This is an optimization exercise on Yosys and OpenROAD, whose aim is small area, a short achievable clock period and few clock cycles, not a production implementation. RTL that was checked went through simulation tests only; none was proved equivalent to the original. Not every run is shown, and edits may drop behaviour that the tests do not exercise. Function not checked in runs 2 to 4: the RTL went through the layout flow alone.

$ cat flow/constraint.sdc
create_clock -name core_clock -period 14.0 [get_ports {clk}]
set_input_delay 2.8000 -clock core_clock [delete_from_list [all_inputs] [get_ports {clk}]]
set_output_delay 2.8000 -clock core_clock [all_outputs]
set_load 0.01 [all_outputs]
$ cat flow/design.v
`timescale 1ns / 1ps
module ALU(
    input [31:0] A,
    input [31:0] B,
    input [2:0] ALU_control,
    output reg [31:0] ALU_result,
    output reg Zero
    );
always@(*)
begin
		case(ALU_control)
		4'b000:
			ALU_result = A+B;
		4'b001:
			ALU_result = A-B;
		4'b010:
			ALU_result = A&B;
		4'b011:
			ALU_result = A|B;
		4'b100:
			ALU_result = A<<B;
		4'b101:
			ALU_result = A>>B;
		default:
			ALU_result = 32'b0;
		endcase
if(ALU_result==0)
begin
	Zero = 1'b1;
end
else
begin
	Zero = 1'b0;
end
end
endmodule
`timescale 1ns / 1ps
module ALU_control(
    input [5:0] Funct,
	 input ALU_op,
    output reg[2:0] ALU_control
    );
wire [6:0] ALU_control_in;
assign ALU_control_in = {ALU_op,Funct};
always@(ALU_control_in)
casex(ALU_control_in)
7'b0100000: ALU_control = 3'b000;
7'b0100010: ALU_control = 3'b001;
7'b0100100: ALU_control = 3'b010;
7'b0100101: ALU_control = 3'b011;
7'b0000000: ALU_control = 3'b100;
7'b0000010: ALU_control = 3'b101;
default: ALU_control = 3'b000;
endcase
endmodule
`timescale 1ns / 1ps
module ControlUnit(
    input [5:0] Opcode,
	 input [5:0] Funct,
    output reg ALU_op,
	 output reg ALU_src,
    output reg Reg_write,
    output reg Writeback_src
    );
wire Funct_MSB;
assign Funct_MSB = Funct[5];
always@(*)
begin 
	case(Opcode)
		6'b000000:
		begin
			ALU_op = 1'b0;
			Reg_write = 1'b1;
			if(Funct_MSB == 1'b1)
			begin
			ALU_src = 1'b0;
			end
			else
			begin
			ALU_src = 1'b1;
			end
			Writeback_src = 1'b0;
		end
		6'b111111:
		begin
			ALU_op = 1'b1;
			Reg_write = 1'b1;
			ALU_src= 1'b0;
			Writeback_src = 1'b1;
		end
		default: begin
			ALU_op = 1'b1;
			Reg_write = 1'b0;
			ALU_src= 1'b0;
			Writeback_src = 1'b0;
		end
	endcase
end
endmodule
`timescale 1ns / 1ps
module RegisterFile(
    input [4:0] ReadRegNum1,
    input [4:0] ReadRegNum2,
    input [4:0] WriteRegNum,
    input [31:0] WriteData,
    output [31:0] ReadData1,
    output [31:0] ReadData2,
    input RegWrite,
    input clk,
    input Reset
    );
reg [31:0] reg_mem [31:0];
assign ReadData1 = reg_mem[ReadRegNum1];
assign ReadData2 = reg_mem[ReadRegNum2];
always@(posedge clk, negedge Reset)
begin
	if(Reset == 0)begin
		reg_mem[0]= 0;
		reg_mem[1]= 20;
		reg_mem[2]= 40;
		reg_mem[3]= 10;
		reg_mem[4]= 10;
		reg_mem[5]= 15;
		reg_mem[6]= 50;
		reg_mem[7]= 5;
		reg_mem[8]= 20;
		reg_mem[9]= 30;
		reg_mem[10]= 0;
		reg_mem[11]= 30;
		reg_mem[12]= 10;
		reg_mem[13]= 15;
	end
	else if(RegWrite == 1)begin
		reg_mem[WriteRegNum] = WriteData;
	end
end
endmodule
`timescale 1ns / 1ps
module InstructionFetch(
		input clk,
		input Reset,
		output reg [31:0] PC
		);
always@(posedge clk, negedge Reset)
begin
if(Reset==0)
PC<=0;
else
PC<=PC+4;
end
endmodule
`timescale 1ns / 1ps
module Datapath(
	input clk,
	input Reg_write,ALU_op,ALU_src,Writeback_src,Reset,
	output [5:0] Opcode,
	output [5:0] Funct,
	output [31:0] PC,
	input [31:0] InstructionCode,
	output [4:0] RegWriteNum,
	output [31:0] RegWriteData
	);
wire [31:0] Instr;
wire [4:0] WriteRegNum;
wire [31:0] WriteData;
wire [4:0] ReadRegNum1;
wire [31:0] ReadData1;
wire [4:0] ReadRegNum2;
wire [31:0] RegReadData2;
wire [31:0] Imm, ReadData2;
wire [31:0] Shamt;
wire [2:0] ALU_control;
wire [31:0] ALU_result;
wire Zero;
InstructionFetch IF(.clk(clk),.Reset(Reset), .PC(PC));
assign Instr = InstructionCode;
assign WriteRegNum = Instr[25:21];
assign ReadRegNum1 = Instr[20:16];
assign ReadRegNum2 = Instr[15:11];
RegisterFile Rfile(
	.ReadRegNum1(ReadRegNum1),
	.ReadRegNum2(ReadRegNum2),
	.WriteRegNum(WriteRegNum),
	.WriteData(WriteData),
	.ReadData1(ReadData1),
	.ReadData2(ReadData2),
	.RegWrite(Reg_write),
	.clk(clk),
	.Reset(Reset)
	);
assign Imm = {{11{Instr[21]}}, Instr[21:0]};
assign Shamt = {{27{Instr[10]}}, Instr[10:6]};
ALU_control ALU_control_unit(.Funct(Instr[5:0]), .ALU_op(ALU_op), .ALU_control(ALU_control));
assign RegReadData2 = (ALU_src == 1'b0)? ReadData2 : Shamt;
ALU ALU_unit(.A(ReadData1), .B(RegReadData2), .ALU_control(ALU_control), .ALU_result(ALU_result), .Zero(Zero));
assign WriteData = (Writeback_src==1'b0)? ALU_result : Imm;
assign Opcode = Instr[31:26];
assign Funct = Instr[5:0];
assign RegWriteNum = WriteRegNum;
assign RegWriteData = WriteData;
endmodule
`timescale 1ns / 1ps
module RISC_processor(
    input clk,
    input Reset,
    output [31:0] PC,
    input [31:0] InstructionCode,
    output RegWriteEn,
    output [4:0] RegWriteNum,
    output [31:0] RegWriteData
    );
	 wire Reg_write,ALU_op,ALU_src,Writeback_src;
	 wire [5:0] Opcode;
	 wire [5:0] Funct;
	 Datapath DU
	 (
		.clk(clk),
		.Reg_write(Reg_write),
		.ALU_op(ALU_op),
		.ALU_src(ALU_src),
		.Writeback_src(Writeback_src),
		.Reset(Reset),
		.Opcode(Opcode),
		.Funct(Funct),
		.PC(PC),
		.InstructionCode(InstructionCode),
		.RegWriteNum(RegWriteNum),
		.RegWriteData(RegWriteData)
		);
	 assign RegWriteEn = Reg_write;
	 ControlUnit CU
	 (
		.Opcode(Opcode),
		.Funct(Funct),
		.ALU_op(ALU_op),
		.ALU_src(ALU_src),
		.Reg_write(Reg_write),
		.Writeback_src(Writeback_src)
	 );
endmodule
$ cat flow/run.sh
#!/bin/bash
# synth_recipe.tcl (not shown) runs the flow's synth.tcl, then flattens the netlist and writes it again
# the make line also repeats each setting of config.mk as NAME=value (left out here)
make -C /OpenROAD-flow-scripts/flow DESIGN_CONFIG=/design/flow/config.mk WORK_HOME=/design/flow/orfs CLKGATE_MAP_FILE= SYNTH_SCRIPT=/design/flow/synth_recipe.tcl finish
$ cat flow/config.mk
export PLATFORM = sky130hd
export DESIGN_NAME = RISC_processor
export DESIGN_NICKNAME = RISC_processor
export VERILOG_FILES = /design/flow/design.v
export SDC_FILE = /design/flow/constraint.sdc
export NUM_CORES = 4
export LEC_CHECK = 0
export ABC_CLOCK_PERIOD_IN_PS = 10000
export CAP_MARGIN = 20
export CORE_MARGIN = 2
export CORE_UTILIZATION = 40
export SLEW_MARGIN = 20
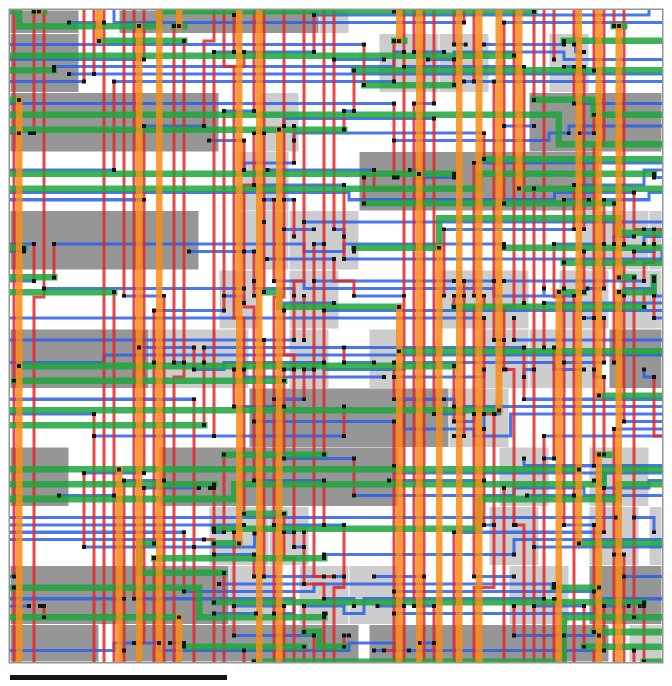
**Above:** run 1 (close-up of the layout).
Bar = 10 µm. Window x 81 to 111, y 273 to 303 µm. Cells in grey, sequential cells in the stronger grey; small squares are vias.
layer	colour
M2	red
M4	orange
M3	green
M1	blue
most frequent	and3_1 (11), edfxtp_1 (9), nand3_1 (5)
cells with their middle in the window	42
netlist names of flops here include	`DU.Rfile.reg_mem` (10)
sequential cells in the window	10

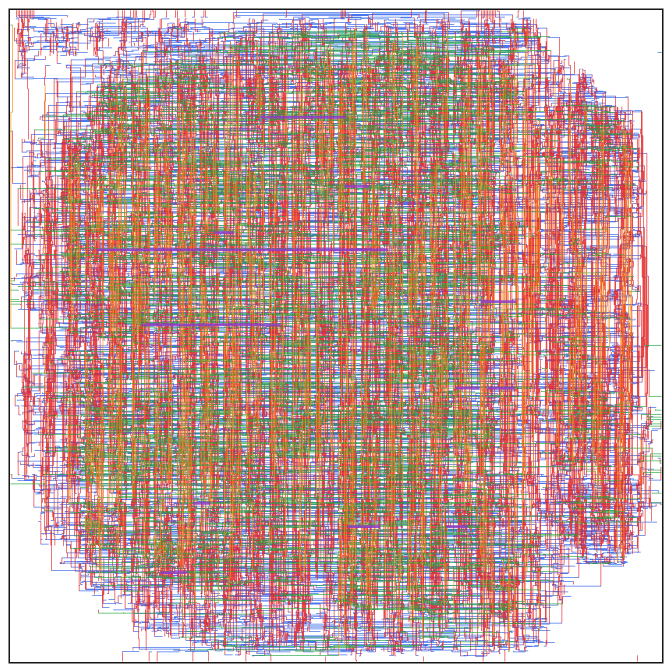
**Above:** run 1 (signal wires by layer).
layer	colour	wire length
M3	green	55.7 mm
M1	blue	122 mm
M4	orange	33.4 mm
M2	red	143 mm
M5	purple	418 µm

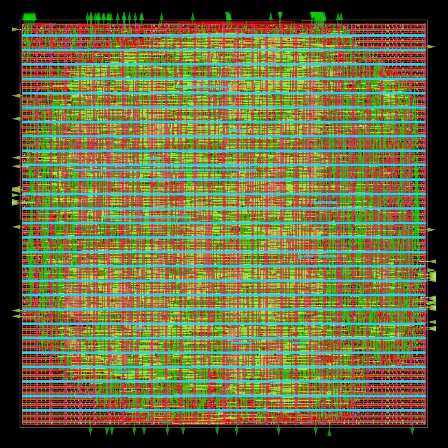
**Above:** run 1 (full-chip view from the flow's report step).
DIE AREA: 148,000 µm²
fin cells: 8,072

run 1: layer usage:
metal | up-vias | part of all wire [%] | wire (µm) | global-route usage [%]
li1 | 23000 | - | - | -
met1 | 29100 | 34 | 122000 | 56.5
met2 | 5929 | 40 | 143000 | 65.6
met3 | 1760 | 16 | 55700 | 19.9
met4 | 24 | 9.4 | 33400 | 35.4
met5 | - | 0.12 | 418 | 0.812
run 1: what timing repair did:
action                     4_1_cts  5_1_grt
setup endpoints to repair        1        7
cloned                           0        0
gates resized for setup          1        5
buffers inserted                 0        0
pin swaps                        0        0
run 1: worst max path at each step:
stage	cells past startpoint	to	from
6_report	31	RegWriteData[31]	InstructionCode[11]
3_3_place_gp	31	RegWriteData[28]	InstructionCode[14]
3_5_place_dp	30	RegWriteData[28]	InstructionCode[14]
5_1_grt	33	RegWriteData[31]	InstructionCode[15]
4_1_cts	30	RegWriteData[28]	InstructionCode[14]
2_1_floorplan	31	RegWriteData[30]	InstructionCode[15]
run 1: cell type report:
type	instances	area (µm²)	area share, %
diodes	28	70.1	0.105
clock buffers	156	3180	4.76
clock inverters	58	617	0.923
inverters	43	163	0.243
multi-input cells	4289	26500	39.7
flip-flops and latches	1054	29300	43.8
well taps	1903	2380	3.56
repair buffers	541	4620	6.92
run 1: logic make-up (layout without fill, tap and decap cells):
| kind of cell | Yosys count | count (layout) | synth area share [%] |
|---|---|---|---|
| adders and majority gates | 48 | 48 | 0.998 |
| AOI/OAI and AO/OA | 1300 | 1300 | 15.4 |
| DFF | 1054 | 1054 | 50.6 |
| and+or+nand+nor | 2667 | 2667 | 23.8 |
| xor gates and xnor gates | 80 | 80 | 1.24 |
| other | 1 | 30 | 0.00647 |
| buffers and inverters | 596 | 798 | 4.58 |
| muxes | 192 | 192 | 3.40 |
run 1: stage by stage:
stage	setup TNS, ns	util, %	setup WS, ns	instances
2_1_floorplan	0	-	1.84	5939
3_5_place_dp	-0.0423	43.8	-0.0423	7829
6_report	0	46.5	0.161	8072
3_3_place_gp	-0.191	43.7	-0.191	7827
5_1_grt	0	46.5	0.00720	8050
4_1_cts	0	46.4	0.201	8043
run 1: flip-flops by register name, summed over array words and instances, names as in the netlist:
name	cells
DU.Rfile.reg_mem	1024
DU.IF.PC	30
==> results.json, run 1 <==
{
  "run_status": "finished clean",
  "critPathMaxFanout": 32,
  "worstHoldStart": "DU.IF.PC[31]",
  "grt_max_degree": 149,
  "cts_buffers": 113,
  "rsz0062_at_grt": "false",
  "timing.critical_path.required_ns": 11.20,
  "overflow": 0,
  "clk_path_buf_depth": 3,
  "insertion_delay_ns": 0.77,
  "yosys_warnings": 6,
  "cap_violations": 0,
  "final_cell_mix": "906 x nand3_1, 576 x edfxtp_1, 506 x nand2_1",
  "slew_violations": 0,
  "vias_per_cell": 7.42,
  "hold_ws_ns": 0.482,
  "ys_ff_latch": 1054,
  "crit_type": "in2out",
  "avgSynthCellArea_um2": 9.76,
  "area_growth_pct": 15.4,
  "crit_buf_inv": 8,
  "cts_max_level": 3,
  "r2r_start": "DU.Rfile.reg_mem[13][6]",
  "syn_area_um2": 57900,
  "portBuffers": 101,
  "relSlewSlack_pct": 12.2,
  "yosysUniqueCellTypes": 106,
  "worst_slew_pin_slew_ns": 1.32,
  "synth_common_cells": "909 x nand3_1, 576 x edfxtp_1, 519 x nand2_1",
  "setup_viol_count_final": 0,
  "min_path_type": "reg2reg",
  "gp_congestion": 1.09,
  "layout_commonest_cell": "nand3_1",
  "clkSinkCount": 1054,
  "start_util_pct": 40.3,
  "rows": 139,
  "antenna_found_initial": 40,
  "fin_skew_ns": 0.0548,
  "final_cell_area_um2": 66800,
  "synth-seq-area-share_pct": 50.6,
  "dpl.hpwl_mm": 232,
  "grt_pass1_vias": 55600,
  "worst-r2r-setup-slack_ns": 6.48,
  "cp_top_family": "simple AND/OR/NAND/NOR gates",
  "cts_root_buf": "clkbuf_16",
  "async_flop_share_pct": 45.4,
  "synth.most_common_cell": "nand3_1",
  "hold_viol_final": 0,
  "io_pins": 104,
  "grt_use_total_pct": 46.7,
  "routed_wl_mm": 354,
  "cpPeakStageDelay_ns": 0.71,
  "worst_ep_arrival_time_ns": 11.04,
  "cts_tree": "yes",
  "drtIter0Drc": 11400,
  "drive_above_1_share_pct": 14.2,
  "fin_crit_sh_pct": 98.8,
  "vias": 59900,
  "core_area_um2": 144000,
  "synth_edf_count": 576,
  "wl_per_cell_um": 43.9,
  "netlist_top_cells_area": "edfxtp_1 30%, dfrtp_1 19%, nand3_1 7.9%",
  "fp.dieH_um": 385,
  "r2r_end": "DU.Rfile.reg_mem[30][28]",
  "min_period_ns": 13.84,
  "path_common_cell": "buf_4",
  "holdBufCountCts": 0,
  "num-nets-final": 6112,
  "whs_endpoint": "DU.IF.PC[31]",
  "dpl_cell_area_um2": 62900,
  "cpMaxStageDelayCell": "or4_1",
  "reg2reg_depth": 28,
  "grt_pass1_wl_mm": 475,
  "first_pass_iters": 18,
  "worstSetupEndpointType": "output pin",
  "drc": 0,
  "synth.top_cell.area_share_pct": 29.9,
  "die_x_um": 385,
  "syn_inst": 5938,
  "n_fill_cell": 13800,
  "worstHoldPathCells": 1
}
Testbench counts for the RTL of run 1, summed over its fixed seeds: cycles 64,000.
## Run 2: what changed since run 1
==> flow/design.v (replaced) <==
module RISC_processor(
    input clk,
    input Reset,
    output [31:0] PC,
    input [31:0] InstructionCode,
    output RegWriteEn,
    output [4:0] RegWriteNum,
    output [31:0] RegWriteData
    );
reg [29:0] pc_q;
always @(posedge clk or negedge Reset)
    if (!Reset) pc_q <= 30'd0;
    else        pc_q <= pc_q + 30'd1;
assign PC = {pc_q, 2'b00};
reg        d_v;
reg [31:0] ir;
always @(posedge clk or negedge Reset)
    if (!Reset) d_v <= 1'b0;
    else        d_v <= 1'b1;
always @(posedge clk)
    ir <= InstructionCode;
reg        w_we;
reg [4:0]  w_rd;
reg [31:0] w_data;
wire [1023:0] rf_flat;
genvar gi;
generate
for (gi = 0; gi < 32; gi = gi + 1) begin : R
    reg [31:0] q;
    wire wen = w_we && (w_rd == gi);
    if (gi < 14) begin : RST
        localparam [31:0] INIT =
            gi == 1  ? 32'd20 : gi == 2  ? 32'd40 : gi == 3  ? 32'd10 :
            gi == 4  ? 32'd10 : gi == 5  ? 32'd15 : gi == 6  ? 32'd50 :
            gi == 7  ? 32'd5  : gi == 8  ? 32'd20 : gi == 9  ? 32'd30 :
            gi == 11 ? 32'd30 : gi == 12 ? 32'd10 : gi == 13 ? 32'd15 : 32'd0;
        always @(posedge clk or negedge Reset)
            if (!Reset)   q <= INIT;
            else if (wen) q <= w_data;
    end else begin : NORST
        always @(posedge clk)
            if (wen) q <= w_data;
    end
    assign rf_flat[gi*32 +: 32] = q;
end
endgenerate
wire [5:0] op  = ir[31:26];
wire [4:0] rd  = ir[25:21];
wire [4:0] rs1 = ir[20:16];
wire [4:0] rs2 = ir[15:11];
wire [4:0] sh  = ir[10:6];
wire [5:0] fn  = ir[5:0];
wire is_r  = (op == 6'b000000);
wire is_li = (op == 6'b111111);
wire d_we  = d_v && (is_r || is_li);
wire f_sub = (fn == 6'b100010);
wire f_and = (fn == 6'b100100);
wire f_or  = (fn == 6'b100101);
wire f_sll = (fn == 6'b000000);
wire f_srl = (fn == 6'b000010);
wire [31:0] rf_a = rf_flat[rs1*32 +: 32];
wire [31:0] rf_b = rf_flat[rs2*32 +: 32];
wire [31:0] rd_a = (w_we && w_rd == rs1) ? w_data : rf_a;
wire [31:0] rd_b = (w_we && w_rd == rs2) ? w_data : rf_b;
wire [31:0] imm   = {{10{ir[21]}}, ir[21:0]};
wire [31:0] shamt = {{27{sh[4]}}, sh};
reg        e_we;
reg [4:0]  e_rd;
reg [31:0] e_a, e_b;
reg        e_fa, e_fb;      
reg        e_sub, e_and, e_or, e_sll, e_srl, e_add;
reg [4:0]  e_sh;
always @(posedge clk or negedge Reset)
    if (!Reset) e_we <= 1'b0;
    else        e_we <= d_we;
always @(posedge clk) begin
    e_rd  <= rd;
    e_sh  <= sh;
    e_sub <= is_r && f_sub;
    e_and <= is_r && f_and;
    e_or  <= is_r && f_or;
    e_sll <= is_r && f_sll;
    e_srl <= is_r && f_srl;
    e_add <= !(is_r && (f_and || f_or || f_sll || f_srl));
    e_fa  <= e_we && is_r && (e_rd == rs1);
    e_fb  <= e_we && is_r && fn[5] && (e_rd == rs2);
    e_a   <= is_li ? 32'd0 : rd_a;
    e_b   <= is_li ? imm : !fn[5] ? shamt : (f_sub ? ~rd_b : rd_b);
end
wire [31:0] a = e_fa ? w_data : e_a;
wire [31:0] b = e_fb ? (e_sub ? ~w_data : w_data) : e_b;
wire [31:0] sum = a + b + {31'd0, e_sub};
wire [31:0] shl = e_sh[4] ? 32'd0 : a << e_sh[3:0];
wire [31:0] shr = e_sh[4] ? 32'd0 : a >> e_sh[3:0];
wire [31:0] res = ({32{e_add}} & sum)
                | ({32{e_and}} & (a & b))
                | ({32{e_or }} & (a | b))
                | ({32{e_sll}} & shl)
                | ({32{e_srl}} & shr);
always @(posedge clk or negedge Reset)
    if (!Reset) w_we <= 1'b0;
    else        w_we <= e_we;
always @(posedge clk) begin
    w_rd   <= e_rd;
    w_data <= res;
end
assign RegWriteEn   = w_we;
assign RegWriteNum  = w_rd;
assign RegWriteData = w_data;
endmodule
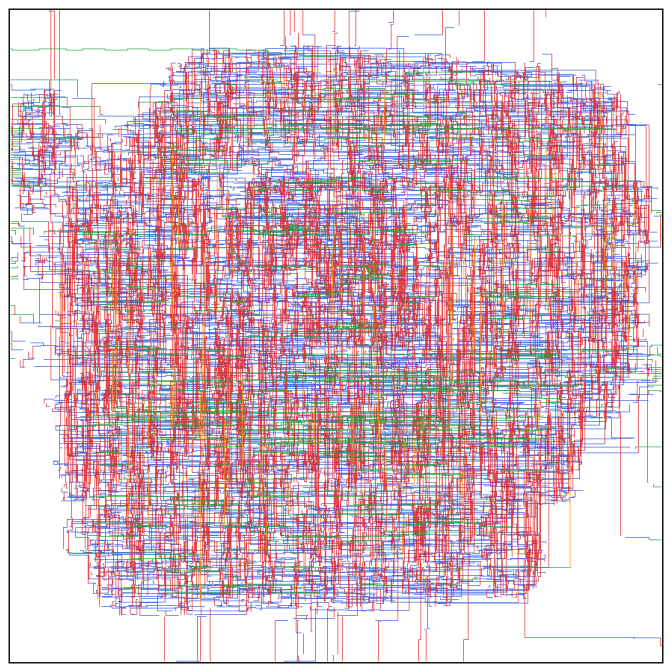
**Above:** run 2 (signal wires by layer).
layer	colour	wire length
M3	green	16,600 µm
M1	blue	84.9 mm
M2	red	87.7 mm
M4	orange	5,100 µm
DR vias: 39,000
WL per Instance: 31.2 µm
GRT Total Usage: 24.2%
WL final: 194 mm

==> run 2 against run 1 <==
Net effect: area after synthesis grew 8.8%; final cell count down 23%; non-clock buffer count decreased by 325; design area rose by 5.8%; clock skew shrank 0.020 ns; utilization down 1.3 points; register-to-register slack better by 2.6 ns; worst setup slack gained 8.9 ns.
==> results.json, run 2 <==
{
  "grt_max_degree": 139,
  "min_path_type": "reg2reg",
  "layout_commonest_cell": "mux4_2",
  "fin_skew_ns": 0.0346,
  "first_pass_iters": 7,
  "crit_buf_inv": 2,
  "r2r_start": "e_fa",
  "clkSinkCount": 1208,
  "n_fill_cell": 13700,
  "drtIter0Drc": 4602,
  "die-area_um2": 161000,
  "synth.top_cell.area_share_pct": 27.4,
  "whs_endpoint": "e_rd[3]",
  "overflow": 0,
  "cpPeakStageDelay_ns": 0.65,
  "post_cts_buffers": 0,
  "hold_ws_ns": 0.331,
  "cp_top_family": "buffers and inverters",
  "gp_congestion": 0.970,
  "num-nets-final": 4156,
  "critPathMaxFanout": 37,
  "setup_viol_count_final": 0,
  "slew_violations": 0,
  "avgSynthCellArea_um2": 15.5,
  "async_flop_share_pct": 39.8,
  "cts_tree": "yes",
  "syn_inst": 4074,
  "worst_slew_pin_slew_ns": 1.14,
  "syn_area_um2": 63000,
  "reg2reg_depth": 12,
  "drc": 0,
  "cts_max_level": 4,
  "netlist_top_cells_area": "edfxtp_1 27%, mux4_2 24%, dfrtp_1 18%",
  "timing.critical_path.required_ns": 11.20,
  "clk_path_buf_depth": 3,
  "fp.dieH_um": 401,
  "synth_edf_count": 576,
  "synth.most_common_cell": "mux4_2",
  "worstSetupEndpointType": "output pin",
  "hold_viol_final": 0,
  "antenna_found_initial": 7,
  "crit_type": "reg2out",
  "vias_per_cell": 6.26,
  "rows": 145,
  "grt_pass1_wl_mm": 283,
  "core_area_um2": 156000,
  "synth-seq-area-share_pct": 51.4,
  "final_cell_mix": "677 x mux4_2, 576 x edfxtp_1, 466 x mux2_2",
  "drive_above_1_share_pct": 37.2,
  "worst-r2r-setup-slack_ns": 9.04,
  "area_growth_pct": 12.2,
  "start_util_pct": 40.3,
  "holdBufCountCts": 0,
  "yosys_warnings": 1,
  "worstHoldPathCells": 0,
  "totalNegativeSetupSlack_ns": 0,
  "run_status": "finished clean",
  "cts_buffers": 135,
  "rsz0062_at_grt": "false",
  "relSlewSlack_pct": 23.3,
  "fin_crit_sh_pct": 35.5
}
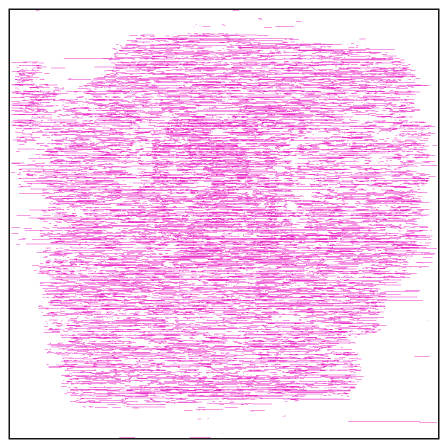
**Above:** run 2 (met1 routing).
nets with wire on the layer	3,937
share of all routed wire	44%

run 2: per-layer routing:
layer | global-route usage, % | vias to the layer above | share of wire, %
met1 | 35.6 | 20900 | 44
li1 | - | 16100 | -
met3 | 4.84 | 285 | 8.5
met2 | 36.4 | 1776 | 45
met4 | 6.77 | 0 | 2.6
met5 | 0 | - | 0
run 2: cell families (layout without fill, tap and decap cells):
group                      after synthesis  in the layout  synth area share, %
AOI/OAI and AO/OA                      399            399                 4.04
xor gates and xnor gates               103            103                 1.43
adders and majority gates               67             67                 1.35
buffers and inverters                  484            576                 3.10
DFF                                   1208           1208                 51.4
muxes                                 1323           1323                 35.4
other                                    2              4               0.0119
and+or+nand+nor                        488            488                 3.31
run 2: final cells by class:
cell class / instances / area, µm² / share of cell area, %
antenna: 1 / 2.50 / 0.00354
clock buffer: 191 / 3810 / 5.39
clock inverter: 58 / 581 / 0.821
inverter: 111 / 417 / 0.589
multi-input combinational: 2383 / 29000 / 40.9
sequential: 1208 / 32400 / 45.9
tap: 2058 / 2570 / 3.64
timing repair buffer: 216 / 1950 / 2.76
run 2: worst max-delay path by stage:
stage | startpoint | endpoint | depth (start not counted)
after floorplan | e_sub | w_data[30] | 15
after global placement | Reset | R[7].q[19] | 3
after detailed placement | Reset | R[7].q[19] | 3
after CTS | w_data[29] | RegWriteData[29] | 2
after global routing | e_fa | w_data[29] | 12
final | w_data[29] | RegWriteData[29] | 2
run 2: through the flow:
step	setup slack, ns	cells	cell area (µm²)	util, %
after global placement	8.72	5976	66300	42.4
after floorplan	10.17	4075	63100	-
after CTS	8.98	6225	70700	45.2
after global routing	8.78	6225	70700	45.2
final	9.03	6226	70700	45.2
after detailed placement	8.73	5976	66300	42.4
==> run 3: a larger rewrite; changed files in full <==
removed: flow/run.sh
==> flow/design.v <==
module RISC_processor(
    input clk,
    input Reset,
    output [31:0] PC,
    input [31:0] InstructionCode,
    output RegWriteEn,
    output [4:0] RegWriteNum,
    output [31:0] RegWriteData
    );
reg [29:0] pc_q;
always @(posedge clk or negedge Reset)
    if (!Reset) pc_q <= 30'd0;
    else        pc_q <= pc_q + 30'd1;
assign PC = {pc_q, 2'b00};
wire [31:0] ins = InstructionCode;
wire [5:0] op  = ins[31:26];
wire [4:0] rd  = ins[25:21];
wire [4:0] rs1 = ins[20:16];
wire [4:0] rs2 = ins[15:11];
wire [4:0] sh  = ins[10:6];
wire [5:0] fn  = ins[5:0];
wire is_r  = (op == 6'b000000);
wire is_li = (op == 6'b111111);
wire f_sll = is_r && (fn == 6'b000000);
wire f_srl = is_r && (fn == 6'b000010);
wire f_and = is_r && (fn == 6'b100100);
wire f_or  = is_r && (fn == 6'b100101);
wire f_sub = is_r && (fn == 6'b100010);
wire use_rs2 = is_r && fn[5];
wire [31:0] imm   = {{10{ins[21]}}, ins[21:0]};
wire [31:0] shamt = {{27{sh[4]}}, sh};
reg        e_we;                         
reg [4:0]  e_rd;
reg [31:0] e_a, e_b;
reg        e_fa, e_fb;                   
reg        e_add, e_sub, e_and, e_or, e_sll, e_srl;
reg [3:0]  e_sh;
reg        w_we;
reg [4:0]  w_rd;
reg [31:0] w_data;
localparam [14*32-1:0] INITS = {
    32'd15, 32'd10, 32'd30, 32'd0, 32'd30, 32'd20, 32'd5,
    32'd50, 32'd15, 32'd10, 32'd10, 32'd40, 32'd20, 32'd0};
wire [31:0]   res;
wire [1023:0] rf_q;
wire [31:0]   wsel;
reg  [13:0]   dflt;
genvar gi, gb;
generate
for (gi = 0; gi < 32; gi = gi + 1) begin : R
    reg  [31:0] q;
    wire [31:0] d;
    assign wsel[gi] = e_we && (e_rd == gi);
    wire nsel = !wsel[gi];
    for (gb = 0; gb < 32; gb = gb + 1) begin : B
        rf_hold u(.q(q[gb]), .w(res[gb]), .en(wsel[gi]), .nen(nsel), .d(d[gb]));
    end
    always @(posedge clk)
        q <= d;
    assign rf_q[gi*32 +: 32] = q;
end
endgenerate
always @(posedge clk or negedge Reset)
    if (!Reset) dflt <= 14'h3fff;
    else        dflt <= dflt & ~wsel[13:0];
wire [31:0] s1, s2;       
wire [13:0] c1, c2;       
generate
for (gi = 0; gi < 32; gi = gi + 1) begin : S
    wire h1 = !is_li   && (rs1 == gi);
    wire h2 = use_rs2  && (rs2 == gi);
    if (gi < 14) begin : D
        assign s1[gi] = h1 && !dflt[gi];
        assign s2[gi] = h2 && !dflt[gi];
        assign c1[gi] = h1 && dflt[gi];
        assign c2[gi] = h2 && dflt[gi];
    end else begin : N
        assign s1[gi] = h1;
        assign s2[gi] = h2;
    end
end
endgenerate
wire [31:0] rf_a, rf_b;
generate
for (gb = 0; gb < 32; gb = gb + 1) begin : P
    wire [31:0] col;
    wire [13:0] cm;
    for (gi = 0; gi < 32; gi = gi + 1) begin : C
        assign col[gi] = rf_q[gi*32 + gb];
        if (gi < 14) begin : I
            assign cm[gi] = INITS[gi*32 + gb];
        end
    end
    rf_rdbit ua(.s(s1), .d(col), .c(|(c1 & cm)), .y(rf_a[gb]));
    rf_rdbit ub(.s(s2), .d(col), .c(|(c2 & cm)), .y(rf_b[gb]));
end
endgenerate
always @(posedge clk or negedge Reset)
    if (!Reset) e_we <= 1'b0;
    else        e_we <= is_r || is_li;
always @(posedge clk) begin
    e_rd  <= rd;
    e_sh  <= sh[3:0];
    e_a   <= rf_a;
    e_b   <= rf_b | (is_li ? imm : 32'd0) | ((is_r && !fn[5]) ? shamt : 32'd0);
    e_fa  <= e_we && !is_li && (e_rd == rs1);
    e_fb  <= e_we && use_rs2 && (e_rd == rs2);
    e_sub <= f_sub;
    e_and <= f_and;
    e_or  <= f_or;
    e_sll <= f_sll && !sh[4];
    e_srl <= f_srl && !sh[4];
    e_add <= !(f_sll || f_srl || f_and || f_or);
end
wire [31:0] a = e_fa ? w_data : e_a;
wire [31:0] b = e_fb ? w_data : e_b;
wire [31:0] sum;
alu_add32 add(.a(a), .b(e_sub ? ~b : b), .ci(e_sub), .s(sum));
wire [31:0] shl = a << e_sh;
wire [31:0] shr = a >> e_sh;
assign res = ({32{e_add}} & sum)
           | ({32{e_and}} & (a & b))
           | ({32{e_or }} & (a | b))
           | ({32{e_sll}} & shl)
           | ({32{e_srl}} & shr);
always @(posedge clk or negedge Reset)
    if (!Reset) w_we <= 1'b0;
    else        w_we <= e_we;
always @(posedge clk) begin
    w_rd   <= e_rd;
    w_data <= res;
end
assign RegWriteEn   = w_we;
assign RegWriteNum  = w_rd;
assign RegWriteData = w_data;
endmodule
module rf_hold(input q, input w, input en, input nen, output d);
assign d = (q & nen) | (w & en);
endmodule
module rf_aoi222(input a1, input b1, input a2, input b2, input a3, input b3, output y);
assign y = ~((a1 & b1) | (a2 & b2) | (a3 & b3));
endmodule
module rf_aoi221(input a1, input b1, input a2, input b2, input c, output y);
assign y = ~((a1 & b1) | (a2 & b2) | c);
endmodule
module rf_rdbit(input [31:0] s, input [31:0] d, input c, output y);
wire [10:0] g;
genvar j;
generate
for (j = 0; j < 10; j = j + 1) begin : G
    rf_aoi222 u(.a1(s[3*j]), .b1(d[3*j]), .a2(s[3*j+1]), .b2(d[3*j+1]),
                .a3(s[3*j+2]), .b3(d[3*j+2]), .y(g[j]));
end
endgenerate
rf_aoi221 u10(.a1(s[30]), .b1(d[30]), .a2(s[31]), .b2(d[31]), .c(c), .y(g[10]));
assign y = ~&g;
endmodule
module alu_add32(input [31:0] a, input [31:0] b, input ci, output [31:0] s);
wire [31:0] p = a ^ b;
reg  [31:0] g, t;
reg  [31:0] gn, tn;
integer l, i;
always @* begin
    g = a & b;
    t = p;
    g[0] = g[0] | (p[0] & ci);
    for (l = 0; l < 5; l = l + 1) begin
        gn = g;
        tn = t;
        for (i = 0; i < 32; i = i + 1)
            if (i[l]) begin
                gn[i] = g[i] | (t[i] & g[((i >> l) << l) - 1]);
                tn[i] = t[i] & t[((i >> l) << l) - 1];
            end
        g = gn;
        t = tn;
    end
end
assign s = p ^ {g[30:0], ci};
endmodule
==> flow/flow/run.sh <==
#!/bin/bash
# Layout: the standard flow (standard.sh) with its unchanged synthesis and
# the design's SDC. The setup repair steps are asked to keep a larger slack
# margin, so that they work on paths well below the design's clock period,
# and to repair only the worst paths (not every endpoint's negative slack).
set -euo pipefail
bash standard.sh SETUP_SLACK_MARGIN=10 TNS_END_PERCENT=0 finish > flow_make.log 2>&1
==> flow/standard.sh <==
#!/bin/bash
# synth_recipe.tcl (not shown) runs the flow's synth.tcl, then flattens the netlist and writes it again
# the make line also repeats each setting of config.mk as NAME=value (left out here)
make -C /OpenROAD-flow-scripts/flow DESIGN_CONFIG=/design/flow/config.mk WORK_HOME=/design/flow/orfs CLKGATE_MAP_FILE= SYNTH_SCRIPT=/design/flow/synth_recipe.tcl "${@:-finish}"
==> flow/config.mk <==
export PLATFORM = sky130hd
export DESIGN_NAME = RISC_processor
export DESIGN_NICKNAME = RISC_processor
export VERILOG_FILES = /design/flow/design.v
export SDC_FILE = /design/flow/constraint.sdc
export NUM_CORES = 4
export LEC_CHECK = 0
export ABC_CLOCK_PERIOD_IN_PS = 4000
export CAP_MARGIN = 20
export CORE_MARGIN = 2
export CORE_UTILIZATION = 40
export SLEW_MARGIN = 20
export SYNTH_HIERARCHICAL = 1
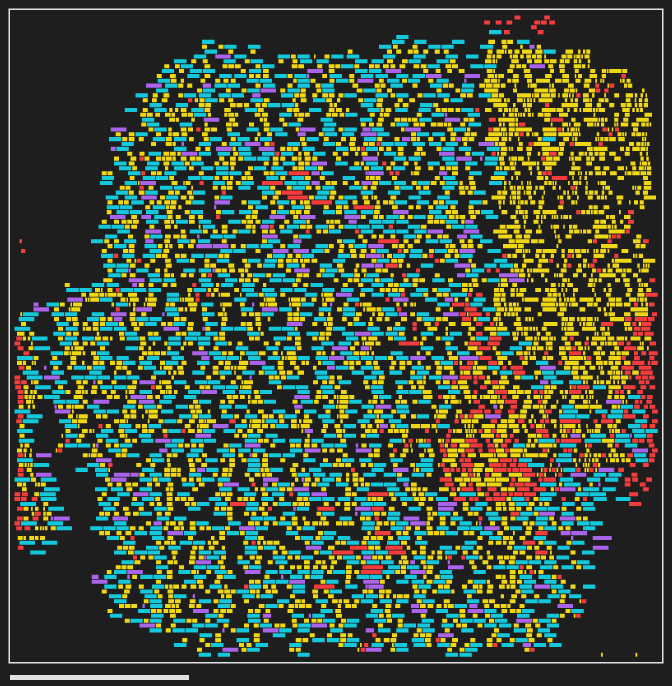
**Above:** run 3 (placed cells, one colour a class).
Bar = 100 µm.
class	colour	cells	share of their area
clock drivers and dummy loads	purple	228	6.9%
registers	cyan	1,188	39%
remaining buffers and delay cells	red	441	8.0%
remaining logic cells	yellow	3,357	47%

==> run 3 against run 2 <==
Net effect: design area decreased by 8.8%; utilization rose by 4.7 points; clock skew up 0.0098 ns; critical path type is now in2reg; largest cell class is now multi-input gates.
==> results.json, run 3 <==
{
  "worst_slew_pin_slew_ns": 1.17,
  "num-nets-final": 5188,
  "worst_ep_arrival_time_ns": 5.63,
  "timing.critical_path.required_ns": 14.65,
  "final_cell_area_um2": 64500,
  "netlist_top_cells_area": "dfxtp_1 44%, a22o_1 17%, a222oi_1 12%",
  "cts_root_buf": "clkbuf_16",
  "relSlewSlack_pct": 21.7,
  "fin_util_pct": 49.9,
  "final_cell_count_no_fill": 6972,
  "async_flop_share_pct": 3.87,
  "die_x_um": 365,
  "synth.most_common_cell": "dfxtp_1",
  "fmaxAchievable_mhz": 201,
  "worstSetupEndpointType": "register",
  "synth.top_cell.area_share_pct": 43.9,
  "slew_violations": 0,
  "insertion_delay_ns": 0.79,
  "drtAntennaViolNets": 0,
  "run_status": "finished clean",
  "fp.dieH_um": 365,
  "layout_commonest_cell": "dfxtp_1",
  "drtIter0Drc": 11600,
  "placedCellCount": 6585,
  "fin_crit_sh_pct": 35.5,
  "n_fill_cell": 11500,
  "routed_wl_mm": 275,
  "synthFlopType": "dfxtp_1",
  "cts_buffers": 130,
  "critPathMaxFanout": 17,
  "first_pass_iters": 13,
  "path_clk_slew_ns": 0.06,
  "crit_type": "in2reg",
  "antenna_found_initial": 25,
  "grt_pass1_vias": 49000,
  "area_growth_pct": 24.0,
  "worstHoldPathCells": 0,
  "setup.worst_path.start": "InstructionCode[16]",
  "totalNegativeSetupSlack_ns": 0,
  "grt_max_degree": 70,
  "dpl.hpwl_mm": 157,
  "synth-seq-area-share_pct": 46.2,
  "hold_ws_ns": 0.455,
  "vias_per_cell": 7.71,
  "hold_viol_final": 0,
  "cts_max_level": 4,
  "rsz0062_at_grt": "true",
  "vias": 53700,
  "fin_ws_ns": 9.03,
  "gp_congestion": 0.999,
  "avgSynthCellArea_um2": 11.3,
  "yosysUniqueCellTypes": 82,
  "cap_violations": 0,
  "grt_use_total_pct": 39.5,
  "worstHoldStart": "e_rd[4]",
  "setup_viol_count_final": 0,
  "synth_common_cells": "1,142 x dfxtp_1, 1,036 x a22o_1, 645 x a222oi_1",
  "drive_above_1_share_pct": 18.6,
  "syn_area_um2": 52000,
  "startpoint_type": "input port",
  "clkSinkCount": 1188,
  "start_util_pct": 40.2,
  "clk_path_buf_depth": 3,
  "dpl_cell_area_um2": 57300,
  "drc": 0,
  "grt_pass1_wl_mm": 380,
  "yosys_warnings": 8,
  "min_path_type": "reg2reg",
  "largest_reg_flops": 1024,
  "final_cell_mix": "1,111 x dfxtp_1, 1,036 x a22o_1, 645 x a222oi_1",
  "synth_edf_count": 0,
  "fin_skew_ns": 0.0444,
  "ys_ff_latch": 1188,
  "syn_inst": 4605,
  "core_area_um2": 129000,
  "wl_per_cell_um": 39.4,
  "r2r_start": "e_fb",
  "cts_tree": "yes",
  "yosys.area.top_type": "dfxtp_1",
  "portBuffers": 101,
  "overflow": 0,
  "min_period_ns": 4.97,
  "reg2reg_depth": 12,
  "pre_cts_slack_ns": 6.89
}
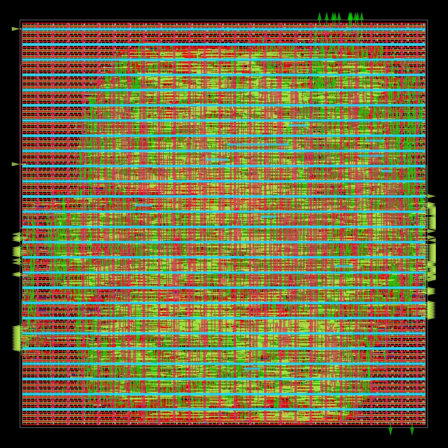
**Above:** run 3 (full-chip view from the flow's report step).
I/O Pins: 104
DIE AREA: 133,000 µm²
row count: 132

run 3: changes by cell type after synthesis, moves of 416 or more:
cell and change:
mux4_2 -637, dfxtp_1 +991, a222oi_1 +627, edfxtp_1 -576, a22o_1 +1036, dfrtp_1 -416
run 3: path summary, 6_finish.rpt:
check | slack [ns] | end
hold / removal | 0.46 | w_rd[4]
min in group asynchronous | 2.20 | pc_q[4]
setup / recovery | 9.03 | e_a[25]
setup reg to reg | 9.12 | R[17].q[4]
hold reg to reg | 0.46 | w_rd[4]
max in group asynchronous | 11.24 | w_we
run 3: cells by family (layout without fill, tap and decap cells):
family,after synthesis,in the layout,synth area share (%)
DFF,1188,1188,46.2
and+or+nand+nor,814,815,8.03
AOI/OAI and AO/OA,2085,2087,36.5
buffers and inverters,180,733,1.53
muxes,208,208,5.17
xor gates and xnor gates,93,93,1.57
other,1,70,0.00721
adders and majority gates,36,36,0.952
run 3: modules after synthesis (local to each module, per instance):
module,flops+latches,cells,times used
rf_aoi222,0,1,640
rf_rdbit,0,4,64
rf_hold,0,1,1024
alu_add32,0,182,1
RISC_processor,1188,2439,1
rf_aoi221,0,1,64
run 3: worst max-delay path, cell delays in order:
cell,delay [ns]
clkdlybuf4s50_1,0.51
buf_12,0.17
nand2b_4,0.16
buf_4,0.14
nor2_4,0.06
buf_12,0.17
a222oi_1,0.48
nand4_1,0.55
or3_1,0.55
run 3: timing repair:
action                      CTS  global route
hold endpoints to repair      0             0
resized for setup           311            29
setup endpoints to repair  1139          1141
pin swaps                   101            46
hold buffers                  0             0
gates cloned                 22             3
buffers inserted             88            29
run 3: layout make-up:
type                            count  area, µm²  area share (%)
Sequential cell                  1188      24100            37.3
Antenna cell                       16       40.0          0.0620
Clock inverter                     33        375           0.582
Inverter                           64        240           0.372
Tap cell                         1742       2180            3.38
Timing Repair Buffer              441       4950            7.68
Multi-Input combinational cell   3293      28800            44.6
Clock buffer                      195       3910            6.06
run 3: per-layer routing:
layer  vias up  track usage [%]  part of all wire [%]
met4        20             28.6                   8.7
met5         -             1.45                 0.065
met1     26100             50.8                    36
met3      1169             14.6                    16
met2      5151             53.6                    39
li1      21300                -                     -
--- run 4 (changed files replaced; the others as in run 3) ---
==> flow/design.v <==
module RISC_processor(
    input clk,
    input Reset,
    output [31:0] PC,
    input [31:0] InstructionCode,
    output RegWriteEn,
    output [4:0] RegWriteNum,
    output [31:0] RegWriteData
    );
reg [29:0] pc_q;
always @(posedge clk or negedge Reset)
    if (!Reset) pc_q <= 30'd0;
    else        pc_q <= pc_q + 30'd1;
assign PC = {pc_q, 2'b00};
reg [25:0] ir;
reg        p_we;                         
reg        p_li, p_rs2, p_sh, p_sub, p_and, p_or, p_sll, p_srl, p_add;
wire [5:0] i_op = InstructionCode[31:26];
wire [5:0] i_fn = InstructionCode[5:0];
wire       i_r  = (i_op == 6'b000000);
wire       i_sl = i_r && (i_fn == 6'b000000);
wire       i_sr = i_r && (i_fn == 6'b000010);
wire       i_an = i_r && (i_fn == 6'b100100);
wire       i_or = i_r && (i_fn == 6'b100101);
always @(posedge clk or negedge Reset)
    if (!Reset) p_we <= 1'b0;
    else        p_we <= i_r || (i_op == 6'b111111);
reg [3:0] r1h, r2h;
reg [7:0] r1l, r2l;
wire [4:0] i_rs1 = InstructionCode[20:16];
wire [4:0] i_rs2 = InstructionCode[15:11];
integer m;
always @(posedge clk) begin
    for (m = 0; m < 4; m = m + 1) begin
        r1h[m] <= (i_op != 6'b111111) && (i_rs1[4:3] == m);
        r2h[m] <= i_r && i_fn[5] && (i_rs2[4:3] == m);
    end
    for (m = 0; m < 8; m = m + 1) begin
        r1l[m] <= (i_rs1[2:0] == m);
        r2l[m] <= (i_rs2[2:0] == m);
    end
end
always @(posedge clk) begin
    ir    <= InstructionCode[25:0];
    p_li  <= (i_op == 6'b111111);
    p_rs2 <= i_r && i_fn[5];
    p_sh  <= i_r && !i_fn[5];
    p_sub <= i_r && (i_fn == 6'b100010);
    p_and <= i_an;
    p_or  <= i_or;
    p_sll <= i_sl && !InstructionCode[10];
    p_srl <= i_sr && !InstructionCode[10];
    p_add <= !(i_sl || i_sr || i_an || i_or);
end
wire [4:0] rd  = ir[25:21];
wire [4:0] rs1 = ir[20:16];
wire [4:0] rs2 = ir[15:11];
wire [4:0] sh  = ir[10:6];
wire       we  = p_we;
wire [31:0] imm   = {{10{ir[21]}}, ir[21:0]};
wire [31:0] shamt = {{27{sh[4]}}, sh};
localparam [14*32-1:0] INITS = {
    32'd15, 32'd10, 32'd30, 32'd0, 32'd30, 32'd20, 32'd5,
    32'd50, 32'd15, 32'd10, 32'd10, 32'd40, 32'd20, 32'd0};
wire [31:0]   res;
wire [1023:0] rf_q;
wire [31:0]   wsel;
reg  [13:0]   dflt;
genvar gi, gb;
generate
for (gi = 0; gi < 32; gi = gi + 1) begin : R
    reg  [31:0] q;
    wire [31:0] d;
    assign wsel[gi] = we && (rd == gi);
    wire nsel = !wsel[gi];
    for (gb = 0; gb < 32; gb = gb + 1) begin : B
        rf_hold u(.q(q[gb]), .w(res[gb]), .en(wsel[gi]), .nen(nsel), .d(d[gb]));
    end
    always @(posedge clk)
        q <= d;
    assign rf_q[gi*32 +: 32] = q;
end
endgenerate
always @(posedge clk or negedge Reset)
    if (!Reset) dflt <= 14'h3fff;
    else        dflt <= dflt & ~wsel[13:0];
wire [31:0] s1, s2;       
wire [13:0] c1, c2;       
generate
for (gi = 0; gi < 32; gi = gi + 1) begin : S
    wire h1 = r1h[gi >> 3] && r1l[gi & 7];
    wire h2 = r2h[gi >> 3] && r2l[gi & 7];
    if (gi < 14) begin : D
        assign s1[gi] = h1 && !dflt[gi];
        assign s2[gi] = h2 && !dflt[gi];
        assign c1[gi] = h1 && dflt[gi];
        assign c2[gi] = h2 && dflt[gi];
    end else begin : N
        assign s1[gi] = h1;
        assign s2[gi] = h2;
    end
end
endgenerate
wire [31:0] rf_a, rf_b;
generate
for (gb = 0; gb < 32; gb = gb + 1) begin : P
    wire [31:0] col;
    wire [13:0] cm;
    for (gi = 0; gi < 32; gi = gi + 1) begin : C
        assign col[gi] = rf_q[gi*32 + gb];
        if (gi < 14) begin : I
            assign cm[gi] = INITS[gi*32 + gb];
        end
    end
    rf_rdbit ua(.s(s1), .d(col), .c(|(c1 & cm)), .y(rf_a[gb]));
    rf_rdbit ub(.s(s2), .d(col), .c(|(c2 & cm)), .y(rf_b[gb]));
end
endgenerate
wire [31:0] a = rf_a;
wire [31:0] b = rf_b | (p_li ? imm : 32'd0) | (p_sh ? shamt : 32'd0);
wire [31:0] sum;
alu_add32 add(.a(p_sub ? ~a : a), .b(b), .s(sum));
wire [31:0] shl = a << sh[3:0];
wire [31:0] shr = a >> sh[3:0];
assign res = ({32{p_add && !p_sub}} & sum)
           | ({32{p_sub}} & ~sum)
           | ({32{p_and}} & (a & b))
           | ({32{p_or }} & (a | b))
           | ({32{p_sll}} & shl)
           | ({32{p_srl}} & shr);
reg        w_we;
reg [4:0]  w_rd;
reg [31:0] w_data;
always @(posedge clk or negedge Reset)
    if (!Reset) w_we <= 1'b0;
    else        w_we <= we;
always @(posedge clk) begin
    w_rd   <= rd;
    w_data <= res;
end
assign RegWriteEn   = w_we;
assign RegWriteNum  = w_rd;
assign RegWriteData = w_data;
endmodule
module rf_hold(input q, input w, input en, input nen, output d);
assign d = (q & nen) | (w & en);
endmodule
module rf_aoi222(input a1, input b1, input a2, input b2, input a3, input b3, output y);
assign y = ~((a1 & b1) | (a2 & b2) | (a3 & b3));
endmodule
module rf_aoi221(input a1, input b1, input a2, input b2, input c, output y);
assign y = ~((a1 & b1) | (a2 & b2) | c);
endmodule
module rf_rdbit(input [31:0] s, input [31:0] d, input c, output y);
wire [10:0] g;
genvar j;
generate
for (j = 0; j < 10; j = j + 1) begin : G
    rf_aoi222 u(.a1(s[3*j]), .b1(d[3*j]), .a2(s[3*j+1]), .b2(d[3*j+1]),
                .a3(s[3*j+2]), .b3(d[3*j+2]), .y(g[j]));
end
endgenerate
rf_aoi221 u10(.a1(s[30]), .b1(d[30]), .a2(s[31]), .b2(d[31]), .c(c), .y(g[10]));
assign y = ~&g;
endmodule
module alu_pg(input a, input b, output p, output g);
assign p = a ^ b;
assign g = a & b;
endmodule
module alu_ao(input g1, input t1, input g0, output g);
assign g = g1 | (t1 & g0);
endmodule
module alu_aa(input t1, input t0, output t);
assign t = t1 & t0;
endmodule
module alu_xor(input a, input b, output y);
assign y = a ^ b;
endmodule
module alu_add32(input [31:0] a, input [31:0] b, output [31:0] s);
wire [31:0] p, g0;
wire [31:0] gl [0:5];
wire [31:0] tl [0:5];
genvar l, i;
generate
for (i = 0; i < 32; i = i + 1) begin : PG
    alu_pg u(.a(a[i]), .b(b[i]), .p(p[i]), .g(g0[i]));
end
assign gl[0] = g0;
assign tl[0] = p;
for (l = 0; l < 5; l = l + 1) begin : L
    for (i = 0; i < 32; i = i + 1) begin : B
        if (i & (1 << l)) begin : C
            alu_ao ug(.g1(gl[l][i]), .t1(tl[l][i]), .g0(gl[l][((i >> l) << l) - 1]), .g(gl[l+1][i]));
            if ((i >> (l + 1)) != 0) begin : T
                alu_aa ut(.t1(tl[l][i]), .t0(tl[l][((i >> l) << l) - 1]), .t(tl[l+1][i]));
            end else begin : NT
                assign tl[l+1][i] = 1'b0;
            end
        end else begin : P
            assign gl[l+1][i] = gl[l][i];
            assign tl[l+1][i] = tl[l][i];
        end
    end
end
assign s[0] = p[0];
for (i = 1; i < 32; i = i + 1) begin : S
    alu_xor x(.a(p[i]), .b(gl[5][i-1]), .y(s[i]));
end
endgenerate
endmodule
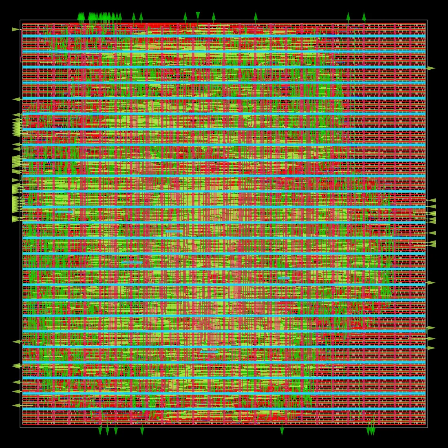
**Above:** run 4 (full-chip view from the flow's report step).
WL final: 245 mm
row count: 129

==> run 4 against run 3 <==
Net effect: still clean; sequential share of layout area increased by 2.1 points; count of clock-buffer cells in the layout decreased by 26; first-iteration DRC count decreased by 4.2%; design area decreased by 7.2%; area after synthesis decreased by 4.3%; hold slack got worse by 0.067 ns; critical path type is now reg2reg; largest cell class unchanged; highest routed layer unchanged.
==> results.json, run 4 <==
{
  "run_status": "finished clean",
  "fin_util_pct": 48.4,
  "grt_max_degree": 61,
  "met2_wirelength_mm": 96.1,
  "yosys_warnings": 8,
  "vias_per_cell": 7.59,
  "path_common_cell": "a21o_1",
  "gp_congestion": 1.02,
  "relSlewSlack_pct": 17.4,
  "die-area_um2": 127000,
  "pre_cts_slack_ns": 7.70,
  "final_cell_count_no_fill": 6528,
  "die_x_um": 357,
  "r2r_start": "dflt[5]",
  "holdBufCountCts": 0,
  "slew_violations": 0,
  "drc": 0,
  "clk_path_buf_depth": 3,
  "drive_above_1_share_pct": 15.4,
  "drtIter0Drc": 11100,
  "fp.dieH_um": 357,
  "async_flop_share_pct": 3.95,
  "reg2reg_depth": 22,
  "yosysUniqueCellTypes": 77,
  "grt_pass1_wl_mm": 342,
  "final_cell_mix": "1,105 x dfxtp_1, 1,034 x a22o_1, 644 x a222oi_1",
  "worst_slew_pin_slew_ns": 1.23,
  "wl_met1_mm": 91.1,
  "cts_root_buf": "clkbuf_16",
  "path_clk_slew_ns": 0.06,
  "layout_commonest_cell": "dfxtp_1",
  "fin_ws_ns": 8.09,
  "vias": 49600,
  "setup_viol_count_final": 0,
  "synthFlopType": "dfxtp_1",
  "overflow": 0,
  "yosys.area.top_type": "dfxtp_1",
  "n_fill_cell": 11300,
  "timing.critical_path.required_ns": 14.62,
  "worstPathCellList": "nor2_4 -> buf_6 -> a222oi_1 -> nand4_1 -> or3_4 -> a21oi_4 -> nand2_1 -> ha_1 -> and2_4 -> and2_1 -> a21o_4 -> buf_4 -> a21o_1 -> a21o_1 -> xor2_1 -> nor2_1 -> a21oi_1 -> a31oi_1 -> o311ai_0 -> a211o_1 -> buf_12 -> a22o_1",
  "start_util_pct": 40.2,
  "netlist_top_cells_area": "dfxtp_1 45%, a22o_1 18%, a222oi_1 13%",
  "crit_cells": 22,
  "antenna_found_initial": 20,
  "endpoint": "R[31].q[29]",
  "placedCellCount": 6241
}
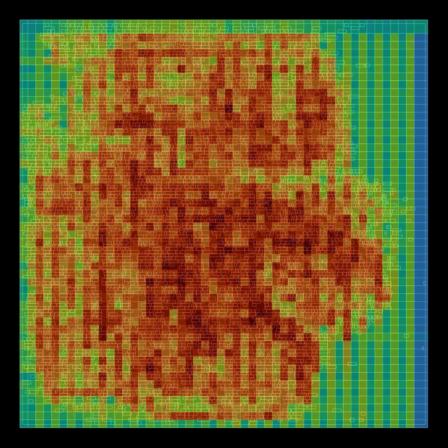
**Above:** run 4 (routing congestion).
WL per Instance: 37.5 µm
GRT Total Usage: 36.7%

## run 4: cell families (layout without fill, tap and decap cells)
logic type / count (synthesis) / count (layout) / share of synthesized area, %
AOI/OAI and AO/OA: 2059 / 2061 / 37.5
xor gates and xnor gates: 90 / 90 / 1.58
adders and majority gates: 33 / 33 / 0.830
buffers and inverters: 150 / 566 / 1.42
DFF: 1165 / 1165 / 47.4
muxes: 122 / 122 / 3.01
other: 1 / 68 / 0.00754
and+or+nand+nor: 775 / 786 / 8.26
## run 4: worst register-to-register path, delay by kind of cell, from the launching register on
kind	cells	cell delay, ns
compound gates	10	2.18
xor+xnor	1	0.17
buf+inv	3	0.60
fa+ha+maj	1	0.44
simple gates	7	1.77
flops	1	0.62
## run 4: Yosys stat by module, one instance, submodules excluded
module          cell area (µm²)  copies in the design
RISC_processor            30400                     1
rf_hold                    8.76                  1024
alu_pg                     12.5                    32
alu_add32                  7.51                     1
alu_ao                     7.51                    75
alu_xor                    8.76                    31
rf_rdbit                   23.8                    64
alu_aa                     6.26                    45
rf_aoi222                  10.0                   640
rf_aoi221                  15.0                    64
## run 4: final cells by class
class / count / area [µm²] / area share (%)
Multi-Input combinational cell: 3146 / 26900 / 44.9
Sequential cell: 1165 / 23600 / 39.4
Clock buffer: 169 / 3520 / 5.88
Timing Repair Buffer: 307 / 2970 / 4.96
Tap cell: 1637 / 2050 / 3.42
Clock inverter: 45 / 657 / 1.10
Inverter: 45 / 169 / 0.282
Antenna cell: 14 / 35.0 / 0.0585
## run 4: layer usage
layer / up-vias / GRT usage, %
li1: 20100 / -
met1: 24300 / 46.9
met2: 4246 / 50.0
met3: 891 / 15.1
met4: 10 / 24.9
met5: - / 0
## run 4: timing repair
action / 4_1_cts / 5_1_grt
pin swaps: 75 / 33
gates cloned: 13 / 1
setup buffers: 39 / 6
resized for setup: 155 / 43
setup endpoints to repair: 1130 / 1130
## Run 5: files that changed since run 4, shown whole
==> flow/design.v <==
module RISC_processor(
    input clk,
    input Reset,
    output [31:0] PC,
    input [31:0] InstructionCode,
    output RegWriteEn,
    output [4:0] RegWriteNum,
    output [31:0] RegWriteData
    );
reg [29:0] pc_q;
always @(posedge clk or negedge Reset)
    if (!Reset) pc_q <= 30'd0;
    else        pc_q <= pc_q + 30'd1;
assign PC = {pc_q, 2'b00};
wire [31:0] ins = InstructionCode;
wire [5:0] op  = ins[31:26];
wire [4:0] rd  = ins[25:21];
wire [4:0] rs1 = ins[20:16];
wire [4:0] rs2 = ins[15:11];
wire [4:0] sh  = ins[10:6];
wire [5:0] fn  = ins[5:0];
wire is_r  = (op == 6'b000000);
wire is_li = (op == 6'b111111);
wire f_sll = is_r && (fn == 6'b000000);
wire f_srl = is_r && (fn == 6'b000010);
wire f_and = is_r && (fn == 6'b100100);
wire f_or  = is_r && (fn == 6'b100101);
wire f_sub = is_r && (fn == 6'b100010);
wire use_rs2 = is_r && fn[5];
wire [31:0] imm   = {{10{ins[21]}}, ins[21:0]};
wire [31:0] shamt = {{27{sh[4]}}, sh};
reg        e_we;                         
reg [4:0]  e_rd;
reg [31:0] e_an, e_bn;                   
reg        e_fa, e_fb;                   
reg        e_add, e_sub, e_and, e_or, e_sll, e_srl, e_li;
reg [3:0]  e_sh;
reg        w_we;
reg [4:0]  w_rd;
reg [31:0] w_data;
localparam [14*32-1:0] INITS = {
    32'd15, 32'd10, 32'd30, 32'd0, 32'd30, 32'd20, 32'd5,
    32'd50, 32'd15, 32'd10, 32'd10, 32'd40, 32'd20, 32'd0};
wire [31:0]   res;
wire [1023:0] rf_q;
wire [31:0]   wsel;
reg  [13:0]   dflt;
genvar gi, gb;
generate
for (gi = 0; gi < 32; gi = gi + 1) begin : R
    reg  [31:0] q;
    wire [31:0] d;
    assign wsel[gi] = e_we && (e_rd == gi);
    wire nsel = !wsel[gi];
    for (gb = 0; gb < 32; gb = gb + 1) begin : B
        rf_hold u(.q(q[gb]), .w(res[gb]), .en(wsel[gi]), .nen(nsel), .d(d[gb]));
    end
    always @(posedge clk)
        q <= d;
    assign rf_q[gi*32 +: 32] = q;
end
endgenerate
always @(posedge clk or negedge Reset)
    if (!Reset) dflt <= 14'h3fff;
    else        dflt <= dflt & ~wsel[13:0];
wire [31:0] s1, s2;       
wire [13:0] c1, c2;       
generate
for (gi = 0; gi < 32; gi = gi + 1) begin : S
    wire h1 = (rs1 == gi);
    wire h2 = use_rs2  && (rs2 == gi);
    if (gi < 14) begin : D
        assign s1[gi] = h1 && !dflt[gi];
        assign s2[gi] = h2 && !dflt[gi];
        assign c1[gi] = h1 && dflt[gi];
        assign c2[gi] = h2 && dflt[gi];
    end else begin : N
        assign s1[gi] = h1;
        assign s2[gi] = h2;
    end
end
endgenerate
wire [31:0] bconst = (is_li ? imm : 32'd0) | ((is_r && !fn[5]) ? shamt : 32'd0);
wire [31:0] rf_an, rf_bn;
generate
for (gb = 0; gb < 32; gb = gb + 1) begin : P
    wire [31:0] col;
    wire [13:0] cm;
    for (gi = 0; gi < 32; gi = gi + 1) begin : C
        assign col[gi] = rf_q[gi*32 + gb];
        if (gi < 14) begin : I
            assign cm[gi] = INITS[gi*32 + gb];
        end
    end
    rf_rdbit ua(.s(s1), .d(col), .cn(!(|(c1 & cm))), .yn(rf_an[gb]));
    rf_rdbit ub(.s(s2), .d(col), .cn(!((|(c2 & cm)) | bconst[gb])), .yn(rf_bn[gb]));
end
endgenerate
always @(posedge clk or negedge Reset)
    if (!Reset) e_we <= 1'b0;
    else        e_we <= is_r || is_li;
always @(posedge clk) begin
    e_rd  <= rd;
    e_sh  <= sh[3:0];
    e_an  <= rf_an;
    e_bn  <= rf_bn;
    e_fa  <= e_we && !is_li && (e_rd == rs1);
    e_fb  <= e_we && use_rs2 && (e_rd == rs2);
    e_sub <= f_sub;
    e_and <= f_and;
    e_or  <= f_or;
    e_sll <= f_sll && !sh[4];
    e_srl <= f_srl && !sh[4];
    e_li  <= is_li;
    e_add <= !(f_sll || f_srl || f_and || f_or || is_li);
end
wire [31:0] a = e_fa ? w_data : ~e_an;
wire [31:0] b = e_fb ? w_data : ~e_bn;
wire [31:0] sum;
alu_add32 add(.a(e_sub ? ~a : a), .b(b), .s(sum));
function [31:0] rev32(input [31:0] x);
    integer r;
    for (r = 0; r < 32; r = r + 1) rev32[r] = x[31 - r];
endfunction
wire [31:0] shx = (e_sll ? rev32(a) : a) >> e_sh;
wire [31:0] shl = rev32(shx);
wire [31:0] shr = shx;
wire [31:0] rest = ({32{e_and}} & (a & b))
                 | ({32{e_or }} & (a | b))
                 | ({32{e_sll}} & shl)
                 | ({32{e_srl}} & shr)
                 | ({32{e_li }} & b);
wire e_pos = e_add && !e_sub;
genvar gr;
generate
for (gr = 0; gr < 32; gr = gr + 1) begin : RS
    alu_res u(.sum(sum[gr]), .pos(e_pos), .neg(e_sub), .rest(rest[gr]), .y(res[gr]));
end
endgenerate
always @(posedge clk or negedge Reset)
    if (!Reset) w_we <= 1'b0;
    else        w_we <= e_we;
always @(posedge clk) begin
    w_rd   <= e_rd;
    w_data <= res;
end
assign RegWriteEn   = w_we;
assign RegWriteNum  = w_rd;
assign RegWriteData = w_data;
endmodule
module rf_hold(input q, input w, input en, input nen, output d);
assign d = (q & nen) | (w & en);
endmodule
module rf_aoi222(input a1, input b1, input a2, input b2, input a3, input b3, output y);
assign y = ~((a1 & b1) | (a2 & b2) | (a3 & b3));
endmodule
module rf_aoi22(input a1, input b1, input a2, input b2, output y);
assign y = ~((a1 & b1) | (a2 & b2));
endmodule
module rf_rdbit(input [31:0] s, input [31:0] d, input cn, output yn);
wire [10:0] g;
genvar j;
generate
for (j = 0; j < 10; j = j + 1) begin : G
    rf_aoi222 u(.a1(s[3*j]), .b1(d[3*j]), .a2(s[3*j+1]), .b2(d[3*j+1]),
                .a3(s[3*j+2]), .b3(d[3*j+2]), .y(g[j]));
end
endgenerate
rf_aoi22 u10(.a1(s[30]), .b1(d[30]), .a2(s[31]), .b2(d[31]), .y(g[10]));
assign yn = (&g) & cn;
endmodule
module alu_res(input sum, input pos, input neg, input rest, output y);
assign y = (sum & pos) | (!sum & neg) | rest;
endmodule
module alu_pg(input a, input b, output p, output g);
assign p = a ^ b;
assign g = a & b;
endmodule
module alu_ao(input g1, input t1, input g0, output g);
assign g = g1 | (t1 & g0);
endmodule
module alu_aa(input t1, input t0, output t);
assign t = t1 & t0;
endmodule
module alu_xor(input a, input b, output y);
assign y = a ^ b;
endmodule
module alu_add32(input [31:0] a, input [31:0] b, output [31:0] s);
wire [31:0] p, g0;
wire [31:0] gl [0:5];
wire [31:0] tl [0:5];
genvar l, i;
generate
for (i = 0; i < 32; i = i + 1) begin : PG
    alu_pg u(.a(a[i]), .b(b[i]), .p(p[i]), .g(g0[i]));
end
assign gl[0] = g0;
assign tl[0] = p;
for (l = 0; l < 5; l = l + 1) begin : L
    for (i = 0; i < 32; i = i + 1) begin : B
        if (i & (1 << l)) begin : C
            alu_ao ug(.g1(gl[l][i]), .t1(tl[l][i]), .g0(gl[l][((i >> l) << l) - 1]), .g(gl[l+1][i]));
            if ((i >> (l + 1)) != 0) begin : T
                alu_aa ut(.t1(tl[l][i]), .t0(tl[l][((i >> l) << l) - 1]), .t(tl[l+1][i]));
            end else begin : NT
                assign tl[l+1][i] = 1'b0;
            end
        end else begin : P
            assign gl[l+1][i] = gl[l][i];
            assign tl[l+1][i] = tl[l][i];
        end
    end
end
assign s[0] = p[0];
for (i = 1; i < 32; i = i + 1) begin : S
    alu_xor x(.a(p[i]), .b(gl[5][i-1]), .y(s[i]));
end
endgenerate
endmodule
==> flow/flow/run.sh <==
#!/bin/bash
# Layout: the standard flow (standard.sh) with its unchanged synthesis and
# the design's SDC. The setup repair steps are asked to keep a larger slack
# margin, so that they work on paths well below the design's clock period.
# Ports are buffered (as the standard flow does) with buf_4 cells.
set -euo pipefail
bash standard.sh SETUP_SLACK_MARGIN=10 TNS_END_PERCENT=0 \
  "BUFFER_PORTS_ARGS=-buffer_cell sky130_fd_sc_hd__buf_4" finish > flow_make.log 2>&1
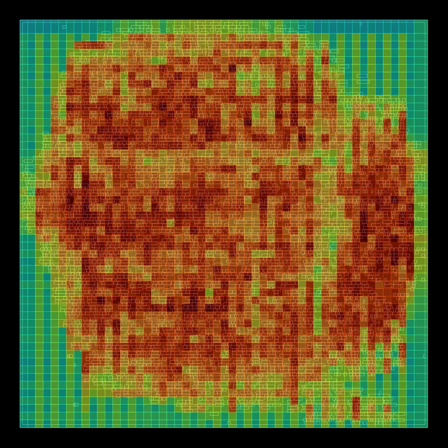
**Above:** run 5 (routing congestion).
met1 usage: 48.3%
GR Layer Usage met3: 13.9%
Final Util: 49.3%
WL per Instance: 38.2 µm
grt peak-use layer: met2

==> run 5 against run 4 <==
Net effect: die area grew 4.1%; utilization up 0.86 points; global-route usage rose by 1.5 points; critical path type is now in2reg.
==> results.json, run 5 <==
{
  "cts_root_buf": "clkbuf_16",
  "synth.top_cell.area_share_pct": 44.2,
  "crit_type": "in2reg",
  "drtAntennaViolNets": 0,
  "final_cell_area_um2": 63600,
  "placedCellCount": 6487,
  "fp.dieH_um": 364,
  "drc": 0,
  "r2r_start": "e_fa",
  "r2r_end": "R[12].q[28]",
  "synth.most_common_cell": "dfxtp_1",
  "setup_viol_count_final": 0,
  "cpMaxStageDelayCell": "nand4_1",
  "min_period_ns": 4.61,
  "dpl.hpwl_mm": 154,
  "routed_wl_mm": 263,
  "hold_ws_ns": 0.436,
  "yosys_warnings": 8,
  "vias": 51800,
  "async_flop_share_pct": 3.87,
  "startpoint_type": "input port",
  "path_clk_slew_ns": 0.06,
  "holdBufCountCts": 0,
  "grt_pass1_vias": 48100,
  "portBuffers": 101,
  "hold_viol_final": 0,
  "run_status": "finished clean",
  "slew_violations": 0,
  "synth_edf_count": 0,
  "seq_area_um2": 24100,
  "drive_above_1_share_pct": 20.2,
  "first_pass_iters": 14,
  "start_util_pct": 40.2,
  "fmaxAchievable_mhz": 217,
  "layout_commonest_cell": "dfxtp_1",
  "worst-r2r-setup-slack_ns": 9.66,
  "clkSinkCount": 1189,
  "worstHoldStart": "e_rd[4]",
  "num-nets-final": 5101,
  "grt_use_total_pct": 38.2,
  "cts_buffers": 132,
  "n_fill_cell": 11600,
  "ys_ff_latch": 1189,
  "syn_inst": 4551,
  "core_area_um2": 129000,
  "vias_per_cell": 7.52,
  "multiInputGateArea_um2": 28300,
  "dpl_cell_area_um2": 56300,
  "grt_max_degree": 66,
  "cts_max_level": 4,
  "worstHoldPathCells": 0,
  "relSlewSlack_pct": 26.5,
  "antenna_found_initial": 6,
  "overflow": 0,
  "synth-seq-area-share_pct": 46.4,
  "final_cell_mix": "1,116 x dfxtp_1, 1,028 x a22o_1, 643 x a222oi_1",
  "grt_pass1_wl_mm": 366,
  "timing.critical_path.required_ns": 14.62,
  "syn_area_um2": 51800,
  "totalNegativeSetupSlack_ns": 0,
  "synth_common_cells": "1,143 x dfxtp_1, 1,028 x a22o_1, 643 x a222oi_1",
  "final_cell_count_no_fill": 6887,
  "rsz0062_at_grt": "true",
  "fin_crit_sh_pct": 32.9,
  "cp_top_family": "simple AND/OR/NAND/NOR gates",
  "die_x_um": 364,
  "pre_cts_slack_ns": 7.90,
  "critPathMaxFanout": 12,
  "yosysUniqueCellTypes": 75,
  "worstSetupEndpointType": "register",
  "clk_path_buf_depth": 3,
  "synthFlopType": "dfxtp_1",
  "fin_skew_ns": 0.0465,
  "crit_buf_inv": 3,
  "worst_ep_arrival_time_ns": 5.23,
  "gp_congestion": 0.992,
  "cpPeakStageDelay_ns": 0.58,
  "cap_violations": 0,
  "io_pins": 104,
  "netlist_top_cells_area": "dfxtp_1 44%, a22o_1 17%, a222oi_1 12%",
  "die-area_um2": 132000,
  "min_path_type": "reg2reg",
  "path_common_cell": "nor3_4",
  "insertion_delay_ns": 0.80,
  "worst_slew_pin_slew_ns": 1.10,
  "largest_reg_flops": 1024,
  "cts_tree": "yes",
  "worstPathCellList": "buf_6 -> or2_4 -> buf_4 -> nor3_4 -> buf_12 -> a222oi_1 -> nand4_1 -> nor3_4",
  "drtIter0Drc": 11500,
  "yosys.area.top_type": "dfxtp_1"
}
Testbench counts for the RTL of run 5, summed over its fixed seeds: cycles 64,064.
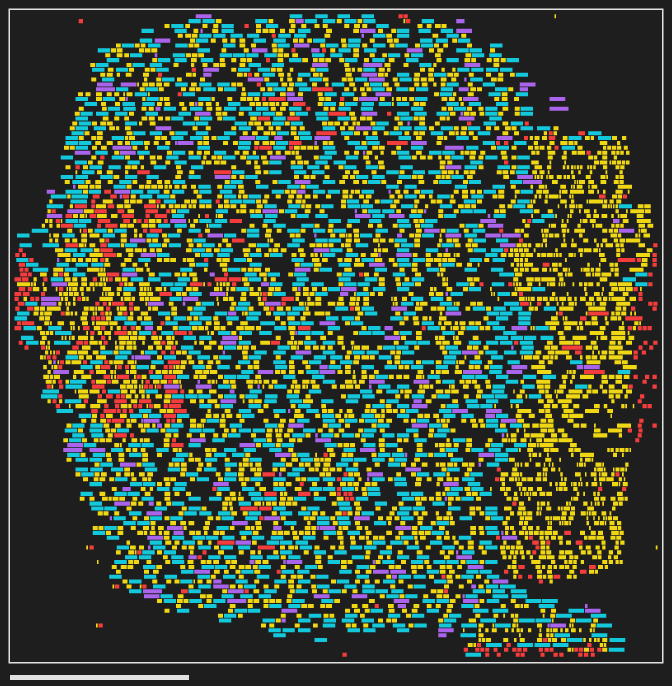
**Above:** run 5 (placed cells, one colour a class).
Bar = 100 µm.
class	colour	cells	share of their area
remaining logic cells	yellow	3,322	47%
remaining buffers and delay cells	red	389	6.6%
clock drivers and dummy loads	purple	237	7.3%
registers	cyan	1,189	39%

-- run 5: cell count changes after synthesis, moves of 26 or more --
cell	previous run	this run
nand3_1	102	33
a22oi_2	0	64
nor3_2	0	64
a221oi_2	65	0
nand4_1	135	202
nor2b_1	18	44
inv_1	43	111
nand2_1	145	100
mux2i_1	72	112
and2_1	101	59
or3_1	75	3
-- run 5: final cells by class --
type | count | share of cell area, %
diodes | 8 | 0.0315
clock buffers | 186 | 5.99
clock inverters | 51 | 1.04
inverters | 115 | 0.699
multi-input cells | 3207 | 44.6
flip-flops and latches | 1189 | 37.9
well taps | 1742 | 3.43
repair buffers | 389 | 6.36
-- run 5: cell families (layout without fill, tap and decap cells) --
kind of cell / Yosys count / in the layout / synth area share, %
AOI/OAI and AO/OA: 2070 / 2070 / 36.0
adders and majority gates: 33 / 33 / 0.797
and+or+nand+nor: 747 / 770 / 8.27
other: 2 / 36 / 0.0145
DFF: 1189 / 1189 / 46.4
xor gates and xnor gates: 101 / 101 / 1.71
muxes: 205 / 205 / 5.12
buffers and inverters: 204 / 741 / 1.65
-- run 5: timing repair --
item / in CTS / in global routing
setup buffers: 109 / 10
endpoints found under the setup margin: 1182 / 982
pin swaps: 92 / 8
cloned: 34 / 0
gates resized for setup: 225 / 13
-- run 5: metal layers --
layer  global-route usage, %  share of wire (%)  wire length [µm]
met3                    13.9                 15             39900
met5                   0.182               0.17               450
met2                    53.9                 40            107000
met4                    26.5                8.2             21700
met1                    48.3                 36             94700
-- run 5: how the worst max path moves through the flow --
stage,from,end,slack [ns]
final,InstructionCode[19],e_an[20],9.39
after global routing,InstructionCode[28],e_bn[23],9.55
after CTS,InstructionCode[28],e_bn[12],9.73
after floorplan,InstructionCode[30],e_bn[21],8.91
after detailed placement,InstructionCode[30],e_bn[9],7.90
after global placement,InstructionCode[30],e_bn[14],7.99
-- run 5: modules after synthesis (local to each module, per instance), a selection --
module	times used	flip-flops and latches	area, µm²
rf_rdbit	64	0	28.8
alu_ao	75	0	7.51
RISC_processor	1	1189	31800
alu_aa	45	0	6.26
rf_aoi222	640	0	10.0
rf_aoi22	64	0	12.5
rf_hold	1024	0	8.76
alu_add32	1	0	7.51
## Run 6: what changed since run 5
--- a/flow/config.mk
+++ b/flow/config.mk
@@ -8,6 +8,10 @@
 export ABC_CLOCK_PERIOD_IN_PS = 4000
 export CAP_MARGIN = 20
+export CELL_PAD_IN_SITES_DETAIL_PLACEMENT = 1
+export CELL_PAD_IN_SITES_GLOBAL_PLACEMENT = 1
 export CORE_MARGIN = 2
-export CORE_UTILIZATION = 40
+export CORE_UTILIZATION = 35
+export CTS_BUF_LIST = sky130_fd_sc_hd__clkbuf_4 sky130_fd_sc_hd__clkbuf_8
+export PLACE_DENSITY = 0.45
 export SLEW_MARGIN = 20
 export SYNTH_HIERARCHICAL = 1
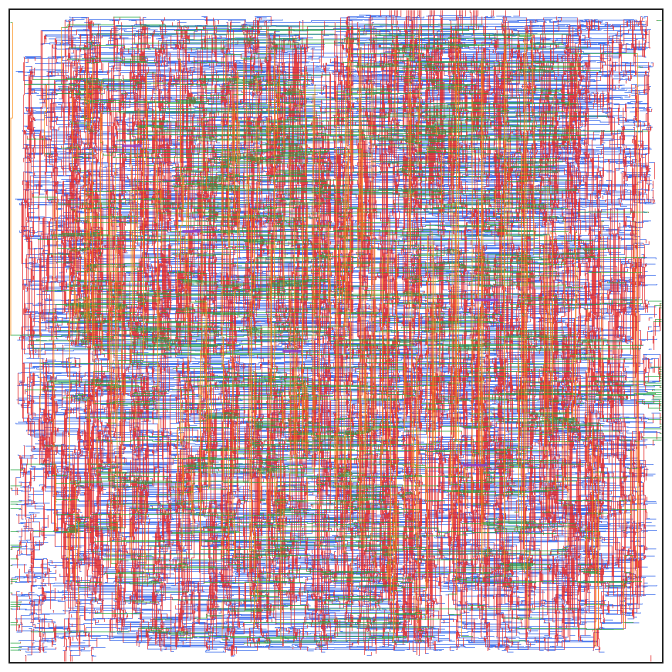
**Above:** run 6 (signal wires by layer).
layer	colour	wire length
M1	blue	128 mm
M2	red	128 mm
M4	orange	19,900 µm
M5	purple	54.3 µm
M3	green	34.4 mm
DR vias: 52,000
GRT Total Usage: 39.3%
WL final: 310 mm

==> run 6 against run 5 <==
Net effect: first-iteration DRC count is 16% lower; utilization is 6.6 points lower; final cell count is 3.7% higher; register-to-register slack worse by 0.18 ns; design area is 1.1% lower; maximum frequency is 1.2% lower; synthesized cell count stayed put; critical path type unchanged; critical endpoint is now e_bn[23].
==> results.json, run 6 <==
{
  "worstSetupEndpointType": "register",
  "synth.most_common_cell": "dfxtp_1",
  "worstHoldStart": "pc_q[29]",
  "grt_pass1_wl_mm": 421,
  "start_util_pct": 35.2,
  "startpoint_type": "input port",
  "drtIter0Drc": 9637,
  "antenna_found_initial": 15,
  "final_cell_area_um2": 62800,
  "cpMaxStageDelayCell": "nand4_1",
  "relSlewSlack_pct": 17.3,
  "timing.critical_path.required_ns": 14.83,
  "clkSinkCount": 1189,
  "cts_buffers": 210,
  "worstPathCellList": "buf_4 -> or2_4 -> nor2_1 -> nand2_4 -> buf_4 -> nor3_4 -> buf_12 -> a222oi_1 -> nand4_1 -> nor3_2",
  "synth_common_cells": "1,143 x dfxtp_1, 1,028 x a22o_1, 643 x a222oi_1",
  "synth.top_cell.area_share_pct": 44.2,
  "totalNegativeSetupSlack_ns": 0,
  "avgSynthCellArea_um2": 11.4,
  "hold_ws_ns": 0.477,
  "layout_commonest_cell": "dfxtp_1",
  "area_growth_pct": 21.3,
  "setup.worst_path.start": "InstructionCode[12]",
  "largest_reg_flops": 1024,
  "worst_slew_pin_slew_ns": 1.23,
  "die-area_um2": 151000,
  "slew_violations": 0,
  "syn_area_um2": 51800,
  "io_pins": 104,
  "path_clk_slew_ns": 0.06,
  "synthFlopType": "dfxtp_1",
  "holdBufCountCts": 0,
  "dpl.hpwl_mm": 190,
  "worst_ep_arrival_time_ns": 5.50,
  "drtAntennaViolNets": 0,
  "grt_max_degree": 52,
  "run_status": "finished clean",
  "clk_path_buf_depth": 3,
  "crit_type": "in2reg",
  "yosys_warnings": 8,
  "cts_max_level": 4,
  "min_period_ns": 4.66,
  "portBuffers": 101,
  "first_pass_iters": 11,
  "cpPeakStageDelay_ns": 0.90,
  "die_x_um": 389,
  "netlist_top_cells_area": "dfxtp_1 44%, a22o_1 17%, a222oi_1 12%",
  "rsz0062_at_grt": "true",
  "insertion_delay_ns": 0.95,
  "vias_per_cell": 7.28,
  "cts_tree": "yes",
  "critPathMaxFanout": 32,
  "worst-r2r-setup-slack_ns": 9.48,
  "rows": 141,
  "overflow": 0,
  "yosys.area.top_type": "dfxtp_1",
  "gp_congestion": 0.975,
  "num-nets-final": 5108,
  "setup_viol_count_final": 0,
  "fin_crit_sh_pct": 33.3,
  "wl_per_cell_um": 43.4,
  "yosysUniqueCellTypes": 75,
  "drive_above_1_share_pct": 22.3,
  "cts_root_buf": "clkbuf_8",
  "syn_inst": 4551,
  "fin_skew_ns": 0.0844,
  "min_path_type": "reg2reg",
  "drc": 0,
  "dpl_cell_area_um2": 56800,
  "fmaxAchievable_mhz": 214,
  "ys_ff_latch": 1189,
  "synth-seq-area-share_pct": 46.4,
  "async_flop_share_pct": 3.87,
  "hold_viol_final": 0,
  "grt_pass1_vias": 50200,
  "final_cell_mix": "1,118 x dfxtp_1, 1,028 x a22o_1, 643 x a222oi_1",
  "fp.dieH_um": 389,
  "path_common_cell": "buf_4",
  "cap_violations": 0,
  "r2r_start": "e_fb",
  "synth_edf_count": 0
}
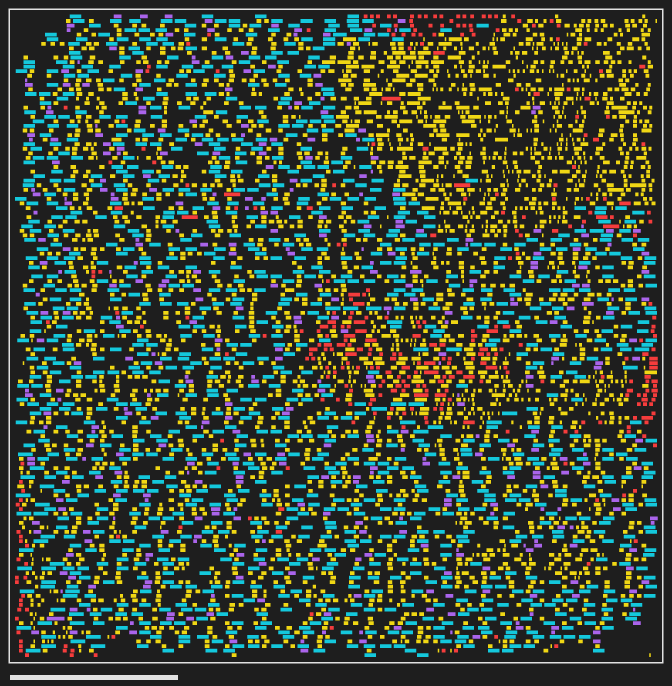
**Above:** run 6 (placed cells, one colour a class).
Bar = 100 µm.
class	colour	cells	share of their area
clock drivers and dummy loads	purple	377	7.6%
registers	cyan	1,189	40%
remaining logic cells	yellow	3,302	47%
remaining buffers and delay cells	red	338	5.1%
Final Util: 42.7%
core area: 147,000 µm²

==> run 6: cell type report <==
cell class | instances | area [µm²]
Tap cell | 1930 | 2410
Sequential cell | 1189 | 24100
Fill cell | 15700 | 84500
Clock buffer | 338 | 4250
Clock inverter | 39 | 327
Antenna cell | 6 | 15.0
Multi-Input combinational cell | 3187 | 28200
Timing Repair Buffer | 338 | 3110
Inverter | 115 | 437
==> run 6: stage by stage <==
step,instances,setup WS (ns),utilization [%]
CTS,7125,9.51,42.4
global route,7138,9.41,42.7
detailed placement,6706,7.81,38.6
global placement,6706,7.79,38.6
finish,7142,9.34,42.7
floorplan,4577,8.91,-
==> run 6: final timing paths <==
path	endpoint	cells past startpoint
worst max-delay path	e_bn[23]	10
worst min-delay path	pc_q[29]	1
worst max register to register	R[15].q[17]	13
worst min register to register	pc_q[29]	1
max in group asynchronous	e_we	1
min in group asynchronous	pc_q[21]	1
==> run 6: cell families after synthesis <==
| kind of cell | after synthesis | share of synthesized area (%) |
|---|---|---|
| flops | 1189 | 46.4 |
| xor+xnor | 101 | 1.71 |
| fa+ha+maj | 33 | 0.797 |
| buf+inv | 204 | 1.65 |
| mux | 205 | 5.12 |
| other cells | 2 | 0.0145 |
| compound gates | 2070 | 36.0 |
| simple gates | 747 | 8.27 |
==> run 6: worst max-delay path: cells and delay by family <==
family | cells | cell delay (ns)
buffers and inverters | 3 | 0.54
AOI/OAI and AO/OA | 1 | 0.42
and+or+nand+nor | 6 | 1.66
==> run 6: routing by layer <==
metal | GRT usage, % | routed length (µm)
met2 | 57.0 | 128000
met5 | 0 | 54
met3 | 10.1 | 34400
met1 | 52.8 | 128000
met4 | 21.9 | 19900
==> run 6: repair_timing <==
item                                   in CTS  in global routing
setup endpoints to repair                1188               1123
gates resized for setup                   178                 54
endpoints found under the hold margin       0                  0
buffers inserted                           38                  7
pin swaps                                  24                 21
cloned                                      4                  4
==> run 6: Yosys stat by module, one instance, submodules excluded <==
module          cells inside  cell area (µm²)  flip-flops and latches
RISC_processor          2319            31800                    1189
rf_rdbit                   4             28.8                       0
alu_res                    2             15.0                       0
alu_pg                     1             12.5                       0
rf_aoi22                   1             12.5                       0
rf_aoi222                  1             10.0                       0
alu_xor                    1             8.76                       0
rf_hold                    1             8.76                       0
alu_add32                  1             7.51                       0
alu_ao                     1             7.51                       0
alu_aa                     1             6.26                       0
## Run 7: what changed since run 6
--- a/flow/config.mk
+++ b/flow/config.mk
@@ -12,5 +12,7 @@
 export CORE_MARGIN = 2
 export CORE_UTILIZATION = 35
-export CTS_BUF_LIST = sky130_fd_sc_hd__clkbuf_4 sky130_fd_sc_hd__clkbuf_8
+export CTS_BUF_LIST = sky130_fd_sc_hd__clkbuf_16
+export CTS_CLUSTER_DIAMETER = 60
+export CTS_CLUSTER_SIZE = 20
 export PLACE_DENSITY = 0.45
 export SLEW_MARGIN = 20
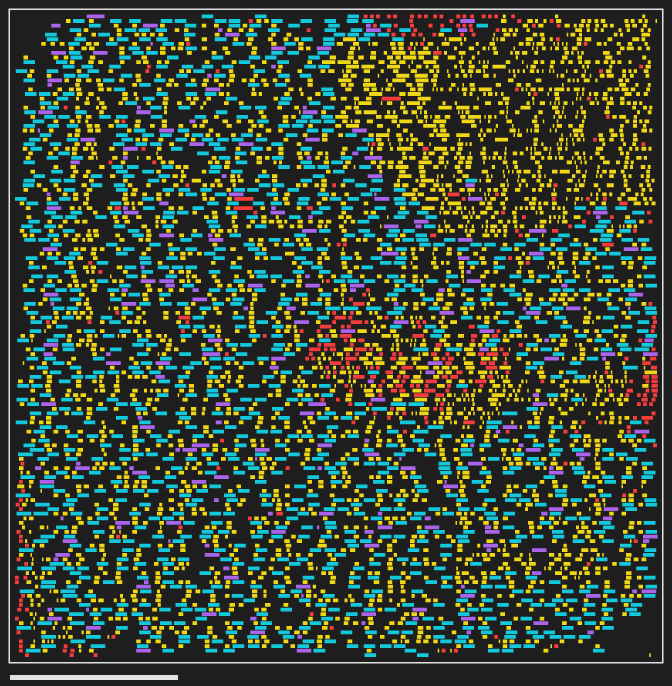
**Above:** run 7 (placed cells, one colour a class).
Bar = 100 µm.
class	colour	cells	share of their area
remaining logic cells	yellow	3,299	48%
remaining buffers and delay cells	red	329	5.1%
registers	cyan	1,189	40%
clock drivers and dummy loads	purple	226	7.0%
Final Util: 42.2%
Design Area, Final: 62,200 µm²
row count: 141
sequential cell area share: 38.7%

==> run 7 against run 6 <==
Net effect: critical path depth shrank 3; area after synthesis is the same; die area is the same; non-clock buffer count shrank 9; via count shrank 1.3%; worst setup slack lost 0.16 ns; design area shrank 1.1%; utilization shrank 0.45 points; clock skew shrank 0.0041 ns.
==> results.json, run 7 <==
{
  "crit_cells": 7,
  "yosysUniqueCellTypes": 75,
  "worst_slew_pin_slew_ns": 1.20,
  "min_path_type": "reg2reg",
  "synth-seq-area-share_pct": 46.4,
  "grt_max_degree": 52,
  "run_status": "finished clean",
  "timing.critical_path.required_ns": 14.61,
  "use_met2_pct": 56.6,
  "endpoint": "e_an[8]",
  "die_x_um": 389,
  "grt_pass1_wl_mm": 416,
  "worst_ep_arrival_time_ns": 5.44,
  "fin_crit_sh_pct": 34.4,
  "holdBufCountCts": 0,
  "start_util_pct": 35.2,
  "cpMaxStageDelayCell": "nand4_1",
  "fp.dieH_um": 389,
  "syn_area_um2": 51800,
  "rsz0062_at_grt": "true",
  "busiest_layer": "met2",
  "synth_common_cells": "1,143 x dfxtp_1, 1,028 x a22o_1, 643 x a222oi_1",
  "fin_skew_ns": 0.0803,
  "synth_top_family_by_area": "compound AO/OA/AOI/OAI gates",
  "synth.most_common_cell": "dfxtp_1",
  "crit_buf_inv": 2,
  "final_cell_mix": "1,138 x dfxtp_1, 1,028 x a22o_1, 643 x a222oi_1",
  "relSlewSlack_pct": 20.2,
  "crit_type": "in2reg",
  "insertion_delay_ns": 0.80,
  "synth.top_cell.area_share_pct": 44.2,
  "min_period_ns": 4.82,
  "io_pins": 104,
  "cts_tree": "yes",
  "drive_above_1_share_pct": 19.1,
  "setup_viol_count_final": 0,
  "portBuffers": 101,
  "cap_violations": 0,
  "r2r_start": "e_sll"
}
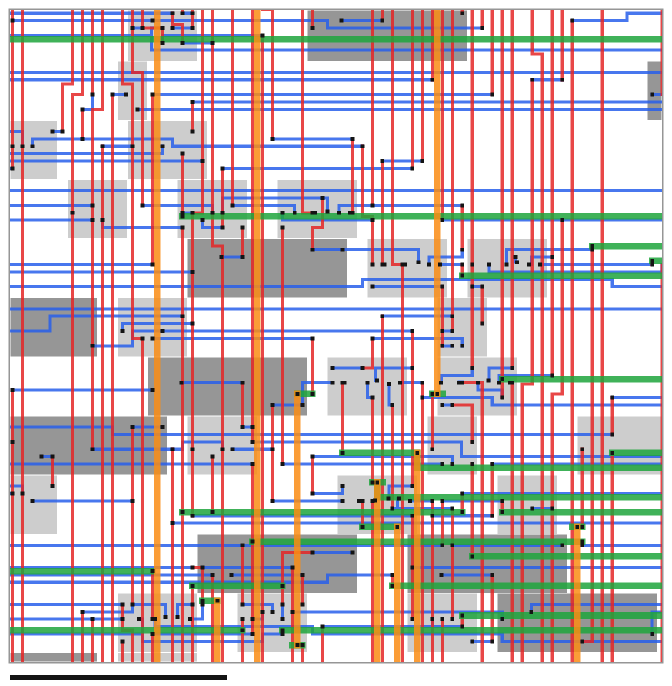
**Above:** run 7 (close-up of the layout).
Bar = 10 µm. Window x 82 to 112, y 277 to 307 µm. Cells in grey, sequential cells in the stronger grey; small squares are vias.
layer	colour
M2	red
M3	green
M4	orange
M1	blue
cells with their middle in the window	30
netlist names of flops here include	`R.q` (8)
sequential cells in the window	8
most frequent	dfxtp_1 (8), a22o_1 (8), a222oi_1 (7)

[run 7: how the worst min path moves through the flow]
stage          startpoint  endpoint  slack, ns  cells after the start
2_1_floorplan     e_rd[3]   w_rd[3]       0.37                      0
3_3_place_gp     pc_q[29]  pc_q[29]       0.46                      1
3_5_place_dp     pc_q[29]  pc_q[29]       0.47                      1
4_1_cts          pc_q[29]  pc_q[29]       0.48                      1
5_1_grt           e_rd[4]   w_rd[4]       0.51                      0
6_report         pc_q[29]  pc_q[29]       0.48                      1
[run 7: area by class of cell]
type	count	area (µm²)	area share, %
multi-input combinational	3184	28000	45.1
sequential	1189	24100	38.7
timing repair buffer	329	3030	4.88
clock buffer	118	2950	4.75
tap	1930	2410	3.88
clock inverter	108	1210	1.95
inverter	115	437	0.702
antenna	11	27.5	0.0443
[run 7: kinds of logic (layout without fill, tap and decap cells)]
kind of cell	Yosys count	after routing
adders and majority gates	33	33
xor gates and xnor gates	101	101
other	2	39
and+or+nand+nor	747	747
buffers and inverters	204	670
muxes	205	205
DFF	1189	1189
AOI/OAI and AO/OA	2070	2070
[run 7: what timing repair did]
item                       in CTS  in global routing
setup buffers                  31                  6
gates resized for setup       129                 62
setup endpoints to repair    1187               1183
gates cloned                    3                  1
pin swaps                      26                 28
[run 7: metrics by stage]
step	util, %	std cells
after CTS	42.0	6966
after global placement	38.6	6706
after global routing	42.2	6974
after floorplan	-	4577
after detailed placement	38.6	6706
final	42.2	6984
[run 7: Yosys stat by module, one instance, submodules excluded]
| module | copies in the design | flip-flops and latches | area (µm²) |
|---|---|---|---|
| RISC_processor | 1 | 1189 | 31800 |
| alu_aa | 45 | 0 | 6.26 |
| alu_add32 | 1 | 0 | 7.51 |
| alu_ao | 75 | 0 | 7.51 |
| alu_pg | 32 | 0 | 12.5 |
| alu_res | 32 | 0 | 15.0 |
| alu_xor | 31 | 0 | 8.76 |
| rf_aoi22 | 64 | 0 | 12.5 |
| rf_aoi222 | 640 | 0 | 10.0 |
| rf_hold | 1024 | 0 | 8.76 |
| rf_rdbit | 64 | 0 | 28.8 |
## Run 8: what changed since run 7
--- a/flow/design.v
+++ b/flow/design.v
@@ -13,5 +13,12 @@
     else        pc_q <= pc_q + 30'd1;
 assign PC = {pc_q, 2'b00};
-wire [31:0] ins = InstructionCode;
+reg        d_v;                          
+reg [31:0] ir;
+always @(posedge clk or negedge Reset)
+    if (!Reset) d_v <= 1'b0;
+    else        d_v <= 1'b1;
+always @(posedge clk)
+    ir <= InstructionCode;
+wire [31:0] ins = ir;
 wire [5:0] op  = ins[31:26];
 wire [4:0] rd  = ins[25:21];
@@ -39,4 +46,5 @@
 reg [4:0]  w_rd;
 reg [31:0] w_data;
+reg [31:0] f_data;                       
 localparam [14*32-1:0] INITS = {
     32'd15, 32'd10, 32'd30, 32'd0, 32'd30, 32'd20, 32'd5,
@@ -99,5 +107,5 @@
 always @(posedge clk or negedge Reset)
     if (!Reset) e_we <= 1'b0;
-    else        e_we <= is_r || is_li;
+    else        e_we <= d_v && (is_r || is_li);
 always @(posedge clk) begin
     e_rd  <= rd;
@@ -115,6 +123,6 @@
     e_add <= !(f_sll || f_srl || f_and || f_or || is_li);
 end
-wire [31:0] a = e_fa ? w_data : ~e_an;
-wire [31:0] b = e_fb ? w_data : ~e_bn;
+wire [31:0] a = e_fa ? f_data : ~e_an;
+wire [31:0] b = e_fb ? f_data : ~e_bn;
 wire [31:0] sum;
 alu_add32 add(.a(e_sub ? ~a : a), .b(b), .s(sum));
@@ -144,4 +152,5 @@
     w_rd   <= e_rd;
     w_data <= res;
+    f_data <= res;
 end
 assign RegWriteEn   = w_we;
--- a/flow/config.mk
+++ b/flow/config.mk
@@ -12,7 +12,4 @@
 export CORE_MARGIN = 2
 export CORE_UTILIZATION = 35
-export CTS_BUF_LIST = sky130_fd_sc_hd__clkbuf_16
-export CTS_CLUSTER_DIAMETER = 60
-export CTS_CLUSTER_SIZE = 20
 export PLACE_DENSITY = 0.45
 export SLEW_MARGIN = 20
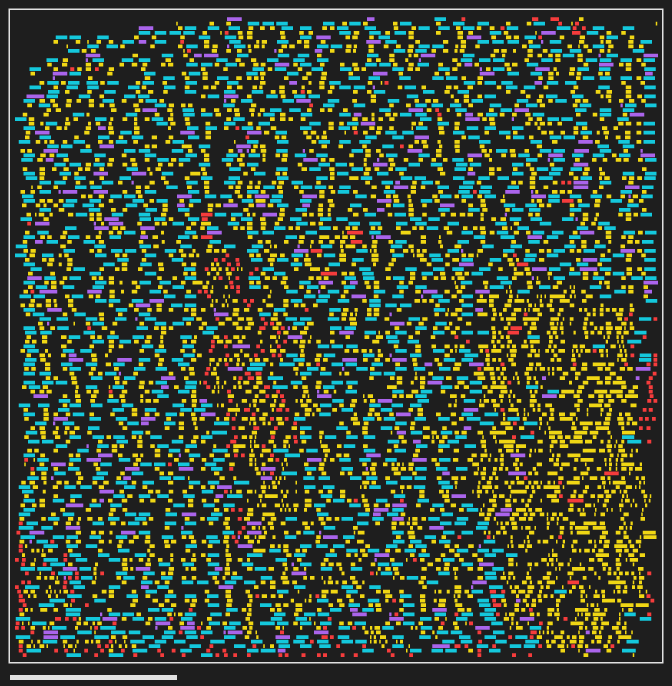
**Above:** run 8 (placed cells, one colour a class).
Bar = 100 µm.
class	colour	cells	share of their area
remaining buffers and delay cells	red	314	4.3%
clock drivers and dummy loads	purple	262	8.0%
remaining logic cells	yellow	3,294	47%
registers	cyan	1,222	41%

==> run 8 against run 7 <==
Net effect: still clean on timing, DRC and antenna; design area up 1.5%; sequential share of layout area up 0.61 points; non-clock buffer count down 15; register-to-register slack better by 0.36 ns; die area up 0.85%; sequential cell count up 33; final cell count up 0.63%; critical path type is now reg2reg; hold slack worse by 0.15 ns.
==> results.json, run 8 <==
{
  "yosysUniqueCellTypes": 84,
  "ys_ff_latch": 1222,
  "drtAntennaViolNets": 0,
  "yosys_warnings": 8,
  "final_cell_mix": "1,140 x dfxtp_1, 1,024 x a22o_1, 641 x a222oi_1",
  "path_clk_slew_ns": 0.06,
  "largest_reg_flops": 1024,
  "vias": 52000,
  "rows": 141,
  "start_util_pct": 35.3,
  "insertion_delay_ns": 0.79,
  "cts_max_level": 4,
  "dpl_cell_area_um2": 56900,
  "drc": 0,
  "fin_util_pct": 42.6,
  "highest_layer": "met5",
  "worst_slew_pin_slew_ns": 1.21,
  "fmaxAchievable_mhz": 235,
  "overflow": 0,
  "worstPathCellList": "nand2b_1 -> or4_1 -> nor3_2 -> buf_4 -> a222oi_1 -> nand4_1 -> nor3_2",
  "clkSinkCount": 1222,
  "cpPeakStageDelay_ns": 0.86,
  "worstSetupEndpointType": "register",
  "antenna_found_initial": 20,
  "async_flop_share_pct": 3.85,
  "rsz0062_at_grt": "true",
  "layout_commonest_cell": "dfxtp_1",
  "grt_pass1_vias": 49800,
  "run_status": "finished clean",
  "synth.most_common_cell": "dfxtp_1",
  "min_period_ns": 4.26,
  "hold_viol_final": 0,
  "final_cell_area_um2": 63100,
  "die-area_um2": 152000,
  "timing.critical_path.required_ns": 14.64,
  "num-nets-final": 5041,
  "critPathMaxFanout": 32,
  "crit_type": "reg2reg",
  "syn_inst": 4564,
  "synth_edf_count": 0
}
Testbench counts for the RTL of run 8, summed over its fixed seeds: cycles 64,096.
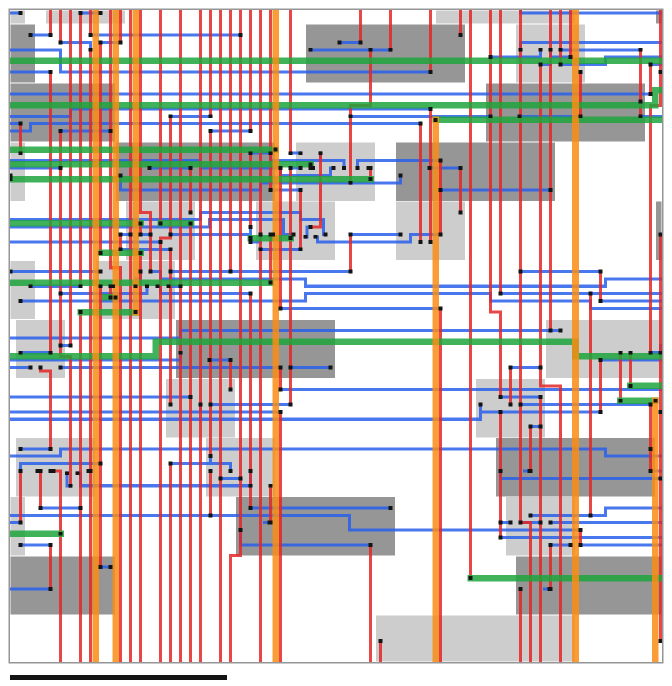
**Above:** run 8 (close-up of the layout).
Bar = 10 µm. Window x 83 to 113, y 278 to 308 µm. Cells in grey, sequential cells in the stronger grey; small squares are vias.
layer	colour
M3	green
M4	orange
M2	red
M1	blue
most frequent	dfxtp_1 (10), a22o_1 (7), a222oi_1 (4)
sequential cells in the window	10
cells with their middle in the window	25
netlist names of flops here include	`R.q` (10)

-- run 8: cell types whose count changed in the layout (fill, tap and decap cells not counted), moves of 15 or more --
cell,delta
a211o_4,+26
buf_4,+22
buf_6,-19
clkbuf_1,+37
clkbuf_16,+31
clkbuf_8,+34
clkinv_2,+17
dfxtp_4,+17
inv_6,-26
inv_8,-19
mux2_2,-20
nor2_1,-15
nor3_2,+29
nor3_4,-25
-- run 8: timing repair --
| item | 4_1_cts | 5_1_grt |
|---|---|---|
| gates resized for setup | 95 | 72 |
| buffers inserted | 14 | 31 |
| pin swaps | 1 | 21 |
| hold endpoints to repair | 0 | 0 |
| gates cloned | 0 | 16 |
| endpoints found under the setup margin | 1145 | 1034 |
-- run 8: worst max-delay path, delay by kind of cell (launching register included) --
kind | cells | cell delay, ns
flops | 1 | 0.86
simple gates | 5 | 2.38
buf+inv | 1 | 0.37
compound gates | 1 | 0.44
-- run 8: kinds of logic after synthesis --
kind of cell / after synthesis / synth area share (%)
AO/OA/AOI/OAI: 2090 / 35.8
other: 2 / 0.0144
adder cells (fa/ha/maj): 33 / 0.790
buffers and inverters: 207 / 1.67
XOR/XNOR: 101 / 1.69
AND/OR/NAND/NOR: 720 / 8.04
flip-flops: 1222 / 47.3
multiplexers: 189 / 4.64
-- run 8: cell type report --
cell class	instances	area share (%)
clock buffer	223	6.93
tap	1930	3.83
antenna	6	0.0238
timing repair inverter	1	0.0178
sequential	1222	39.3
inverter	117	0.743
clock inverter	39	0.729
timing repair buffer	314	4.17
multi-input combinational	3176	44.3
-- run 8: worst paths after layout --
kind	start	to	slack [ns]	cells past startpoint
max	ir[11]	e_bn[3]	9.74	7
min	ir[24]	e_rd[3]	0.32	0
max reg2reg	ir[11]	e_bn[3]	9.74	7
min reg2reg	ir[24]	e_rd[3]	0.32	0
max in group asynchronous	Reset	pc_q[23]	11.41	1
min in group asynchronous	Reset	pc_q[19]	2.06	1
-- run 8: routing by layer --
layer	vias up	track usage [%]
met5	-	0
met4	16	19.0
met3	816	9.52
met2	3327	57.1
met1	27000	48.4
li1	20800	-
## Run 9: what changed since run 8
--- a/flow/design.v
+++ b/flow/design.v
@@ -40,5 +40,4 @@
 reg [4:0]  e_rd;
 reg [31:0] e_an, e_bn;                   
-reg        e_fa, e_fb;                   
 reg        e_add, e_sub, e_and, e_or, e_sll, e_srl, e_li;
 reg [3:0]  e_sh;
@@ -46,5 +45,4 @@
 reg [4:0]  w_rd;
 reg [31:0] w_data;
-reg [31:0] f_data;                       
 localparam [14*32-1:0] INITS = {
     32'd15, 32'd10, 32'd30, 32'd0, 32'd30, 32'd20, 32'd5,
@@ -111,8 +109,6 @@
     e_rd  <= rd;
     e_sh  <= sh[3:0];
-    e_an  <= rf_an;
-    e_bn  <= rf_bn;
-    e_fa  <= e_we && !is_li && (e_rd == rs1);
-    e_fb  <= e_we && use_rs2 && (e_rd == rs2);
+    e_an  <= (e_we && (e_rd == rs1)) ? ~res : rf_an;
+    e_bn  <= (e_we && use_rs2 && (e_rd == rs2)) ? ~res : rf_bn;
     e_sub <= f_sub;
     e_and <= f_and;
@@ -123,6 +119,6 @@
     e_add <= !(f_sll || f_srl || f_and || f_or || is_li);
 end
-wire [31:0] a = e_fa ? f_data : ~e_an;
-wire [31:0] b = e_fb ? f_data : ~e_bn;
+wire [31:0] a = ~e_an;
+wire [31:0] b = ~e_bn;
 wire [31:0] sum;
 alu_add32 add(.a(e_sub ? ~a : a), .b(b), .s(sum));
@@ -152,5 +148,4 @@
     w_rd   <= e_rd;
     w_data <= res;
-    f_data <= res;
 end
 assign RegWriteEn   = w_we;
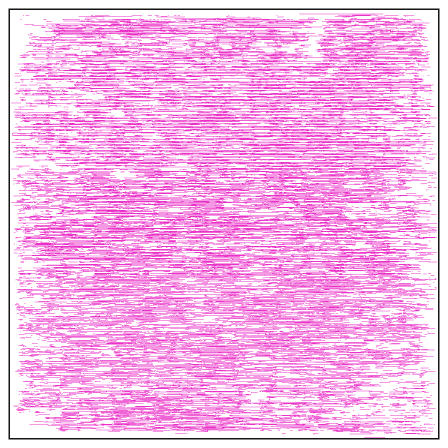
**Above:** run 9 (met1 routing).
share of all routed wire	42%
longest straight run	180 µm
WL final: 303 mm
met1 usage: 52.6%

==> run 9 against run 8 <==
Net effect: still clean; via count down 1.9%; maximum frequency up 0.20%; wire length down 1.6%; sequential cell count down 2; area after synthesis down 1.4%; non-clock buffer count down 33; register-to-register slack about the same; critical endpoint is now e_an[1].
==> results.json, run 9 <==
{
  "clk_share_pct": 7.87,
  "hold_ws_ns": 0.326,
  "syn_inst": 4543,
  "ys_ff_latch": 1220,
  "portBuffers": 101,
  "multi_input_area_share_pct": 43.7,
  "area_growth_pct": 19.0,
  "gp_congestion": 0.926,
  "worstSetupEndpointType": "register",
  "synth_edf_count": 0,
  "overflow": 0,
  "dpl.hpwl_mm": 180,
  "final_cell_count_no_fill": 6931,
  "placedCellCount": 6665,
  "dominant_cells": "multi-input gates",
  "setup_viol_count_final": 0,
  "min_path_type": "reg2reg",
  "start_util_pct": 35.3,
  "fin_crit_sh_pct": 30.3,
  "cts_buffers": 143,
  "synth.most_common_cell": "dfxtp_1",
  "pre_cts_slack_ns": 9.33,
  "die_x_um": 388,
  "num-nets-final": 4964,
  "io_pins": 104,
  "largest_reg_flops": 1024,
  "relSlewSlack_pct": 23.8,
  "n_all_buffers": 281,
  "holdBufCountCts": 0,
  "grt_max_degree": 66,
  "crit_type": "reg2reg",
  "worst_ep_arrival_time_ns": 4.74,
  "cts_tree": "yes",
  "avgSynthCellArea_um2": 11.3,
  "grt_pass1_vias": 49100,
  "first_pass_iters": 11,
  "synthFlopType": "dfxtp_1",
  "cp_top_family": "simple AND/OR/NAND/NOR gates",
  "die-area_um2": 150000,
  "fin_ws_ns": 9.75,
  "seq_area_um2": 24700,
  "vias_per_cell": 7.35,
  "async_flop_share_pct": 3.85,
  "insertion_delay_ns": 0.79,
  "signal_buffer_area_fraction_pct": 3.49,
  "drive_above_1_share_pct": 17.1,
  "synth_common_cells": "1,173 x dfxtp_1, 1,029 x a22o_1, 640 x a222oi_1",
  "n_tap_cell": 1917,
  "drtIter0Drc": 8698,
  "slew_violations": 0,
  "final_cell_mix": "1,170 x dfxtp_1, 1,029 x a22o_1, 640 x a222oi_1",
  "clk_path_buf_depth": 3,
  "cpPeakStageDelay_ns": 0.67,
  "multiInputGateArea_um2": 26800,
  "fin_util_pct": 42.0,
  "fmaxAchievable_mhz": 235,
  "multi_input_cells": 3141,
  "n_all_inverters": 110,
  "yosys_warnings": 8,
  "cap_violations": 0,
  "crit_buf_inv": 3,
  "syn_area_um2": 51500,
  "synth-seq-area-share_pct": 47.9,
  "worst_slew_pin_slew_ns": 1.14,
  "drc": 0,
  "grt_use_total_pct": 38.5,
  "path_clk_slew_ns": 0.06,
  "min_period_ns": 4.25,
  "grt_pass1_wl_mm": 412,
  "cts_root_buf": "clkbuf_16",
  "layout_commonest_cell": "dfxtp_1",
  "num_antenna_cells": 8,
  "fin_skew_ns": 0.0409,
  "drtAntennaViolNets": 0,
  "worstPathCellList": "buf_4 -> inv_1 -> nor2_1 -> nand2_1 -> nor2_4 -> buf_4 -> a222oi_1 -> nand4_1 -> nor3_2 -> nand2_1 -> o21ai_1",
  "totalNegativeSetupSlack_ns": 0,
  "vias": 51000,
  "hold_viol_final": 0,
  "run_status": "finished clean",
  "antenna_found_initial": 19,
  "design.seq.count": 1220,
  "cts_max_level": 4,
  "timing.critical_path.required_ns": 14.49
}
Testbench counts for the RTL of run 9, summed over its fixed seeds: cycles 64,096.
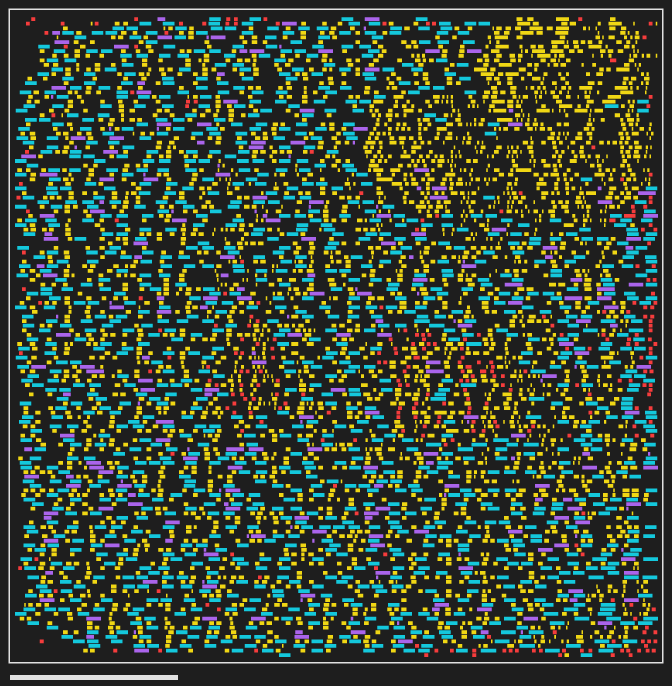
**Above:** run 9 (placed cells, one colour a class).
Bar = 100 µm.
class	colour	cells	share of their area
remaining logic cells	yellow	3,251	46%
clock drivers and dummy loads	purple	254	8.2%
remaining buffers and delay cells	red	281	3.6%
registers	cyan	1,220	42%
sequential cell area share: 40.3%
row count: 140
core area: 146,000 µm²

-- run 9: changes by cell type in the layout (fill, tap and decap cells not counted), sizes merged, moves of 9 or more --
cell / before / now
a211o: 48 / 39
and3: 12 / 3
buf: 313 / 281
clkinv: 35 / 22
mux2: 39 / 21
mux2i: 113 / 53
nand2: 97 / 150
nand2b: 28 / 17
nor2: 107 / 97
o21ai: 56 / 99
o221ai: 15 / 30
xnor2: 36 / 52
xor2: 65 / 50
-- run 9: per-stage QoR --
stage | area (µm²)
6_report | 61300
5_1_grt | 61300
4_1_cts | 61100
3_5_place_dp | 56200
3_3_place_gp | 56200
2_1_floorplan | 51600
-- run 9: per-layer routing --
metal / share of wire (%) / vias up / track usage [%]
met5: 0.015 / - / 0
met4: 5.4 / 8 / 17.8
met3: 11 / 723 / 9.67
met2: 42 / 3169 / 56.8
met1: 42 / 26600 / 52.6
li1: - / 20500 / -
-- run 9: final timing paths --
check                       start       end  slack, ns  depth (start not counted)
min in group asynchronous   Reset   pc_q[9]       2.10                          1
setup / recovery           ir[19]   e_an[1]       9.75                         11
setup reg to reg           ir[19]   e_an[1]       9.75                         11
hold / removal             ir[22]   e_rd[1]       0.33                          0
hold reg to reg            ir[22]   e_rd[1]       0.33                          0
max in group asynchronous   Reset  pc_q[22]      11.35                          1
-- run 9: what timing repair did --
action	4_1_cts	5_1_grt
gates cloned	0	1
gates resized for setup	11	30
buffers inserted	3	0
pin swaps	3	2
setup endpoints to repair	953	818
-- run 9: logic make-up (layout without fill, tap and decap cells) --
family                   after synthesis  after routing  synth area share, %
AO/OA/AOI/OAI                       2116           2117                 36.6
XOR/XNOR                             102            102                 1.73
adder cells (fa/ha/maj)               33             33                0.802
buffers and inverters                210            645                 1.71
flip-flops                          1220           1220                 47.9
multiplexers                         104            104                 2.81
other                                  2             37               0.0146
AND/OR/NAND/NOR                      756            756                 8.40
## Run 10: what changed since run 9
--- a/flow/config.mk
+++ b/flow/config.mk
@@ -12,4 +12,7 @@
 export CORE_MARGIN = 2
 export CORE_UTILIZATION = 35
+export CTS_BUF_LIST = sky130_fd_sc_hd__clkbuf_16
+export CTS_CLUSTER_DIAMETER = 60
+export CTS_CLUSTER_SIZE = 20
 export PLACE_DENSITY = 0.45
 export SLEW_MARGIN = 20
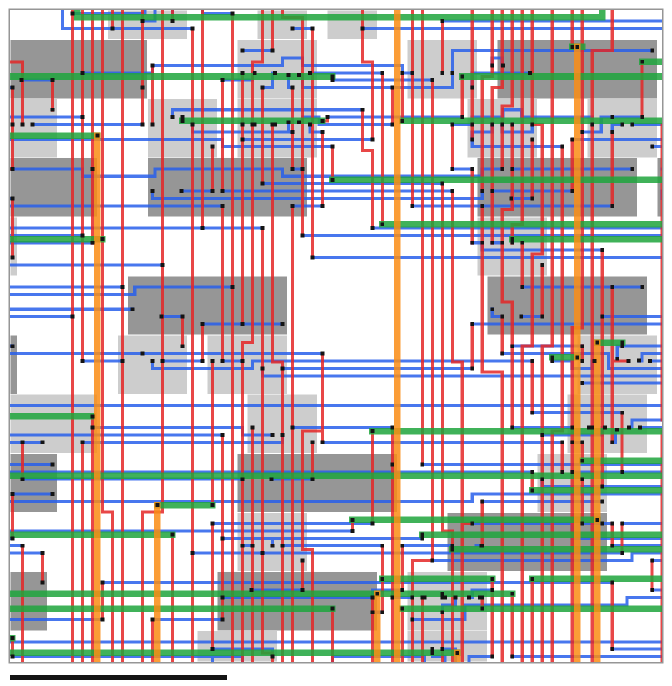
**Above:** run 10 (close-up of the layout).
Bar = 10 µm. Window x 82 to 112, y 276 to 306 µm. Cells in grey, sequential cells in the stronger grey; small squares are vias.
layer	colour
M4	orange
M3	green
M2	red
M1	blue
most frequent	dfxtp_1 (10), a22o_1 (10), a222oi_1 (6)
cells with their middle in the window	28
netlist names of flops here include	`R.q` (10)
sequential cells in the window	10

==> run 10 against run 9 <==
Net effect: area after synthesis stayed put; non-clock buffer count rose by 32; register-to-register slack about the same; sequential share of layout area increased by 0.11 points; sequential cell count unchanged; final cell count is 0.10% higher; worst setup slack got worse by 0.014 ns; maximum frequency shrank 0.34%; highest routed layer unchanged; critical endpoint is now e_an[31]; critical path type unchanged; first-iteration DRC count decreased by 5.5%; synthesized cell count unchanged; largest cell class unchanged.
==> results.json, run 10 <==
{
  "drive_above_1_share_pct": 17.6,
  "vias_per_cell": 7.36,
  "worst_ep_arrival_time_ns": 4.84,
  "synth_common_cells": "1,173 x dfxtp_1, 1,029 x a22o_1, 640 x a222oi_1",
  "crit_type": "reg2reg",
  "syn_area_um2": 51500,
  "die_x_um": 388,
  "grt_pass1_wl_mm": 412,
  "layout_commonest_cell": "dfxtp_1",
  "fp.dieH_um": 388,
  "insertion_delay_ns": 0.80,
  "n_fill_cell": 15700,
  "busiest_layer": "met2",
  "area_growth_pct": 18.7,
  "hold_viol_final": 0,
  "worst_slew_pin_slew_ns": 1.16,
  "met3_usage_pct": 10.0,
  "use_met2_pct": 57.0,
  "fmaxAchievable_mhz": 235,
  "seq_area_um2": 24700,
  "synth-seq-area-share_pct": 47.9,
  "route.met3.wl_mm": 32.6,
  "synth_edf_count": 0,
  "holdBufCountCts": 0,
  "grt_use_total_pct": 38.5,
  "ys_ff_latch": 1220,
  "start_util_pct": 35.3,
  "cts_root_buf": "clkbuf_16",
  "grt_pass1_vias": 49300,
  "startpoint_type": "register",
  "slew_violations": 0,
  "grt_max_degree": 66,
  "avgSynthCellArea_um2": 11.3,
  "num-nets-final": 4982,
  "synth_adder_area_share_pct": 0.802,
  "syn_inst": 4543,
  "worstSetupEndpointType": "register",
  "antenna_found_initial": 17,
  "setup_viol_count_final": 0,
  "cts_max_level": 4,
  "synth_mux_area_share_pct": 2.81,
  "multiInputGateArea_um2": 26800,
  "cts_tree": "yes",
  "io_pins": 104,
  "first_pass_iters": 11,
  "cap_violations": 0,
  "clk_path_buf_depth": 3,
  "core_area_um2": 146000,
  "fin_skew_ns": 0.0467,
  "rsz0062_at_grt": "true",
  "num_antenna_cells": 0,
  "portBuffers": 101,
  "final_cell_area_um2": 61200,
  "synth-compound-area-share_pct": 36.6,
  "synth-simple-area-share_pct": 8.40,
  "highest_layer": "met5",
  "cts_buffers": 130,
  "min_period_ns": 4.26,
  "synthXorXnorAreaFrac_pct": 1.73,
  "async_flop_share_pct": 3.85,
  "final_cell_mix": "1,169 x dfxtp_1, 1,029 x a22o_1, 640 x a222oi_1",
  "drtIter0Drc": 8216,
  "totalNegativeSetupSlack_ns": 0,
  "critPathMaxFanout": 47,
  "fin_crit_sh_pct": 30.4,
  "rows": 140,
  "netlist_top_cells_area": "dfxtp_1 46%, a22o_1 17%, a222oi_1 12%",
  "drc": 0,
  "synth_top_family_by_area": "compound AO/OA/AOI/OAI gates",
  "yosysUniqueCellTypes": 79,
  "gp_congestion": 0.926,
  "clkSinkCount": 1220,
  "dpl.hpwl_mm": 180,
  "overflow": 0,
  "timing.critical_path.required_ns": 14.58,
  "met2_wirelength_mm": 127,
  "path_clk_slew_ns": 0.07,
  "dpl_cell_area_um2": 56200,
  "drtAntennaViolNets": 0,
  "yosys.area.top_type": "dfxtp_1",
  "final_cell_count_no_fill": 6938,
  "yosys_warnings": 8,
  "synth.most_common_cell": "dfxtp_1",
  "largest_reg_flops": 1024,
  "wl_met1_mm": 126,
  "min_path_type": "reg2reg",
  "die-area_um2": 150000,
  "placedCellCount": 6665,
  "run_status": "finished clean"
}
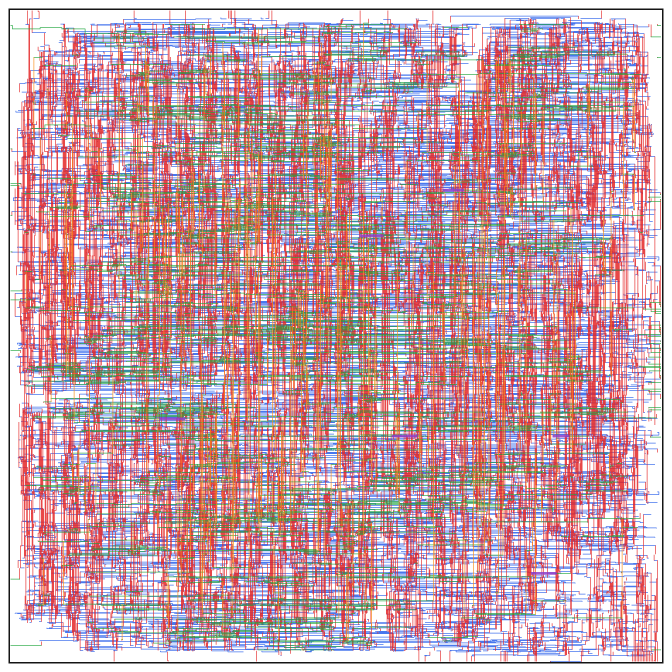
**Above:** run 10 (signal wires by layer).
layer	colour	wire length
M2	red	127 mm
M1	blue	126 mm
M5	purple	73.6 µm
M4	orange	15,900 µm
M3	green	32.6 mm
DR vias: 51,100
WL final: 302 mm
WL per Instance: 43.5 µm

## run 10: cell counts after synthesis
No cell type changed its count.
## run 10: path summary, 6_finish.rpt
kind                               from  endpoint  slack, ns  depth (start not counted)
max in group asynchronous         Reset      w_we      11.36                          1
worst max register to register  e_sh[0]  e_an[31]       9.74                          8
worst min-delay path             ir[22]   e_rd[1]       0.33                          0
worst max-delay path            e_sh[0]  e_an[31]       9.74                          8
min in group asynchronous         Reset  pc_q[16]       2.06                          1
worst min register to register   ir[22]   e_rd[1]       0.33                          0
## run 10: stage by stage
stage | setup slack [ns] | util (%) | hold WS [ns]
after floorplan | 10.02 | - | 0.310
after global placement | 9.37 | 38.5 | 0.315
after global routing | 9.78 | 41.9 | 0.341
after detailed placement | 9.33 | 38.5 | 0.315
after CTS | 9.76 | 41.7 | 0.333
final | 9.74 | 41.9 | 0.327
## run 10: what timing repair did
action / in CTS / in global routing
buffers inserted: 21 / 13
endpoints found under the setup margin: 901 / 804
gates resized for setup: 21 / 24
cloned: 0 / 0
pin swaps: 3 / 4
## run 10: layout make-up
| class | count | share of cell area, % |
|---|---|---|
| sequential | 1220 | 40.4 |
| tap | 1917 | 3.92 |
| timing repair buffer | 313 | 3.92 |
| clock inverter | 108 | 2.00 |
| multi-input combinational | 3140 | 43.8 |
| clock buffer | 130 | 5.32 |
| inverter | 110 | 0.681 |
## run 10: Yosys stat by module (local to each module, per instance)
module	flops+latches	copies in the design	cell area (µm²)
RISC_processor	1220	1	31500
rf_rdbit	0	64	28.8
alu_res	0	32	15.0
alu_pg	0	32	12.5
rf_aoi22	0	64	12.5
rf_aoi222	0	640	10.0
alu_xor	0	31	8.76
rf_hold	0	1024	8.76
alu_add32	0	1	7.51
alu_ao	0	75	7.51
alu_aa	0	45	6.26
## run 10: critical path, cell delays in order (launching register included)
cell and delay [ns]:
dfxtp_4 0.62, buf_6 0.49, mux2_2 0.43, mux4_2 0.53, a22oi_1 0.21, o311ai_1 0.29
o221ai_1 0.53, a211o_4 0.57, o21ai_0 0.32

==> layout pictures side by side <==
Full-chip view from the flow's report step.
(a)
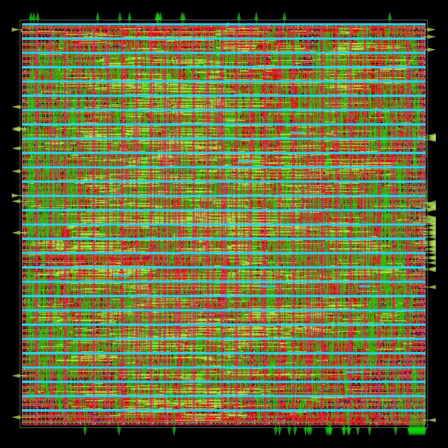
(b)
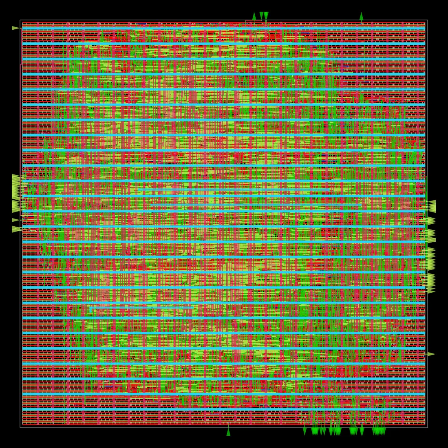
(c)
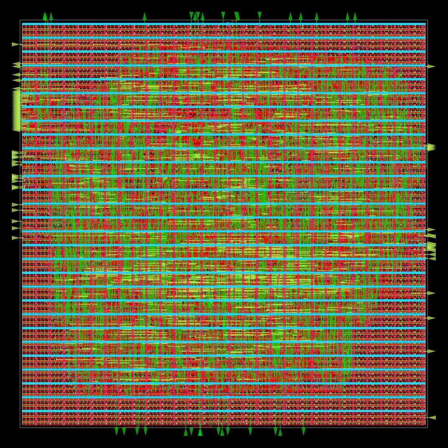
(d)
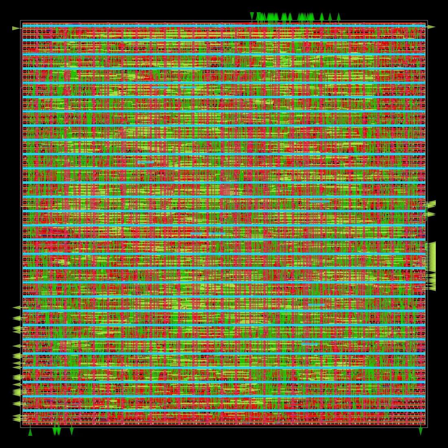
(e)
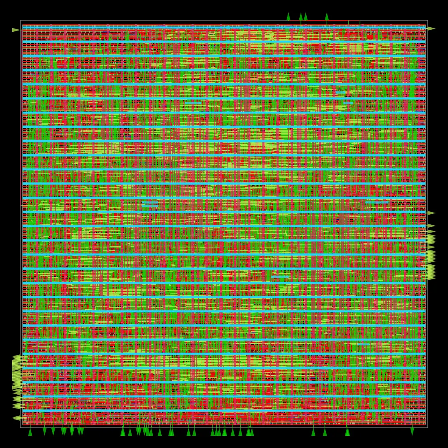
The one with the least wire is (c).
(a) is run 10.
(c) is run 2.
(d) is run 7.
(e) is run 8.
(b) is run 5.


==> screenshots <==
Signal wires by layer.
picture 1
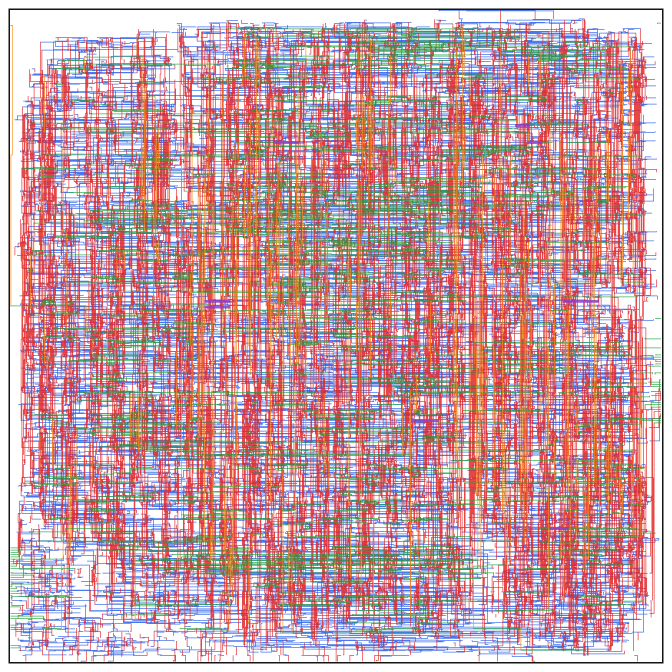
picture 2
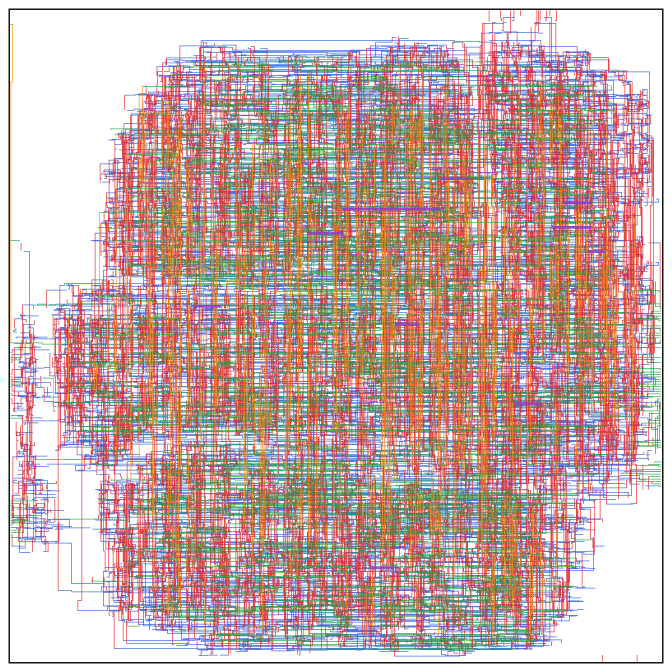
picture 3
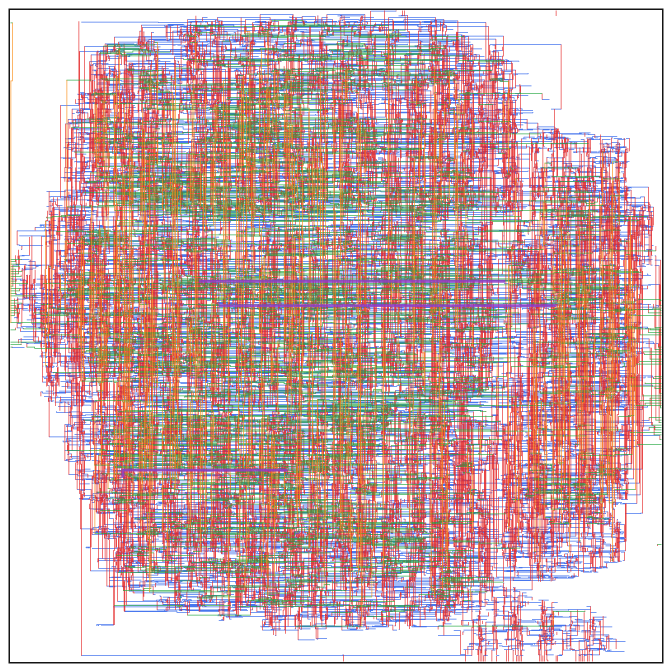
picture 4
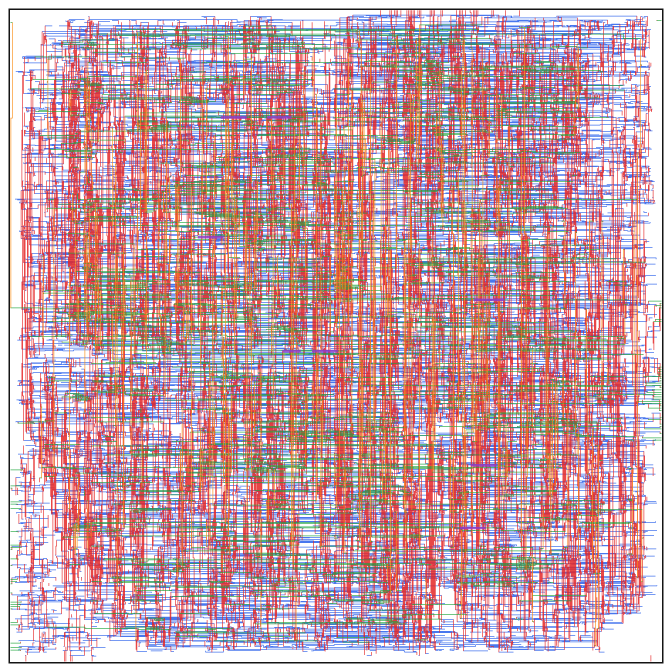
picture 5
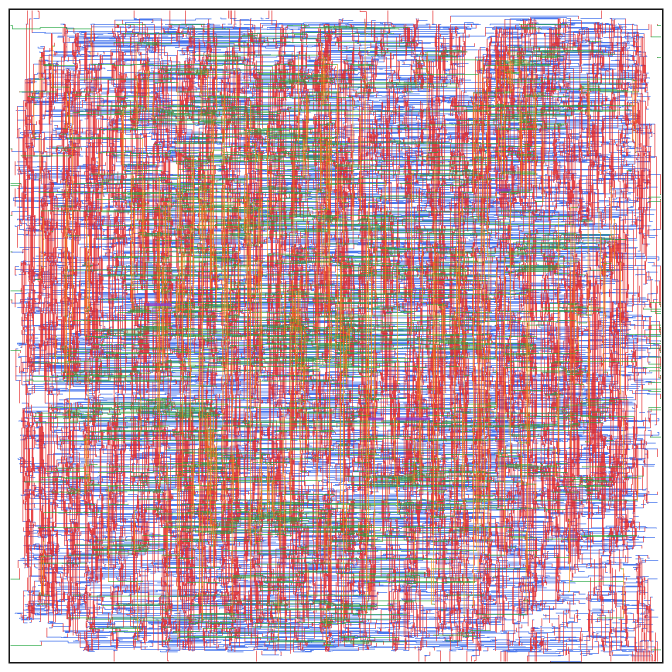
picture 6
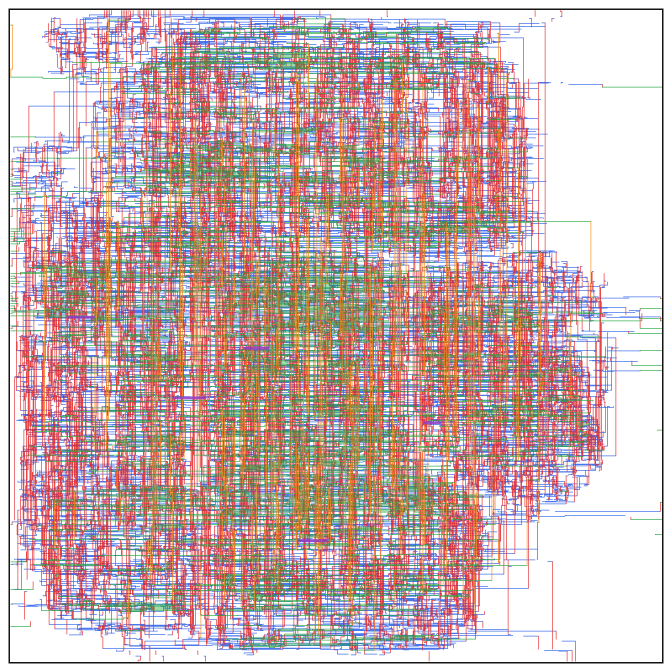
Picture 1 comes from run 8.
Picture 3 comes from run 5.
Picture 2 comes from run 3.
Picture 4 comes from run 7.
Picture 6 comes from run 4.
Picture 5 comes from run 9.

==> static timing again, ports no longer ideal <==
In the flow no input, the clock included, has a driving cell. The finished layouts below were timed again as built, in two steps. Step 1 (the two cells are an assumption about what drives the block):
set clk [get_ports {clk}]
set_driving_cell -lib_cell sky130_fd_sc_hd__clkbuf_16 $clk
set_driving_cell -lib_cell sky130_fd_sc_hd__buf_2 [delete_from_list [all_inputs] $clk]
Step 2 moves the port delays by t, midway between the first and last clock arrival at a register: inputs arrive t later, outputs are due t later. That takes back most of the time a late clock gives input paths. Slacks: ideal / step 1 / step 2; pairs: ideal / step 1.
run	shift t [ns]	slack for setup (ns)	slew at the worst register clock pin (ns)
run 1	0.818	0.161 / 0.056 / 0.056	0.07 / 0.07
run 2	0.846	9.028 / 8.949 / 8.844	0.07 / 0.07
run 3	0.841	9.027 / 9.074 / 8.233	0.07 / 0.07
run 4	0.827	8.089 / 8.089 / 7.865	0.07 / 0.07
run 5	0.852	9.390 / 9.398 / 8.546	0.07 / 0.07
run 6	0.989	9.336 / 9.375 / 8.386	0.09 / 0.09
run 7	0.842	9.178 / 9.231 / 8.390	0.08 / 0.08
run 8	0.853	9.743 / 9.720 / 9.743	0.07 / 0.07
run 9	0.865	9.751 / 9.705 / 9.751	0.07 / 0.07
run 10	0.869	9.737 / 9.729 / 9.737	0.08 / 0.08
After both steps every run listed still meets setup and hold. For run 6, which loses most, drivers alone change the setup slack by +0.039 ns; drivers and shift together by -0.950 ns. The worst setup slack also covers recovery checks on asynchronous resets.
